What follows belongs to an exercise in optimizing a design on an open flow for small area; a production flow would make more cautious choices. RTL that was checked went through simulation tests only; none was proved equivalent to the original. Some runs may be left out. An edit can pass the tests and still lose a function that they never use. Only the layout flow was run in run 3; the RTL was not checked for function there. Power figures rest on the tool's default switching activity, not on a simulated workload.

**Run 1: wiring by layer**

Drawn at 1 px/um.
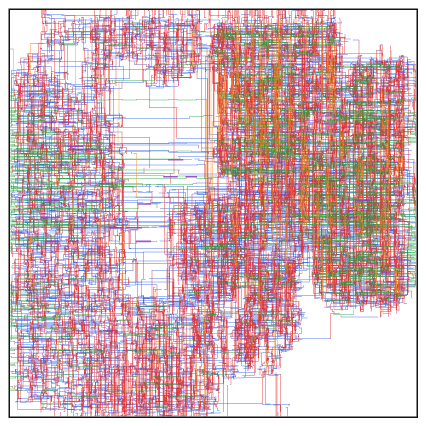
**Run 1: placed cells, one color a class**

Drawn at 1 px/um.
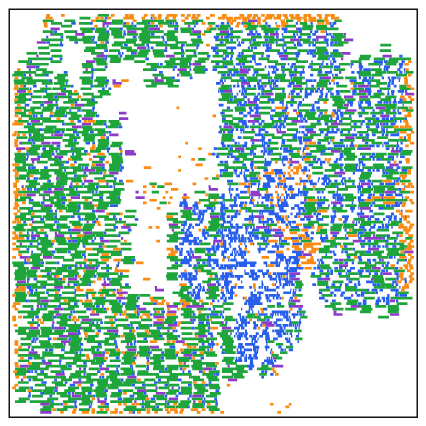
**Run 1: routing congestion**

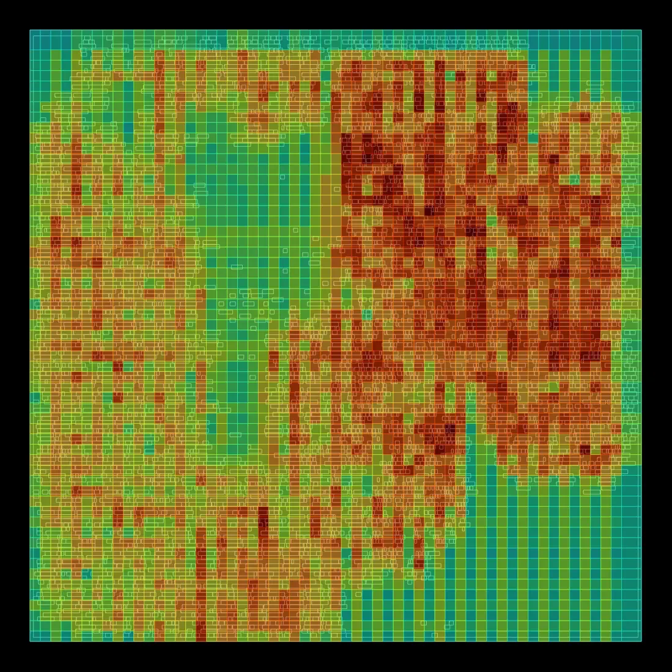
File: flow/config.mk
export PLATFORM = sky130hd
export DESIGN_NAME = issue
export DESIGN_NICKNAME = issue
export VERILOG_FILES = /design/flow/design.v
export SDC_FILE = /design/flow/constraint.sdc
export NUM_CORES = 4
export LEC_CHECK = 0
export CAP_MARGIN = 20
export CORE_MARGIN = 2
export CORE_UTILIZATION = 40
export SLEW_MARGIN = 20
File: flow/constraint.sdc
create_clock -name core_clock -period 7.0 [get_ports {clk}]
set_input_delay 1.4000 -clock core_clock [delete_from_list [all_inputs] [get_ports {clk}]]
set_output_delay 1.4000 -clock core_clock [all_outputs]
set_load 0.01 [all_outputs]
File: flow/design.v
module issue (
    input   wire            clk,
    input   wire            resetn,
    input   wire            snoop_hit,
    output  wire            readyn,
    input   wire            bco_valid,
    input   wire [1:0]      bp_pattern,
    input   wire            bp_taken,
    input   wire            bp_hit,
    input   wire [31:0]     bp_target,
    input   wire            wb_en,
    input   wire [3:0]      wb_dst_rob,
    input   wire [31:0]     wb_value,
    input   wire            wb_lsmiss,
    input   wire            nowb_en,
    input   wire [3:0]      nowb_dst_rob,
    input   wire [31:0]     nowb_value,
    input   wire            i_valid,
    input   wire [31:0]     i_pc,
    input   wire [3:0]      i_src0_rob,
    input   wire            i_src0_ready,
    input   wire [31:0]     i_src0_value,
    input   wire [3:0]      i_src1_rob,
    input   wire            i_src1_ready,
    input   wire [31:0]     i_src1_value,
    input   wire [3:0]      i_dst_rob,
    input   wire [25:0]     i_imm,
    input   wire [7:0]      i_fid,
    input   wire            i_branch,
    input   wire            i_load,
    input   wire            i_store,
    input   wire            i_pipe_alu,
    input   wire            i_pipe_mul,
    input   wire            i_pipe_mem,
    input   wire            i_pipe_bru,
    input   wire [4:0]      i_alu_cmd,
    input   wire [0:0]      i_mul_cmd,
    input   wire [4:0]      i_mem_cmd,
    input   wire [6:0]      i_bru_cmd,
    input   wire [1:0]      i_bagu_cmd,
    output  wire            o_valid,
    output  wire [31:0]     o_pc,
    output  wire [31:0]     o_src0_value,
    output  wire            o_src0_forward_alu,
    output  wire [31:0]     o_src1_value,
    output  wire            o_src1_forward_alu,
    output  wire [3:0]      o_dst_rob,
    output  wire [25:0]     o_imm,
    output  wire [7:0]      o_fid,
    output  wire            o_pipe_alu,
    output  wire            o_pipe_mul,
    output  wire            o_pipe_mem,
    output  wire            o_pipe_bru,
    output  wire [4:0]      o_alu_cmd,
    output  wire [0:0]      o_mul_cmd,
    output  wire [4:0]      o_mem_cmd,
    output  wire [6:0]      o_bru_cmd,
    output  wire [1:0]      o_bagu_cmd,
    output  wire [1:0]      o_bp_pattern,
    output  wire            o_bp_taken,
    output  wire            o_bp_hit,
    output  wire [31:0]     o_bp_target
);
    localparam NS = 7;           
    localparam DW = 133;         
    integer i;
    genvar  s, p;
    reg         wbr_v;
    reg  [3:0]  wbr_rob;
    reg  [31:0] wbr_val;
    always @(posedge clk) begin
        if (~resetn)
            wbr_v <= 1'b0;
        else
            wbr_v <= wb_en & ~wb_lsmiss;
        wbr_rob <= wb_dst_rob;
        wbr_val <= wb_value;
    end
    reg  [2:0]  cnt;             
    reg         pend;            
    reg         dly1, dly2, dly3;
    wire        s_readyn = cnt[2] | (cnt[1] & cnt[0]);
    assign readyn = s_readyn;
    always @(posedge clk) begin
        if (~resetn) begin
            dly1 <= 1'b0;
            dly2 <= 1'b0;
            dly3 <= 1'b0;
        end
        else if (snoop_hit) begin
            dly1 <= 1'b1;
            dly2 <= 1'b1;
            dly3 <= 1'b1;
        end
        else begin
            dly1 <= s_readyn;
            dly2 <= dly1;
            dly3 <= dly2;
        end
    end
    reg  [DW-1:0] sd      [0:NS-1];
    reg  [3:0]    s0_rob  [0:NS-1];
    reg           s0_rdy  [0:NS-1];
    reg  [31:0]   s0_val  [0:NS-1];
    reg  [3:0]    s1_rob  [0:NS-1];
    reg           s1_rdy  [0:NS-1];
    reg  [31:0]   s1_val  [0:NS-1];
    reg  [2:0]  ord [0:NS-1];
    reg         afv;
    reg  [3:0]  afrob;
    reg         ah1, ah0;
    wire [DW-1:0] din = { i_pc, i_imm, i_fid, i_dst_rob,
                          bp_pattern, bp_taken, bp_hit, bp_target,
                          i_alu_cmd, i_mul_cmd, i_mem_cmd, i_bru_cmd, i_bagu_cmd,
                          i_branch, i_load, i_store,
                          i_pipe_alu, i_pipe_mul, i_pipe_mem, i_pipe_bru };
    wire [NS-1:0] fwd0, fwd1, srdy, sbr, sst, sls;
    generate
        for (s = 0; s < NS; s = s + 1) begin : g_slot
            wire alu = sd[s][3];
            wire mul = sd[s][2];
            wire mem = sd[s][1];
            wire bru = sd[s][0];
            assign fwd0[s] = ~s0_rdy[s] & afv & (s0_rob[s] == afrob);
            assign fwd1[s] = ~s1_rdy[s] & afv & (s1_rob[s] == afrob);
            assign srdy[s] = (s0_rdy[s] | fwd0[s]) & (s1_rdy[s] | fwd1[s])
                           & ~(ah0 & (alu | (~mul & ~mem & bru)));
            assign sbr[s]  = sd[s][6];
            assign sst[s]  = sd[s][4];
            assign sls[s]  = sd[s][5] | sd[s][4];
        end
    endgenerate
    wire [3:0] pv, prdy, pbr, pst, pls;
    generate
        for (p = 0; p < 4; p = p + 1) begin : g_pos
            assign pv[p]   = (cnt > p);
            assign prdy[p] = pv[p] & srdy[ord[p]];
            assign pbr[p]  = sbr[ord[p]];
            assign pst[p]  = sst[ord[p]];
            assign pls[p]  = sls[ord[p]];
        end
    endgenerate
    wire [3:0] pick_rdy;
    assign pick_rdy[0] = prdy[0];
    assign pick_rdy[1] = prdy[1] & ~(pbr[1] & pbr[0])
                                 & ~(pls[1] & pst[0]);
    assign pick_rdy[2] = prdy[2] & ~(pbr[2] & (pbr[0] | pbr[1]))
                                 & ~(pls[2] & (pst[0] | pst[1]));
    assign pick_rdy[3] = prdy[3] & ~(pbr[3] & (pbr[0] | pbr[1] | pbr[2]))
                                 & ~(pls[3] & (pst[0] | pst[1] | pst[2]));
    wire [3:0] pick1h;
    assign pick1h[0] = pick_rdy[0];
    assign pick1h[1] = pick_rdy[1] & ~pick_rdy[0];
    assign pick1h[2] = pick_rdy[2] & ~|pick_rdy[1:0];
    assign pick1h[3] = pick_rdy[3] & ~|pick_rdy[2:0];
    assign o_valid = |pick_rdy & ~bco_valid;
    wire [NS-1:0] psel;
    generate
        for (s = 0; s < NS; s = s + 1) begin : g_psel
            assign psel[s] = (pick1h[0] & (ord[0] == s))
                           | (pick1h[1] & (ord[1] == s))
                           | (pick1h[2] & (ord[2] == s))
                           | (pick1h[3] & (ord[3] == s));
        end
    endgenerate
    reg  [DW-1:0] o_d;
    reg  [31:0]   o_v0, o_v1;
    reg           o_f0, o_f1;
    always @(*) begin
        o_d  = {DW{1'b0}};
        o_v0 = 32'b0;
        o_v1 = 32'b0;
        o_f0 = 1'b0;
        o_f1 = 1'b0;
        for (i = 0; i < NS; i = i + 1) begin
            o_d  = o_d  | ({DW{psel[i]}} & sd[i]);
            o_v0 = o_v0 | ({32{psel[i]}} & ~s0_val[i]);
            o_v1 = o_v1 | ({32{psel[i]}} & ~s1_val[i]);
            o_f0 = o_f0 | (psel[i] & fwd0[i]);
            o_f1 = o_f1 | (psel[i] & fwd1[i]);
        end
    end
    assign { o_pc, o_imm, o_fid, o_dst_rob,
             o_bp_pattern, o_bp_taken, o_bp_hit, o_bp_target,
             o_alu_cmd, o_mul_cmd, o_mem_cmd, o_bru_cmd, o_bagu_cmd } = o_d[DW-1:7];
    assign { o_pipe_alu, o_pipe_mul, o_pipe_mem, o_pipe_bru } = o_d[3:0];
    assign o_src0_value       = o_v0;
    assign o_src0_forward_alu = o_f0;
    assign o_src1_value       = o_v1;
    assign o_src1_forward_alu = o_f1;
    always @(posedge clk) begin
        if (~resetn | snoop_hit | bco_valid)
            afv <= 1'b0;
        else
            afv <= o_valid & o_pipe_alu;
        afrob <= o_dst_rob;
        if (~resetn) begin
            ah1 <= 1'b0;
            ah0 <= 1'b0;
        end
        else begin
            ah1 <= o_valid & ~o_pipe_alu & (o_pipe_mul | o_pipe_mem);
            ah0 <= ah1;
        end
    end
    wire        acc  = pend & ~bco_valid;
    wire        wr   = resetn & i_valid & ~snoop_hit & ~bco_valid & ~dly3;
    wire [3:0]  occ  = cnt + pend;
    wire [2:0]  pick_sid = ({3{pick1h[0]}} & ord[0])
                         | ({3{pick1h[1]}} & ord[1])
                         | ({3{pick1h[2]}} & ord[2])
                         | ({3{pick1h[3]}} & ord[3]);
    reg  [2:0]  wslot;
    always @(*) begin
        wslot = pick_sid;
        for (i = 0; i < NS; i = i + 1)
            if (occ == i)
                wslot = ord[i];
    end
    wire [NS-1:0] shl;           
    generate
        for (p = 0; p < NS; p = p + 1) begin : g_shl
            if (p == 0) begin : g0
                assign shl[p] = pick1h[0];
            end
            else if (p < 4) begin : g1
                assign shl[p] = shl[p-1] | pick1h[p];
            end
            else begin : g2
                assign shl[p] = shl[3];
            end
        end
    endgenerate
    always @(posedge clk) begin
        if (~resetn) begin
            cnt  <= 3'd0;
            pend <= 1'b0;
            for (i = 0; i < NS; i = i + 1)
                ord[i] <= i;
        end
        else begin
            if (bco_valid)
                cnt <= 3'd0;
            else
                cnt <= cnt - o_valid + acc;
            pend <= wr;
            for (i = 0; i < NS; i = i + 1)
                if (shl[i])
                    ord[i] <= (i == NS - 1) ? pick_sid : ord[(i + 1) % NS];
        end
    end
    wire n0_b = wbr_v   & (wbr_rob      == i_src0_rob);
    wire n0_c = nowb_en & (nowb_dst_rob == i_src0_rob);
    wire n1_b = wbr_v   & (wbr_rob      == i_src1_rob);
    wire n1_c = nowb_en & (nowb_dst_rob == i_src1_rob);
    wire n0_rdy = i_src0_ready | n0_b | n0_c;
    wire n1_rdy = i_src1_ready | n1_b | n1_c;
    generate
        for (s = 0; s < NS; s = s + 1) begin : g_wr
            wire we   = wr & (wslot == s);
            wire w0_b = wbr_v   & (wbr_rob      == s0_rob[s]);
            wire w0_c = nowb_en & (nowb_dst_rob == s0_rob[s]);
            wire w1_b = wbr_v   & (wbr_rob      == s1_rob[s]);
            wire w1_c = nowb_en & (nowb_dst_rob == s1_rob[s]);
            wire v0_i = we & i_src0_ready;
            wire v0_b = we ? (~i_src0_ready & n0_b) : (~s0_rdy[s] & w0_b);
            wire v0_c = we ? (~i_src0_ready & ~n0_b) : (~s0_rdy[s] & ~w0_b & w0_c);
            wire v1_i = we & i_src1_ready;
            wire v1_b = we ? (~i_src1_ready & n1_b) : (~s1_rdy[s] & w1_b);
            wire v1_c = we ? (~i_src1_ready & ~n1_b) : (~s1_rdy[s] & ~w1_b & w1_c);
            always @(posedge clk) begin
                if (we) begin
                    sd[s]     <= din;
                    s0_rob[s] <= i_src0_rob;
                    s1_rob[s] <= i_src1_rob;
                end
                if (we)
                    s0_rdy[s] <= n0_rdy;
                else if (w0_b | w0_c)
                    s0_rdy[s] <= 1'b1;
                if (we)
                    s1_rdy[s] <= n1_rdy;
                else if (w1_b | w1_c)
                    s1_rdy[s] <= 1'b1;
                if (v0_i | v0_b | v0_c)
                    s0_val[s] <= ~(({32{v0_i}} & i_src0_value)
                                 | ({32{v0_b}} & wbr_val)
                                 | ({32{v0_c}} & nowb_value));
                if (v1_i | v1_b | v1_c)
                    s1_val[s] <= ~(({32{v1_i}} & i_src1_value)
                                 | ({32{v1_b}} & wbr_val)
                                 | ({32{v1_c}} & nowb_value));
            end
        end
    endgenerate
endmodule
File: flow/run.sh
#!/bin/bash
# synth_recipe.tcl (not shown) runs the flow's synth.tcl, then flattens the netlist and writes it again
# the make line also repeats each setting of config.mk as NAME=value (left out here)
make -C /OpenROAD-flow-scripts/flow DESIGN_CONFIG=/design/flow/config.mk WORK_HOME=/design/flow/orfs CLKGATE_MAP_FILE= SYNTH_SCRIPT=/design/flow/synth_recipe.tcl finish
==> flow_summary_export.csv, run 1 <==
group,metric,value,unit
clock_network,clock-sinks,1521,
synthesis,synth_ff_type,"edfxtp_1",
floorplanning,die_area,0.1652,mm2
synthesis,syn_avg_cell_area,14.34,um2
synthesis,yosysTopAreaCellShare,0.6715,
clock_network,clk_path_buf_depth,3,
sta,relSlewSlack,0.1733,
sta,hold_viol_final,0,
global_routing,grt_pass1_wl,328700,um
placement,place_area,0.07343,mm2
layout,layout.cells.non_filler,7226,
clock_network,htreeDepth,4,
critical_path,path_class,"reg2out",
power_and_ir_drop,clockPowerShare,0.444,
critical_path,path_max_fanout,23,
sta,worst_pin_slew,1.229,ns
floorplanning,ios,485,
routing,dr.pass1.iters,14,
global_routing,antenna_found_initial,39,
clock_network,clkLatencyLatePin,0.83,ns
synthesis,yosys_register_bits,1521,
placement,placed_cells,6898,
layout,fin_nets,5219,
clock_network,cts_root_buf,"clkbuf_16",
sta,fin_crit,6.879,ns
synthesis,syn_nets,4814,
power_and_ir_drop,p_int,0.01498,W
synthesis,synth_largest_area_cell,"edfxtp_1",
floorplanning,initial_core_util,0.4031,
global_routing,track_usage,0.2729,
layout,drive_gt1_frac,0.1171,
routing,dr_total_vias,47580,
power_and_ir_drop,swShare,0.2175,
global_routing,grt_overflow,0,
clock_network,clk_pin_slew,0.05,ns
floorplanning,dieWidth,406.5,um
sta,finalMaxSlewViolations,0,
outcome,outcome,"no timing/DRC/antenna violations",
worst_hold_path,hp-class,"reg2reg",
floorplanning,core,0.1608,mm2
sta,tns,0,ns
routing,route.detailed.drc,0,
synthesis,synth_async_sr_flop_share,0,
synthesis,ys_seq_area_frac,0.6937,
power_and_ir_drop,power.density,241.1,mW/mm2
critical_path,cp.required,5.60,ns
global_routing,grt_max_degree,121,
clock_network,hold_buffers,0,
layout,final_area,0.07937,mm2
floorplanning,row_count,147,
sta,fin_skew,0.07701,ns
layout,area_delta_synth_final,22.49,%
critical_path,cp.arrival,5.48,ns
global_routing,grt_pass1_vias,46140,
placement,globalplace.congestion,0.9366,
critical_path,worst_setup_path_start_kind,"register",
job,drv_cap,0,
synthesis,yosysUniqueCellTypes,91,
synthesis,synth_warnings,9,
synthesis,synth_edf_count,1449,
power_and_ir_drop,seq_power_share,0.525,
power_and_ir_drop,p_switching,0.004163,W
clock_network,cts_tree,"done",
routing,drtIter0Drc,8729,
synthesis,synthTopCellsByArea,"edfxtp_1, a222oi_1, a22oi_1",
routing,drt_wl_total,233000,um
sta,grt_setup_unrepaired,"false",
floorplanning,fp.dieH,406.5,um
power_and_ir_drop,vdd_drop_max,0.0002625,V
routing,vias_per_cell,6.585,
placement,port_buffers,484,
critical_path,endpoint_kind,"primary output",
power_and_ir_drop,comb_power_share,0.031,
placement,hpwl,139800,um
sta,finalSetupViolations,0,
sta,period_share,0.9827,
clock_network,cts_buffers,164,
power_and_ir_drop,leakage,26.49,nW
sta,max_freq,145.4,MHz
synthesis,syn_area,0.06480,mm2
routing,ant_nets,0,
synthesis,syn-instance-count,4518,
About 'wiring by layer':
purple -> M5  # wire length 293 um
blue -> M1  # wire length 85.7 mm
green -> M3  # wire length 29.6 mm
red -> M2  # wire length 105 mm
orange -> M4  # wire length 12,300 um

About 'placed cells, one color a class':
purple -> clock drivers and dummy loads  # cells 297
green -> registers  # cells 1,521
orange -> remaining buffers and delay cells  # cells 723
blue -> remaining logic cells  # cells 2,513

About 'routing congestion':
final core occ: 0.4938
met2 Use GR: 0.4177
GR Layer Usage met3: 0.08273
WL per Instance: 32.24 um

==> run 1: synthesized netlist by cell type, types with 10 or more instances <==
master and n:
a211oi_1 28, a21oi_1 50, a221o_1 11, a221oi_1 189, a222oi_1 392, a22o_1 10
a22oi_1 276, a32o_1 15, and2_1 52, and3_1 28, buf_1 56, buf_2 56
clkbuf_1 363, dfxtp_1 72, edfxtp_1 1449, inv_1 43, mux2i_1 46, nand2_1 192
nand2b_1 20, nand3_1 160, nand4_1 15, nor2_1 226, nor2b_1 32, nor3_1 48
nor4_1 26, o211ai_1 10, o21ai_0 33, o221ai_1 10, o22ai_1 198, o2bb2ai_1 21
or4_1 65, xnor2_1 61, xor2_1 120
==> run 1: sequential cells by signal, indices dropped and copies added, names as in the netlist, 3 cells and up <==
name     cells
wbr_val     32
s1_val     224
afrob        4
cnt          3
s0_val     224
sd         931
s0_rdy       7
s0_rob      28
s1_rob      28
s1_rdy       7
wbr_rob      4
ord         21
==> run 1: cells by family (layout without fill, tap and decap cells) <==
| logic type | Yosys count | count (layout) | share of synthesized area |
|---|---|---|---|
| flip-flops | 1521 | 1521 | 0.6937 |
| AO/OA/AOI/OAI | 1310 | 1310 | 0.1669 |
| AND/OR/NAND/NOR | 906 | 906 | 0.06953 |
| buffers and inverters | 532 | 1068 | 0.03284 |
| XOR/XNOR | 181 | 181 | 0.02446 |
| multiplexers | 59 | 59 | 0.01074 |
| adder cells (fa/ha/maj) | 9 | 9 | 0.001854 |
| other | 0 | 12 | 0 |
==> run 1: power by group through the flow <==
stage / Combinational [W] / Clock, W / Sequential [W]
floorplan: 0.000240 / 0 / 0.0102
global placement: 0.000563 / 0 / 0.0102
detailed placement: 0.000577 / 0 / 0.0102
CTS: 0.000579 / 0.00861 / 0.0100
global route: 0.000622 / 0.00894 / 0.0101
finish: 0.000591 / 0.00850 / 0.0101
==> run 1: cell usage in the layout (no fill, tap or decap), types with 26 or more instances in the layout <==
master,n
a22oi_1,276
and3_1,28
nor2b_1,31
clkbuf_1,38
dfxtp_1,66
mux2i_1,30
xnor2_1,60
xor2_1,120
buf_4,170
a221oi_1,186
clkinv_1,35
nor3_1,46
clkinv_2,26
nand3_1,159
buf_12,59
nor2_1,225
a222oi_1,392
or4_1,57
dlymetal6s2s_1,65
inv_1,40
a21oi_1,47
nand2_1,191
and2_1,52
a211oi_1,28
o22ai_1,198
edfxtp_1,1449
clkbuf_16,169
clkdlybuf4s50_1,411
==> run 1: timing repair <==
| action | 4_1_cts | 5_1_grt |
|---|---|---|
| cloned | 2 | 3 |
| endpoints found under the setup margin | 193 | 188 |
| setup buffers | 2 | 9 |
| pin swaps | 2 | 14 |
| gates resized for setup | 19 | 81 |
==> run 1: path summary, 6_finish.rpt <==
check        slack [ns]  depth (start not counted)        startpoint                 endpoint
max reg2reg        1.01                         15  afrob[3]$_DFF_P_  s0_val[2][20]$_DFFE_PP_
min reg2reg        0.42                          1   dly2$_SDFF_PN0_          dly3$_SDFF_PN0_
max                0.12                         15  afrob[3]$_DFF_P_             o_bru_cmd[3]
min                0.42                          1   dly2$_SDFF_PN0_          dly3$_SDFF_PN0_
==> run 1: per-stage QoR <==
stage               total power [W]  hold WS [ns]  setup WS, ns
floorplan                   0.01044        0.4034        0.3705
global placement            0.01080        0.4098        0.5050
detailed placement          0.01082        0.4154        0.4310
CTS                         0.01923        0.4270      0.007640
global route                0.01961        0.4450      0.001145
finish                      0.01914        0.4221        0.1209
==> run 1: per-layer routing <==
layer,vias up,part of all wire,track usage
met5,-,0.0013,0
met4,48,0.053,0.1346
met3,714,0.13,0.08273
met2,3469,0.45,0.4177
met1,23640,0.37,0.3525
li1,19710,-,-
==> run 1: worst max-delay path: stages, from the launching register on <==
cell	delay, ns
dfxtp_1	0.30
buf_6	0.17
xnor2_1	0.27
nand4_1	0.18
a221o_1	0.36
or2_1	0.25
mux4_2	0.56
o21a_1	0.24
buf_4	0.20
a32o_1	0.32
a221o_4	0.45
buf_12	0.20
buf_12	0.17
a22oi_1	0.25
nand3_1	0.18
clkdlybuf4s50_1	0.53
==> run 1: cell type report <==
class	count	area, um2
Antenna cell	12	30.03
Clock buffer	207	4338
Clock inverter	90	929.6
Fill cell	13750	81380
Inverter	48	230.2
Multi-Input combinational cell	2465	18410
Sequential cell	1521	44970
Tap cell	2160	2703
Timing Repair Buffer	723	7770
## Run 2: what changed since run 1
--- a/flow/design.v
+++ b/flow/design.v
@@ -108,5 +108,5 @@
     reg  [2:0]  ord [0:NS-1];
     reg         afv;
-    reg  [3:0]  afrob;
+    reg  [NS-1:0] fm0, fm1;      
     reg         ah1, ah0;
     wire [DW-1:0] din = { i_pc, i_imm, i_fid, i_dst_rob,
@@ -122,6 +122,6 @@
             wire mem = sd[s][1];
             wire bru = sd[s][0];
-            assign fwd0[s] = ~s0_rdy[s] & afv & (s0_rob[s] == afrob);
-            assign fwd1[s] = ~s1_rdy[s] & afv & (s1_rob[s] == afrob);
+            assign fwd0[s] = ~s0_rdy[s] & afv & fm0[s];
+            assign fwd1[s] = ~s1_rdy[s] & afv & fm1[s];
             assign srdy[s] = (s0_rdy[s] | fwd0[s]) & (s1_rdy[s] | fwd1[s])
                            & ~(ah0 & (alu | (~mul & ~mem & bru)));
@@ -164,21 +164,31 @@
         end
     endgenerate
-    reg  [DW-1:0] o_d;
-    reg  [31:0]   o_v0, o_v1;
-    reg           o_f0, o_f1;
-    always @(*) begin
-        o_d  = {DW{1'b0}};
-        o_v0 = 32'b0;
-        o_v1 = 32'b0;
-        o_f0 = 1'b0;
-        o_f1 = 1'b0;
-        for (i = 0; i < NS; i = i + 1) begin
-            o_d  = o_d  | ({DW{psel[i]}} & sd[i]);
-            o_v0 = o_v0 | ({32{psel[i]}} & ~s0_val[i]);
-            o_v1 = o_v1 | ({32{psel[i]}} & ~s1_val[i]);
-            o_f0 = o_f0 | (psel[i] & fwd0[i]);
-            o_f1 = o_f1 | (psel[i] & fwd1[i]);
+    wire [DW-1:0] o_d;
+    wire [NS-1:0] pseln = ~psel;
+    wire [31:0]   o_v0, o_v1;
+    wire          o_f0, o_f1;
+    generate
+        for (p = 0; p < DW; p = p + 1) begin : g_od
+            issue_omux7 u (
+                .sel (psel),
+                .d   ({sd[6][p], sd[5][p], sd[4][p], sd[3][p], sd[2][p], sd[1][p], sd[0][p]}),
+                .y   (o_d[p])
+            );
         end
-    end
+        for (p = 0; p < 32; p = p + 1) begin : g_ov
+            issue_omux7n u0 (
+                .seln (pseln),
+                .dn   ({s0_val[6][p], s0_val[5][p], s0_val[4][p], s0_val[3][p], s0_val[2][p], s0_val[1][p], s0_val[0][p]}),
+                .y   (o_v0[p])
+            );
+            issue_omux7n u1 (
+                .seln (pseln),
+                .dn   ({s1_val[6][p], s1_val[5][p], s1_val[4][p], s1_val[3][p], s1_val[2][p], s1_val[1][p], s1_val[0][p]}),
+                .y   (o_v1[p])
+            );
+        end
+    endgenerate
+    assign o_f0 = |(psel & fwd0);
+    assign o_f1 = |(psel & fwd1);
     assign { o_pc, o_imm, o_fid, o_dst_rob,
              o_bp_pattern, o_bp_taken, o_bp_hit, o_bp_target,
@@ -194,5 +204,4 @@
         else
             afv <= o_valid & o_pipe_alu;
-        afrob <= o_dst_rob;
         if (~resetn) begin
             ah1 <= 1'b0;
@@ -269,5 +278,12 @@
             wire v1_b = we ? (~i_src1_ready & n1_b) : (~s1_rdy[s] & w1_b);
             wire v1_c = we ? (~i_src1_ready & ~n1_b) : (~s1_rdy[s] & ~w1_b & w1_c);
+            wire [31:0] d0n, d1n;
+            issue_vsel u_d0 (.si(v0_i), .sb(v0_b), .sc(v0_c),
+                             .di(i_src0_value), .db(wbr_val), .dc(nowb_value), .yn(d0n));
+            issue_vsel u_d1 (.si(v1_i), .sb(v1_b), .sc(v1_c),
+                             .di(i_src1_value), .db(wbr_val), .dc(nowb_value), .yn(d1n));
             always @(posedge clk) begin
+                fm0[s] <= we ? (i_src0_rob == o_dst_rob) : (s0_rob[s] == o_dst_rob);
+                fm1[s] <= we ? (i_src1_rob == o_dst_rob) : (s1_rob[s] == o_dst_rob);
                 if (we) begin
                     sd[s]     <= din;
@@ -284,13 +300,69 @@
                     s1_rdy[s] <= 1'b1;
                 if (v0_i | v0_b | v0_c)
-                    s0_val[s] <= ~(({32{v0_i}} & i_src0_value)
-                                 | ({32{v0_b}} & wbr_val)
-                                 | ({32{v0_c}} & nowb_value));
+                    s0_val[s] <= d0n;
                 if (v1_i | v1_b | v1_c)
-                    s1_val[s] <= ~(({32{v1_i}} & i_src1_value)
-                                 | ({32{v1_b}} & wbr_val)
-                                 | ({32{v1_c}} & nowb_value));
+                    s1_val[s] <= d1n;
             end
         end
     endgenerate
 endmodule
+module issue_omux7 (
+    input  wire [6:0] sel,
+    input  wire [6:0] d,
+    output wire       y
+);
+    wire [2:0] g;
+    issue_aoi222 u0 (.a1(sel[0]), .a2(d[0]), .b1(sel[1]), .b2(d[1]), .c1(sel[2]), .c2(d[2]), .y(g[0]));
+    issue_aoi222 u1 (.a1(sel[3]), .a2(d[3]), .b1(sel[4]), .b2(d[4]), .c1(sel[5]), .c2(d[5]), .y(g[1]));
+    assign g[2] = ~(sel[6] & d[6]);
+    assign y    = ~&g;
+endmodule
+module issue_aoi222 (
+    input  wire a1,
+    input  wire a2,
+    input  wire b1,
+    input  wire b2,
+    input  wire c1,
+    input  wire c2,
+    output wire y
+);
+    assign y = ~((a1 & a2) | (b1 & b2) | (c1 & c2));
+endmodule
+module issue_omux7n (
+    input  wire [6:0] seln,
+    input  wire [6:0] dn,
+    output wire       y
+);
+    wire [3:0] g;
+    issue_oai22 u0 (.a1(seln[0]), .a2(dn[0]), .b1(seln[1]), .b2(dn[1]), .y(g[0]));
+    issue_oai22 u1 (.a1(seln[2]), .a2(dn[2]), .b1(seln[3]), .b2(dn[3]), .y(g[1]));
+    issue_oai22 u2 (.a1(seln[4]), .a2(dn[4]), .b1(seln[5]), .b2(dn[5]), .y(g[2]));
+    assign g[3] = ~(seln[6] | dn[6]);
+    issue_or4 u3 (.a(g), .y(y));
+endmodule
+module issue_or4 (
+    input  wire [3:0] a,
+    output wire       y
+);
+    assign y = |a;
+endmodule
+module issue_oai22 (
+    input  wire a1,
+    input  wire a2,
+    input  wire b1,
+    input  wire b2,
+    output wire y
+);
+    assign y = ~((a1 | a2) & (b1 | b2));
+endmodule
+module issue_vsel (
+    input  wire        si,
+    input  wire        sb,
+    input  wire        sc,
+    input  wire [31:0] di,
+    input  wire [31:0] db,
+    input  wire [31:0] dc,
+    output wire [31:0] yn
+);
+    assign yn = ~(({32{si}} & di) | ({32{sb}} & db) | ({32{sc}} & dc));
+endmodule
--- a/flow/config.mk
+++ b/flow/config.mk
@@ -8,4 +8,8 @@
 export CAP_MARGIN = 20
 export CORE_MARGIN = 2
-export CORE_UTILIZATION = 40
+export CORE_UTILIZATION = 45
+export CTS_BUF_LIST = sky130_fd_sc_hd__clkbuf_8
+export CTS_CLUSTER_DIAMETER = 40
+export CTS_CLUSTER_SIZE = 12
 export SLEW_MARGIN = 20
+export SYNTH_HIERARCHICAL = 1
==> flow_summary_export.csv, run 2 <==
group,metric,value,unit
power_and_ir_drop,p_int,0.01404,W
worst_hold_path,whs_endpoint,"dly2$_SDFF_PN0_",
power_and_ir_drop,power.density,241.0,mW/mm2
clock_network,cts_buffers,207,
routing,dr_total_vias,44040,
sta,setup_slack,0.1633,ns
outcome,outcome,"no timing/DRC/antenna violations",
floorplanning,row_count,136,
power_and_ir_drop,power,0.01818,W
clock_network,cts_root_buf,"clkbuf_8",
global_routing,met1_usage,0.3799,
floorplanning,ios,485,
placement,pre_cts_ws,0.7506,ns
global_routing,grt_overflow,0,
routing,dr.pass1.iters,17,
worst_hold_path,min_path_cells,1,
synthesis,synth_warnings,15,
layout,layout_commonest_cell,"edfxtp_1",
sta,relSlewSlack,0.1664,
sta,hold_viol_final,0,
synthesis,synth_edf_count,1449,
critical_path,endpoint_kind,"primary output",
sta,fin_skew,0.06795,ns
power_and_ir_drop,clockPowerShare,0.414,
layout,nFillCells,11100,
critical_path,cp.required,5.60,ns
synthesis,yosysUniqueCellTypes,83,
clock_network,clk_pin_slew,0.07,ns
sta,finalSetupViolations,0,
power_and_ir_drop,p_switching,0.004143,W
synthesis,synth_ff_type,"edfxtp_1",
routing,drtIter0Drc,9352,
placement,globalplace.congestion,0.8835,
synthesis,syn_nets,4130,
floorplanning,fp.dieH,377.1,um
routing,vias_per_cell,6.812,
power_and_ir_drop,swShare,0.2278,
critical_path,path_max_fanout,33,
synthesis,yosysMostFrequentCell,"edfxtp_1",
layout,drive_gt1_frac,0.1292,
sta,max_freq,146.3,MHz
layout,fin_nets,4782,
worst_hold_path,hp-class,"reg2reg",
job,drv_cap,0,
global_routing,grt_max_degree,131,
global_routing,grt_pass1_vias,42850,
global_routing,grt_pass1_wl,299100,um
synthesis,synth_largest_area_cell,"edfxtp_1",
layout,final_cell_mix,"edfxtp_1, a222oi_1, clkdlybuf4s50_1",
sta,grt_setup_unrepaired,"true",
layout,largest_reg_flops,931,
routing,ant_nets,0,
synthesis,syn-instance-count,3834,
clock_network,cts_tree,"done",
critical_path,worst_setup_path_start_kind,"register",
critical_path,cp.arrival,5.44,ns
clock_network,hold_buffers,0,
sta,period_share,0.9767,
routing,route.detailed.drc,0,
power_and_ir_drop,vdd_drop_max,0.0001737,V
synthesis,yosys_register_bits,1531,
run 2: changes by cell type after synthesis, moves of 80 or more:
cell      delta
a222oi_1   +316
clkbuf_1   -320
a221oi_1   -186
nor2_1     -102
a22oi_1    -266
buf_6       +80
run 2: what timing repair did:
item	in CTS	in global routing
gates cloned	3	1
resized for setup	14	31
setup endpoints to repair	176	182
setup buffers	5	14
pin swaps	0	12
run 2: power groups by stage:
| stage | sequential, W | combinational, W | clock, W |
|---|---|---|---|
| detailed placement | 0.0103 | 0.000532 | 0 |
| global placement | 0.0103 | 0.000523 | 0 |
| CTS | 0.0101 | 0.000535 | 0.00765 |
| finish | 0.0101 | 0.000545 | 0.00753 |
| floorplan | 0.0103 | 0.000140 | 0 |
| global route | 0.0101 | 0.000575 | 0.00801 |
run 2: area by class of cell:
class | count | area, um2 | area share
Antenna cell | 19 | 47.55 | 0.0006301
Clock buffer | 209 | 2877 | 0.03812
Clock inverter | 166 | 1683 | 0.02230
Inverter | 31 | 195.2 | 0.002587
Multi-Input combinational cell | 2077 | 16600 | 0.2200
Sequential cell | 1531 | 45170 | 0.5985
Tap cell | 1794 | 2245 | 0.02975
Timing Repair Buffer | 638 | 6645 | 0.08806
run 2: per-module statistics from Yosys (local to each module, per instance):
module        copies in the design  flops+latches  cell area (um2)
issue                            1           1531            51340
issue_aoi222                   260              0            10.01
issue_oai22                    192              0            6.256
issue_omux7                    130              0            8.758
issue_omux7n                    64              0            3.754
issue_or4                       64              0            7.507
issue_vsel                      14              0            402.9
run 2: worst max path at each step:
stage,from,slack (ns),cells past startpoint,endpoint
2_1_floorplan,sd[3][0]$_DFFE_PP_,-0.26,13,o_pipe_alu
3_3_place_gp,ah0$_SDFF_PN0_,0.86,13,o_alu_cmd[2]
3_5_place_dp,ah0$_SDFF_PN0_,0.75,13,o_alu_cmd[2]
4_1_cts,s1_rdy[1]$_SDFFCE_PN1P_,0.004,13,o_src0_value[25]
5_1_grt,sd[5][4]$_DFFE_PP_,-0.05,15,o_bp_target[10]
6_report,ord[1][0]$_SDFFE_PN1P_,0.16,15,o_src0_value[29]
run 2: logic make-up after synthesis:
| logic type | after synthesis | synth area share |
|---|---|---|
| xor gates and xnor gates | 194 | 0.02713 |
| and+or+nand+nor | 722 | 0.05855 |
| buffers and inverters | 226 | 0.02525 |
| DFF | 1531 | 0.7209 |
| adders and majority gates | 9 | 0.001918 |
| AOI/OAI and AO/OA | 1073 | 0.1528 |
| muxes | 79 | 0.01352 |
run 2: critical path, cell delays in order, from the launching register on:
cell             delay (ns)
dfxtp_2                0.47
nor2b_1                0.37
a22oi_1                0.15
a22oi_1                0.28
a21oi_1                0.10
a2111oi_2              0.39
and3_4                 0.31
nor4_4                 0.04
buf_4                  0.19
buf_4                  0.15
a211oi_4               0.24
buf_4                  0.18
clkbuf_16              0.26
o22ai_1                0.11
or4_1                  0.66
clkdlybuf4s50_1        0.54
run 2: through the flow:
stage | cells | area [um2] | TNS (ns) | hold WS [ns] | utilization
detailed placement | 6046 | 70300 | 0 | 0.4192 | 0.5100
CTS | 6429 | 75100 | 0 | 0.4359 | 0.5449
floorplan | 3834 | 62820 | -31.03 | 0.4052 | -
global route | 6457 | 75440 | -0.2911 | 0.4453 | 0.5473
global placement | 6045 | 70270 | 0 | 0.4088 | 0.5098
finish | 6465 | 75460 | 0 | 0.4309 | 0.5475
run 2: per-layer routing:
metal | wire (um) | share of wire | vias to the layer above
met5 | 355 | 0.0017 | -
met4 | 8243 | 0.039 | 56
met3 | 27180 | 0.13 | 600
met2 | 95510 | 0.46 | 3170
met1 | 78610 | 0.37 | 21820
li1 | - | - | 18390
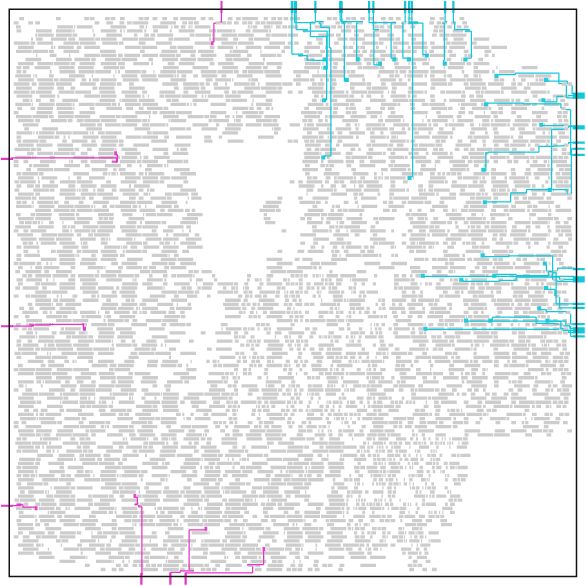
**Above:** run 2 (nets reached from selected ports).
Drawn at 1.5 px/um.
magenta -> `o_bru_cmd`  # bits 7, direction output, edge 3 bottom, 3 left, 1 top, end cells 7, buffers 7, wire 368 um
cyan -> `o_src1_value`  # bits 32, direction output, edge 19 right, 13 top, end cells 32, buffers 32, wire 1,910 um

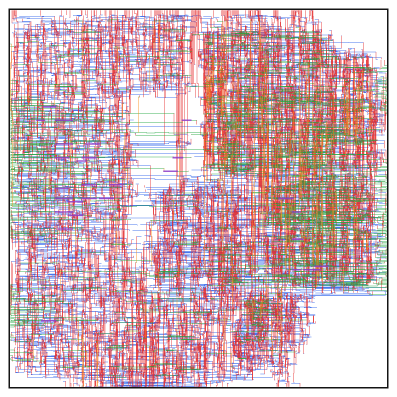
**Above:** run 2 (wiring by layer).
Drawn at 1 px/um.
red -> M2  # wire length 95.5 mm
purple -> M5  # wire length 355 um
green -> M3  # wire length 27.2 mm
orange -> M4  # wire length 8,240 um
blue -> M1  # wire length 78.6 mm

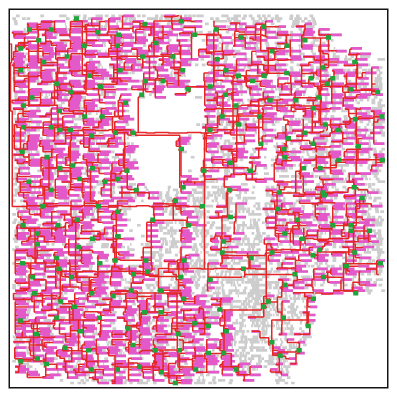
**Above:** run 2 (clock network drawn from the DEF).
Drawn at 1 px/um.
green -> clock-net drivers  # count 207
magenta -> flip-flops  # count 1,531
red -> clock wires  # length 18,400 um
flops lie = widely spread

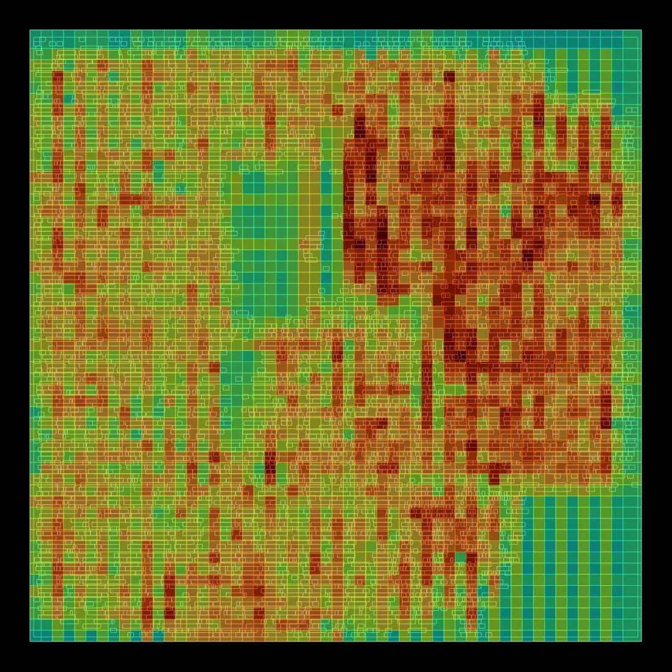
**Above:** run 2 (routing congestion).
met2 Use GR: 0.4413
grt peak-use layer: met2
final core occ: 0.5475

## Run 3: large edit since run 2, in outline
flow/design.v: 368 -> 1515 lines; modules unchanged: 0
  issue_idffs: new, 184 lines
  issue_wht: new, 67 lines
  issue_alloc: new, 38 lines
  issue_queue: new, 354 lines
  issue_pick_core: new, 173 lines
  issue_pick_mux_ctrl: new, 112 lines
  issue_pick_mux_data: new, 100 lines
  issue_pick: new, 137 lines
  issue: edited, 308 -> 350 lines
  removed: issue_omux7, issue_aoi222, issue_omux7n, issue_or4, issue_oai22, issue_vsel
==> module issue_alloc as of run 3 <==
module issue_alloc (
    input   wire            clk,
    input   wire            resetn,
    input   wire            snoop_hit,
    input   wire [8:0]      fifo_pr,
    input   wire            i_valid,
    output  wire            o_readyn,
    output  wire            next_wen
);
    wire s_readyn;
    assign s_readyn = fifo_pr[8] | fifo_pr[7] | fifo_pr[6] | fifo_pr[5] | fifo_pr[4] | fifo_pr[3];
    reg s_readyn_dly1_R;
    reg s_readyn_dly2_R;
    reg s_readyn_dly3_R;
    reg s_readyn_dly4_R;
    always @(posedge clk) begin
        if (~resetn) begin
            s_readyn_dly1_R <= 'b0;
            s_readyn_dly2_R <= 'b0;
            s_readyn_dly3_R <= 'b0;
            s_readyn_dly4_R <= 'b0;
        end
        else if (snoop_hit) begin
            s_readyn_dly1_R <= 'b1;
            s_readyn_dly2_R <= 'b1;
            s_readyn_dly3_R <= 'b1;
            s_readyn_dly4_R <= 'b1;
        end
        else begin
            s_readyn_dly1_R <= s_readyn;
            s_readyn_dly2_R <= s_readyn_dly1_R;
            s_readyn_dly3_R <= s_readyn_dly2_R;
            s_readyn_dly4_R <= s_readyn_dly3_R;
        end
    end
    assign next_wen = i_valid & ~s_readyn_dly4_R;
    assign o_readyn = s_readyn;
endmodule
==> module issue_pick_core as of run 3 <==
module issue_pick_core (
    input   wire            clk,
    input   wire            resetn,
    input   wire            snoop_hit,
    input   wire            bco_valid,
    input   wire [3:0]      i_valid,
    input   wire [15:0]     i_src0_rob,
    input   wire [3:0]      i_src0_rdy,
    input   wire [15:0]     i_src1_rob,
    input   wire [3:0]      i_src1_rdy,
    input   wire [15:0]     i_dst_rob,
    input   wire [3:0]      i_branch,
    input   wire [3:0]      i_load,
    input   wire [3:0]      i_store,
    input   wire [3:0]      i_pipe_alu,
    input   wire [3:0]      i_pipe_mul,
    input   wire [3:0]      i_pipe_mem,
    input   wire [3:0]      i_pipe_bru,
    output  wire [3:0]      o_en,
    output  wire [1:0]      o_pick,
    output  wire [3:0]      o_prepick_forward_src0,
    output  wire [3:0]      o_prepick_forward_src1,
    output  wire            o_valid,
    output  wire [3:0]      o_dst_rob,
    output  wire            o_pipe_alu,
    output  wire            o_pipe_mul,
    output  wire            o_pipe_mem,
    output  wire            o_pipe_bru
);
    integer i;
    genvar  j;
    reg  [3:0]  alu_forward_rob;
    reg         alu_forward_valid;
    wire [3:0]  alu_forward_rob_next;
    wire        alu_forward_valid_next;
    assign alu_forward_rob_next   = o_dst_rob;
    assign alu_forward_valid_next = o_valid & o_pipe_alu;
    always @(posedge clk) begin
        if (~resetn) begin
            alu_forward_valid <= 'b0;
        end
        else if (snoop_hit) begin
            alu_forward_valid <= 'b0;
        end
        else if (bco_valid) begin
            alu_forward_valid <= 'b0;
        end
        else begin
            alu_forward_valid <= alu_forward_valid_next;
        end
    end
    always @(posedge clk) begin
        alu_forward_rob <= alu_forward_rob_next;
    end
    wire [3:0]  fence_normal;
    assign fence_normal = 4'b0000;
    wire [3:0]  fence_b;
    wire [3:0]  fence_b_carrier;
    assign fence_b        [0] = 1'b0;
    assign fence_b_carrier[0] = 1'b0;
    generate
        for (j = 1; j < 4; j = j + 1) begin
            assign fence_b        [j] = i_branch[j]     & fence_b_carrier[j];
            assign fence_b_carrier[j] = i_branch[j - 1] | fence_b_carrier[j - 1];
        end
    endgenerate
    wire [3:0]  fence_ls;
    wire [3:0]  fence_ls_carrier;
    assign fence_ls        [0] = 1'b0;
    assign fence_ls_carrier[0] = 1'b0;
    generate
        for (j = 1; j < 4; j = j + 1) begin
            assign fence_ls        [j] = (i_store[j] | i_load[j]) & fence_ls_carrier[j];
            assign fence_ls_carrier[j] =  i_store[j - 1] | fence_ls_carrier[j - 1];
        end
    endgenerate
    reg  [3:0]  aphd_R,     aphd_next;
    wire [3:0]  aphd_hit;
    always @(posedge clk) begin
        if (~resetn) begin
            aphd_R <= 'b0;
        end
        else begin
            aphd_R <= aphd_next;
        end
    end
    always @(*) begin
        aphd_next = { 1'b0, aphd_R[3:1] };
        if (o_valid) begin
            if (o_pipe_alu) begin
            end
            else if (o_pipe_mul) begin
                aphd_next[3 -2] = 1'b1;
            end
            else if (o_pipe_mem) begin
                aphd_next[3 -2] = 1'b1;
            end
            else if (o_pipe_bru) begin
            end
        end
    end
    generate
        for (j = 0; j < 4; j = j + 1) begin
            assign aphd_hit[j] = i_pipe_alu[j] ? aphd_R[1 -1]
                               : i_pipe_mul[j] ? aphd_R[3 -1]
                               : i_pipe_mem[j] ? aphd_R[3 -1]
                               : i_pipe_bru[j] ? aphd_R[1 -1]
                               : 1'b0;
        end
    endgenerate
    wire [3:0]  prepick_forward_src0;
    wire [3:0]  prepick_forward_src1;
    wire [3:0]  prepick_rdy_src0;
    wire [3:0]  prepick_rdy_src1;
    wire [3:0]  prepick_rdy;
    generate
        for (j = 0; j < 4; j = j + 1) begin
            assign prepick_forward_src0[j] = ~i_src0_rdy[j] & alu_forward_valid & (i_src0_rob[j * 4 +: 4] == alu_forward_rob);
            assign prepick_forward_src1[j] = ~i_src1_rdy[j] & alu_forward_valid & (i_src1_rob[j * 4 +: 4] == alu_forward_rob);
            assign prepick_rdy_src0[j] = i_src0_rdy[j] | prepick_forward_src0[j];
            assign prepick_rdy_src1[j] = i_src1_rdy[j] | prepick_forward_src1[j];
            assign prepick_rdy[j] = i_valid[j] & prepick_rdy_src0[j] & prepick_rdy_src1[j];
        end
    endgenerate
    wire [3:0]  pick_rdy;
    generate
        for (j = 0; j < 4; j = j + 1) begin
            assign pick_rdy[j] = prepick_rdy[j] & ~fence_normal[j] & ~fence_b[j] & ~fence_ls[j] & ~aphd_hit[j];
        end
    endgenerate
    assign o_pick = pick_rdy[0] ? 2'b00
                  : pick_rdy[1] ? 2'b01
                  : pick_rdy[2] ? 2'b10
                  : pick_rdy[3] ? 2'b11
                  :               2'b00;
    assign o_en   = pick_rdy[0] ? 4'b0001
                  : pick_rdy[1] ? 4'b0010
                  : pick_rdy[2] ? 4'b0100
                  : pick_rdy[3] ? 4'b1000
                  :               4'b0000;
    assign o_valid = |(pick_rdy);
    reg  [3:0]  o_src0_rob_comb;
    reg         o_src0_rdy_comb;
    reg  [3:0]  o_src1_rob_comb;
    reg         o_src1_rdy_comb;
    reg  [3:0]  o_dst_rob_comb;
    reg         o_pipe_alu_comb;
    reg         o_pipe_mul_comb;
    reg         o_pipe_mem_comb;
    reg         o_pipe_bru_comb;
    always @(*) begin
        o_src0_rob_comb     = i_src0_rob    [o_pick *  4 +:  4];
        o_src0_rdy_comb     = i_src0_rdy    [o_pick *  1 +:  1];
        o_src1_rob_comb     = i_src1_rob    [o_pick *  4 +:  4];
        o_src1_rdy_comb     = i_src1_rdy    [o_pick *  1 +:  1];
        o_dst_rob_comb      = i_dst_rob     [o_pick *  4 +:  4];
        o_pipe_alu_comb     = i_pipe_alu    [o_pick *  1 +:  1];
        o_pipe_mul_comb     = i_pipe_mul    [o_pick *  1 +:  1];
        o_pipe_mem_comb     = i_pipe_mem    [o_pick *  1 +:  1];
        o_pipe_bru_comb     = i_pipe_bru    [o_pick *  1 +:  1];
    end
    assign o_prepick_forward_src0 = prepick_forward_src0;
    assign o_prepick_forward_src1 = prepick_forward_src1;
    assign o_src0_rob   = o_src0_rob_comb;
    assign o_src0_rdy   = o_src0_rdy_comb;
    assign o_src1_rob   = o_src1_rob_comb;
    assign o_src1_rdy   = o_src1_rdy_comb;
    assign o_dst_rob    = o_dst_rob_comb;
    assign o_pipe_alu   = o_pipe_alu_comb;
    assign o_pipe_mul   = o_pipe_mul_comb;
    assign o_pipe_mem   = o_pipe_mem_comb;
    assign o_pipe_bru   = o_pipe_bru_comb;
endmodule
==> module issue_pick as of run 3 <==
module issue_pick (
    input   wire            clk,
    input   wire            resetn,
    input   wire            snoop_hit,
    input   wire            bco_valid,
    input   wire [3:0]      i_valid,
    input   wire [127:0]    i_pc,
    input   wire [15:0]     i_src0_rob,
    input   wire [3:0]      i_src0_rdy,
    input   wire [127:0]    i_src0_value,
    input   wire [15:0]     i_src1_rob,
    input   wire [3:0]      i_src1_rdy,
    input   wire [127:0]    i_src1_value,
    input   wire [15:0]     i_dst_rob,
    input   wire [103:0]    i_imm,
    input   wire [7:0]      i_bp_pattern,
    input   wire [3:0]      i_bp_taken,
    input   wire [3:0]      i_bp_hit,
    input   wire [127:0]    i_bp_target,
    input   wire [31:0]     i_fid,
    input   wire [3:0]      i_branch,
    input   wire [3:0]      i_load,
    input   wire [3:0]      i_store,
    input   wire [3:0]      i_pipe_alu,
    input   wire [3:0]      i_pipe_mul,
    input   wire [3:0]      i_pipe_mem,
    input   wire [3:0]      i_pipe_bru,
    input   wire [19:0]     i_alu_cmd,
    input   wire [3:0]      i_mul_cmd,
    input   wire [19:0]     i_mem_cmd,
    input   wire [27:0]     i_bru_cmd,
    input   wire [7:0]      i_bagu_cmd,
    output  wire [3:0]      o_en,
    output  wire            o_valid,
    output  wire [31:0]     o_pc,
    output  wire [31:0]     o_src0_value,
    output  wire            o_src0_forward_alu,
    output  wire [31:0]     o_src1_value,
    output  wire            o_src1_forward_alu,
    output  wire [3:0]      o_dst_rob,
    output  wire [25:0]     o_imm,
    output  wire [1:0]      o_bp_pattern,
    output  wire            o_bp_taken,
    output  wire            o_bp_hit,
    output  wire [31:0]     o_bp_target,
    output  wire [7:0]      o_fid,
    output  wire            o_pipe_alu,
    output  wire            o_pipe_mul,
    output  wire            o_pipe_mem,
    output  wire            o_pipe_bru,
    output  wire [4:0]      o_alu_cmd,
    output  wire [0:0]      o_mul_cmd,
    output  wire [4:0]      o_mem_cmd,
    output  wire [6:0]      o_bru_cmd,
    output  wire [1:0]      o_bagu_cmd
);
    issue_pick_mux_ctrl issue_pick_mux_ctrl_INST (
        .clk            (clk),
        .resetn         (resetn),
        .snoop_hit      (snoop_hit),
        .bco_valid      (bco_valid),
        .i_valid        (i_valid),
        .i_pc           (i_pc),
        .i_src0_rob     (i_src0_rob),
        .i_src0_rdy     (i_src0_rdy),
        .i_src1_rob     (i_src1_rob),
        .i_src1_rdy     (i_src1_rdy),
        .i_dst_rob      (i_dst_rob),
        .i_imm          (i_imm),
        .i_fid          (i_fid),
        .i_branch       (i_branch),
        .i_load         (i_load),
        .i_store        (i_store),
        .i_pipe_alu     (i_pipe_alu),
        .i_pipe_mul     (i_pipe_mul),
        .i_pipe_mem     (i_pipe_mem),
        .i_pipe_bru     (i_pipe_bru),
        .i_alu_cmd      (i_alu_cmd),
        .i_mul_cmd      (i_mul_cmd),
        .i_mem_cmd      (i_mem_cmd),
        .i_bru_cmd      (i_bru_cmd),
        .i_bagu_cmd     (i_bagu_cmd),
        .o_en           (o_en),
        .o_pick         (),
        .o_valid        (o_valid),
        .o_pc           (o_pc),
        .o_dst_rob      (o_dst_rob),
        .o_imm          (o_imm),
        .o_fid          (o_fid),
        .o_pipe_alu     (o_pipe_alu),
        .o_pipe_mul     (o_pipe_mul),
        .o_pipe_mem     (o_pipe_mem),
        .o_pipe_bru     (o_pipe_bru),
        .o_alu_cmd      (o_alu_cmd),
        .o_mul_cmd      (o_mul_cmd),
        .o_mem_cmd      (o_mem_cmd),
        .o_bru_cmd      (o_bru_cmd),
        .o_bagu_cmd     (o_bagu_cmd)
    );
    issue_pick_mux_data issue_pick_mux_data_INST (
        .clk                (clk),
        .resetn             (resetn),
        .snoop_hit          (snoop_hit),
        .bco_valid          (bco_valid),
        .i_valid            (i_valid),
        .i_src0_rob         (i_src0_rob),
        .i_src0_rdy         (i_src0_rdy),
        .i_src0_value       (i_src0_value),
        .i_src1_rob         (i_src1_rob),
        .i_src1_rdy         (i_src1_rdy),
        .i_src1_value       (i_src1_value),
        .i_dst_rob          (i_dst_rob),
        .i_branch           (i_branch),
        .i_load             (i_load),
        .i_store            (i_store),
        .i_pipe_alu         (i_pipe_alu),
        .i_pipe_mul         (i_pipe_mul),
        .i_pipe_mem         (i_pipe_mem),
        .i_pipe_bru         (i_pipe_bru),
        .i_bp_pattern       (i_bp_pattern),
        .i_bp_taken         (i_bp_taken),
        .i_bp_hit           (i_bp_hit),
        .i_bp_target        (i_bp_target),
        .o_en               (),
        .o_pick             (),
        .o_valid            (),
        .o_dst_rob          (),
        .o_bp_pattern       (o_bp_pattern),
        .o_bp_taken         (o_bp_taken),
        .o_bp_hit           (o_bp_hit),
        .o_bp_target        (o_bp_target),
        .o_src0_value       (o_src0_value),
        .o_src0_forward_alu (o_src0_forward_alu),
        .o_src1_value       (o_src1_value),
        .o_src1_forward_alu (o_src1_forward_alu)
    );
endmodule
==> module issue_pick_mux_ctrl as of run 3 <==
module issue_pick_mux_ctrl (
    input   wire            clk,
    input   wire            resetn,
    input   wire            snoop_hit,
    input   wire            bco_valid,
    input   wire [3:0]      i_valid,
    input   wire [127:0]    i_pc,
    input   wire [15:0]     i_src0_rob,
    input   wire [3:0]      i_src0_rdy,
    input   wire [15:0]     i_src1_rob,
    input   wire [3:0]      i_src1_rdy,
    input   wire [15:0]     i_dst_rob,
    input   wire [103:0]    i_imm,
    input   wire [31:0]     i_fid,
    input   wire [3:0]      i_branch,
    input   wire [3:0]      i_load,
    input   wire [3:0]      i_store,
    input   wire [3:0]      i_pipe_alu,
    input   wire [3:0]      i_pipe_mul,
    input   wire [3:0]      i_pipe_mem,
    input   wire [3:0]      i_pipe_bru,
    input   wire [19:0]     i_alu_cmd,
    input   wire [3:0]      i_mul_cmd,
    input   wire [19:0]     i_mem_cmd,
    input   wire [27:0]     i_bru_cmd,
    input   wire [7:0]      i_bagu_cmd,
    output  wire [3:0]      o_en,
    output  wire [1:0]      o_pick,
    output  wire            o_valid,
    output  wire [31:0]     o_pc,
    output  wire [3:0]      o_dst_rob,
    output  wire [25:0]     o_imm,
    output  wire [7:0]      o_fid,
    output  wire            o_pipe_alu,
    output  wire            o_pipe_mul,
    output  wire            o_pipe_mem,
    output  wire            o_pipe_bru,
    output  wire [4:0]      o_alu_cmd,
    output  wire [0:0]      o_mul_cmd,
    output  wire [4:0]      o_mem_cmd,
    output  wire [6:0]      o_bru_cmd,
    output  wire [1:0]      o_bagu_cmd
);
    issue_pick_core issue_pick_core_ctrl_INST (
        .clk        (clk),
        .resetn     (resetn),
        .snoop_hit  (snoop_hit),
        .bco_valid  (bco_valid),
        .i_valid    (i_valid),
        .i_src0_rob (i_src0_rob),
        .i_src0_rdy (i_src0_rdy),
        .i_src1_rob (i_src1_rob),
        .i_src1_rdy (i_src1_rdy),
        .i_dst_rob  (i_dst_rob),
        .i_branch   (i_branch),
        .i_load     (i_load),
        .i_store    (i_store),
        .i_pipe_alu (i_pipe_alu),
        .i_pipe_mul (i_pipe_mul),
        .i_pipe_mem (i_pipe_mem),
        .i_pipe_bru (i_pipe_bru),
        .o_en       (o_en),
        .o_pick     (o_pick),
        .o_prepick_forward_src0(),
        .o_prepick_forward_src1(),
        .o_valid    (o_valid),
        .o_dst_rob  (o_dst_rob),
        .o_pipe_alu (o_pipe_alu),
        .o_pipe_mul (o_pipe_mul),
        .o_pipe_mem (o_pipe_mem),
        .o_pipe_bru (o_pipe_bru)
    );
    reg  [31:0] o_pc_comb;
    reg  [3:0]  o_src0_rob_comb;
    reg         o_src0_rdy_comb;
    reg  [3:0]  o_src1_rob_comb;
    reg         o_src1_rdy_comb;
    reg  [25:0] o_imm_comb;
    reg  [7:0]  o_fid_comb;
    reg  [4:0]  o_alu_cmd_comb;
    reg  [0:0]  o_mul_cmd_comb;
    reg  [4:0]  o_mem_cmd_comb;
    reg  [6:0]  o_bru_cmd_comb;
    reg  [1:0]  o_bagu_cmd_comb;
    integer i;
    always @(*) begin
        o_pc_comb           = i_pc          [o_pick * 32 +: 32];
        o_src0_rob_comb     = i_src0_rob    [o_pick *  4 +:  4];
        o_src0_rdy_comb     = i_src0_rdy    [o_pick *  1 +:  1];
        o_src1_rob_comb     = i_src1_rob    [o_pick *  4 +:  4];
        o_src1_rdy_comb     = i_src1_rdy    [o_pick *  1 +:  1];
        o_imm_comb          = i_imm         [o_pick * 26 +: 26];
        o_fid_comb          = i_fid         [o_pick *  8 +:  8];
        o_alu_cmd_comb      = i_alu_cmd     [o_pick *  5 +:  5];
        o_mul_cmd_comb      = i_mul_cmd     [o_pick *  1 +:  1];
        o_mem_cmd_comb      = i_mem_cmd     [o_pick *  5 +:  5];
        o_bru_cmd_comb      = i_bru_cmd     [o_pick *  7 +:  7];
        o_bagu_cmd_comb     = i_bagu_cmd    [o_pick *  2 +:  2];
    end
    assign o_pc         = o_pc_comb;
    assign o_src0_rob   = o_src0_rob_comb;
    assign o_src0_rdy   = o_src0_rdy_comb;
    assign o_src1_rob   = o_src1_rob_comb;
    assign o_src1_rdy   = o_src1_rdy_comb;
    assign o_imm        = o_imm_comb;
    assign o_fid        = o_fid_comb;
    assign o_alu_cmd    = o_alu_cmd_comb;
    assign o_mul_cmd    = o_mul_cmd_comb;
    assign o_mem_cmd    = o_mem_cmd_comb;
    assign o_bru_cmd    = o_bru_cmd_comb;
    assign o_bagu_cmd   = o_bagu_cmd_comb;
endmodule
==> flow/config.mk (replaced) <==
export PLATFORM = sky130hd
export DESIGN_NAME = issue
export DESIGN_NICKNAME = issue
export VERILOG_FILES = /design/flow/design.v
export SDC_FILE = /design/flow/constraint.sdc
export NUM_CORES = 4
export LEC_CHECK = 0
export CAP_MARGIN = 20
export CORE_MARGIN = 2
export CORE_UTILIZATION = 40
export SLEW_MARGIN = 20
==> flow_summary_export.csv, run 3 <==
group,metric,value,unit
sta,fin_crit,6.648,ns
clock_network,clock-sinks,2002,
power_and_ir_drop,power,0.02820,W
synthesis,ys_top_cells_by_count,"edfxtp_1, mux2_2, nand2_1, o22ai_1, o21ai_0",
sta,finalSetupViolations,0,
critical_path,path_class,"reg2out",
sta,hold_viol_final,0,
sta,grt_setup_unrepaired,"false",
clock_network,clk_pin_slew,0.06,ns
critical_path,critPathBufInv,3,
job,drv_cap,0,
layout,layout_commonest_cell,"edfxtp_1",
routing,ant_nets,0,
clock_network,cts_tree,"done",
sta,finalMaxSlewViolations,0,
critical_path,r2r_cells,10,
clock_network,clk_path_buf_depth,3,
layout,final_cell_mix,"edfxtp_1, mux2_2, nand2_1",
sta,setup_slack,0.3522,ns
synthesis,synth_ff_type,"edfxtp_1",
routing,vias_per_cell,6.133,
worst_hold_path,min_path_cells,1,
outcome,outcome,"no timing/DRC/antenna violations",
global_routing,grt_pass1_wl,443100,um
synthesis,synth_async_sr_flop_share,0,
power_and_ir_drop,power.density,258.1,mW/mm2
placement,hpwl,182700,um
routing,drt_wl_total,301100,um
critical_path,cp.arrival,5.25,ns
routing,dr_total_vias,66950,
critical_path,crit_cells,10,
global_routing,antenna_found_initial,15,
power_and_ir_drop,leakage,37.20,nW
synthesis,yosys_register_bits,2002,
sta,worst_pin_slew,1.271,ns
layout,fin_nets,7970,
critical_path,endpoint_kind,"primary output",
sta,relSlewSlack,0.1447,
critical_path,critical_path.top_delay_family,"buffers and inverters",
power_and_ir_drop,vdd_drop_max,0.0002149,V
clock_network,post-cts-setup-buffers,0,
global_routing,grt_max_degree,169,
sta,period_share,0.9497,
synthesis,synth_warnings,41,
critical_path,path_max_fanout,30,
critical_path,crit_path_max_incr_delay,0.84,ns
layout,area_delta_synth_final,16.89,%
floorplanning,dieWidth,487.4,um
synthesis,yosysMostFrequentCell,"edfxtp_1",
synthesis,syn_avg_cell_area,12.51,um2
synthesis,synthTopCellsByArea,"edfxtp_1, mux2_2, dfxtp_1",
layout,drive_gt1_frac,0.2036,
sta,fin_skew,0.05225,ns
critical_path,worst_setup_path_start_kind,"register",
clock_network,cts_buffers,215,
routing,route.detailed.drc,0,
clock_network,clkLatencyLatePin,0.90,ns
synthesis,syn_area,0.09347,mm2
worst_hold_path,hp-class,"reg2reg",
floorplanning,initial_core_util,0.4020,
placement,pre_cts_ws,0.5792,ns
global_routing,grt_pass1_vias,65200,
global_routing,grt_overflow,0,
synthesis,ys_seq_area_frac,0.6043,
synthesis,syn_nets,7757,
clock_network,htreeDepth,4,
floorplanning,die_area,0.2376,mm2
critical_path,path_common_cell,"buf_12",
synthesis,yosysUniqueCellTypes,69,
placement,globalplace.congestion,0.8688,
floorplanning,core,0.2325,mm2
synthesis,synth_largest_area_cell,"edfxtp_1",
synthesis,yosysTopAreaCellShare,0.5265,
placement,port_buffers,484,
critical_path,crit_chain,"o221ai_1 -> nor4_1 -> a2bb2oi_1 -> o211ai_1 -> nor2b_1 -> o21ai_4 -> buf_12 -> buf_12 -> mux2i_1 -> clkdlybuf4s50_1",
sta,max_freq,150.4,MHz
synthesis,syn-instance-count,7470,
routing,dr.pass1.iters,6,
routing,avgRoutedWirePerCell,27.58,um
floorplanning,ios,485,
floorplanning,row_count,177,
critical_path,cpMaxStageDelayCell,"dfxtp_1",
critical_path,cp.required,5.60,ns
floorplanning,fp.dieH,487.4,um
sta,tns,0,ns
clock_network,cts_root_buf,"clkbuf_16",
synthesis,synth_edf_count,1639,
routing,drtIter0Drc,7882,
[run 3: worst reg2reg max path: stages (launching register included)]
cell	delay (ns)
dfxtp_1	0.83
xor2_1	0.17
o41ai_1	0.61
and4_1	0.68
nor4_4	0.12
inv_2	0.09
buf_4	0.46
nand2_1	0.81
buf_4	0.49
o22ai_1	0.21
o22ai_1	0.12
[run 3: routing by layer]
metal	GRT usage	wire [um]	vias up
met5	0	72	-
met2	0.3831	135900	3658
met1	0.3412	126000	33830
met3	0.05370	29860	566
li1	-	-	28890
met4	0.07773	9224	12
[run 3: worst paths after layout]
| kind | from | endpoint | slack, ns |
|---|---|---|---|
| worst max-delay path | register | o_bp_target[1] | 0.35 |
| worst min-delay path | issue_alloc_INST.s_readyn_dly3_R$_SDFF_PN0_ | issue_alloc_INST.s_readyn_dly4_R$_SDFF_PN0_ | 0.43 |
| worst max register to register | register | issue_queue_INST.src1_value_R[4][0]$_DFFE_PP_ | 2.12 |
| worst min register to register | issue_alloc_INST.s_readyn_dly3_R$_SDFF_PN0_ | issue_alloc_INST.s_readyn_dly4_R$_SDFF_PN0_ | 0.43 |
[run 3: timing repair]
| action | CTS | global route |
|---|---|---|
| endpoints found under the setup margin | 0 | 37 |
| hold buffers | 0 | 0 |
| resized for setup | 0 | 1 |
[run 3: cell families (layout without fill, tap and decap cells)]
logic type	count (synthesis)	in the layout	synth area share
buffers and inverters	747	1147	0.03198
other	0	3	0
and+or+nand+nor	1259	1259	0.05961
AOI/OAI and AO/OA	1829	1829	0.1194
muxes	1433	1433	0.1660
DFF	2002	2002	0.6043
xor gates and xnor gates	200	200	0.01874
[run 3: where the power goes]
part	total [W]	switching [W]	internal, W
sequential	0.0140	0.000432	0.0136
combinational	0.00261	0.00160	0.00100
clock	0.0116	0.00505	0.00653
[run 3: metrics by stage]
| stage | hold slack (ns) | std cells | utilization | area [um2] |
|---|---|---|---|---|
| after detailed placement | 0.4208 | 10510 | 0.4389 | 102100 |
| after global routing | 0.4449 | 10910 | 0.4698 | 109300 |
| after floorplan | 0.3290 | 7470 | - | 93490 |
| after CTS | 0.4362 | 10910 | 0.4698 | 109200 |
| after global placement | 0.4121 | 10510 | 0.4388 | 102000 |
| final | 0.4294 | 10920 | 0.4699 | 109300 |
[run 3: cell type report]
| cell class | instances | area (um2) |
|---|---|---|
| repair buffers | 715 | 7117 |
| inverters | 28 | 123.9 |
| fillers | 20690 | 123300 |
| diodes | 3 | 7.507 |
| well taps | 3043 | 3807 |
| multi-input cells | 4721 | 34540 |
| clock buffers | 313 | 6136 |
| flip-flops and latches | 2002 | 56490 |
| clock inverters | 91 | 1044 |
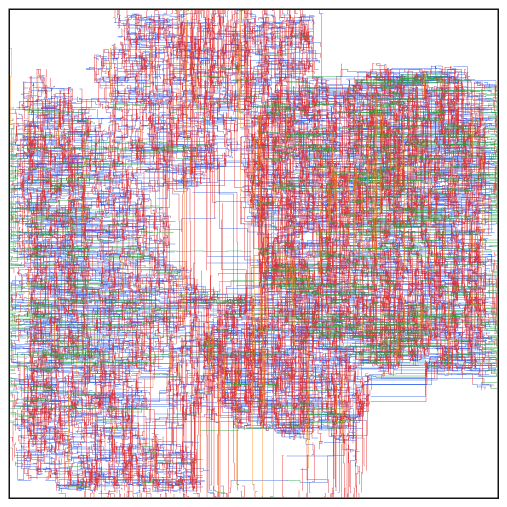
**Above:** run 3 (wiring by layer).
Drawn at 1 px/um.
green -> M3  # wire length 29.9 mm
blue -> M1  # wire length 126 mm
orange -> M4  # wire length 9,220 um
red -> M2  # wire length 136 mm
purple -> M5  # wire length 72.7 um

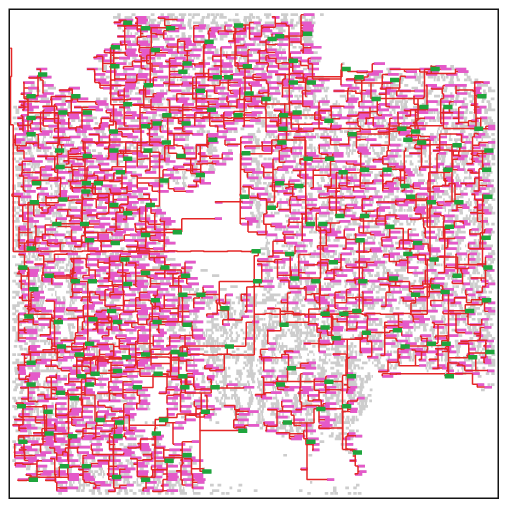
**Above:** run 3 (clock network drawn from the DEF).
Drawn at 1 px/um.
magenta -> flip-flops  # count 2,002
red -> clock wires  # length 26.8 mm
green -> clock-net drivers  # count 215
routed clock nets = 216

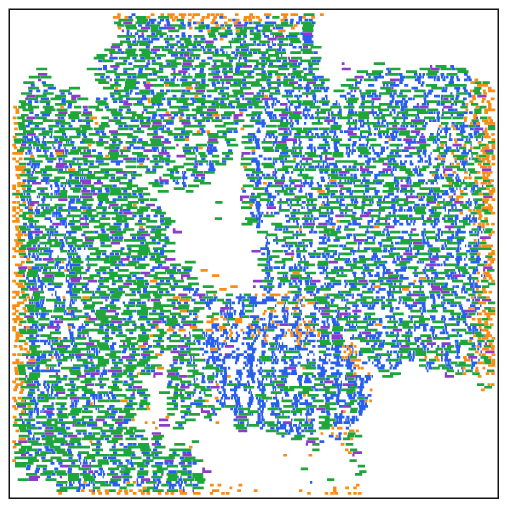
**Above:** run 3 (placed cells, one color a class).
Drawn at 1 px/um.
green -> registers  # cells 2,002
purple -> clock drivers and dummy loads  # cells 404
blue -> remaining logic cells  # cells 4,749
orange -> remaining buffers and delay cells  # cells 715

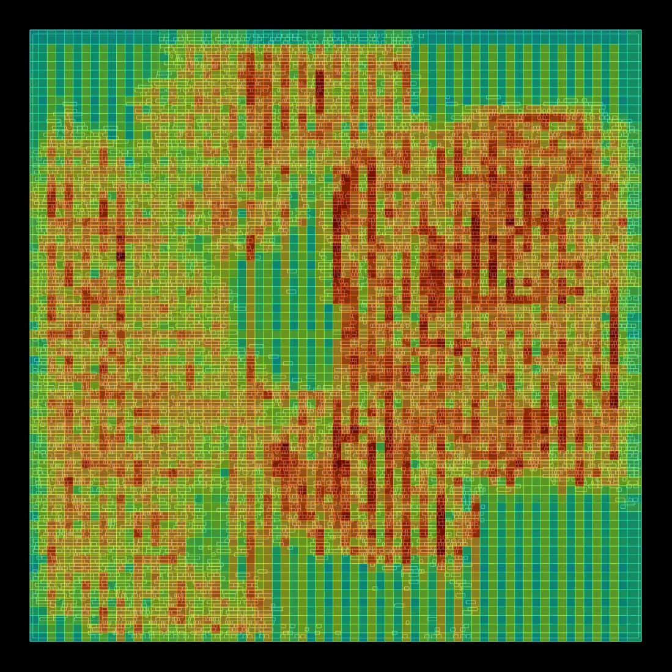
**Above:** run 3 (routing congestion).
GR Layer Usage met3: 0.05370
Total GRT Usage: 0.2459
M1 GR Usage: 0.3412
met2 Use GR: 0.3831

==> afterwards: timing with drivers on the ports <==
The results above use ideal ports. As a check the final layouts listed here were re-extracted and re-timed, cells and wires unchanged. Step 1 sets driving cells, clkbuf_16 on the clock port and buf_2 on the other inputs (assumed; they add their load-dependent delay and slew). Step 2 moves the port delays by t, midway between the first and last clock arrival at a register: inputs arrive t later, outputs are due t later. That takes back most of the time a late clock gives input paths. Three values: ideal ports, drivers, drivers and shift; two values: the first two.
| run | shift t [ns] | setup slack, ns | hold WS [ns] | worst setup path after step 2 | cell pins on the clock port's net |
|---|---|---|---|---|---|
| run 1 | 0.875 | 0.121 / 0.041 / 0.915 | 0.422 / 0.422 / 0.422 | register to output | 1 |
| run 2 | 1.019 | 0.163 / 0.084 / 1.103 | 0.431 / 0.431 / 0.431 | register to output | 1 |
| run 3 | 0.964 | 0.352 / 0.261 / 0.407 | 0.429 / 0.429 / 0.429 | input to output | 1 |
After both steps every run listed still meets setup and hold.
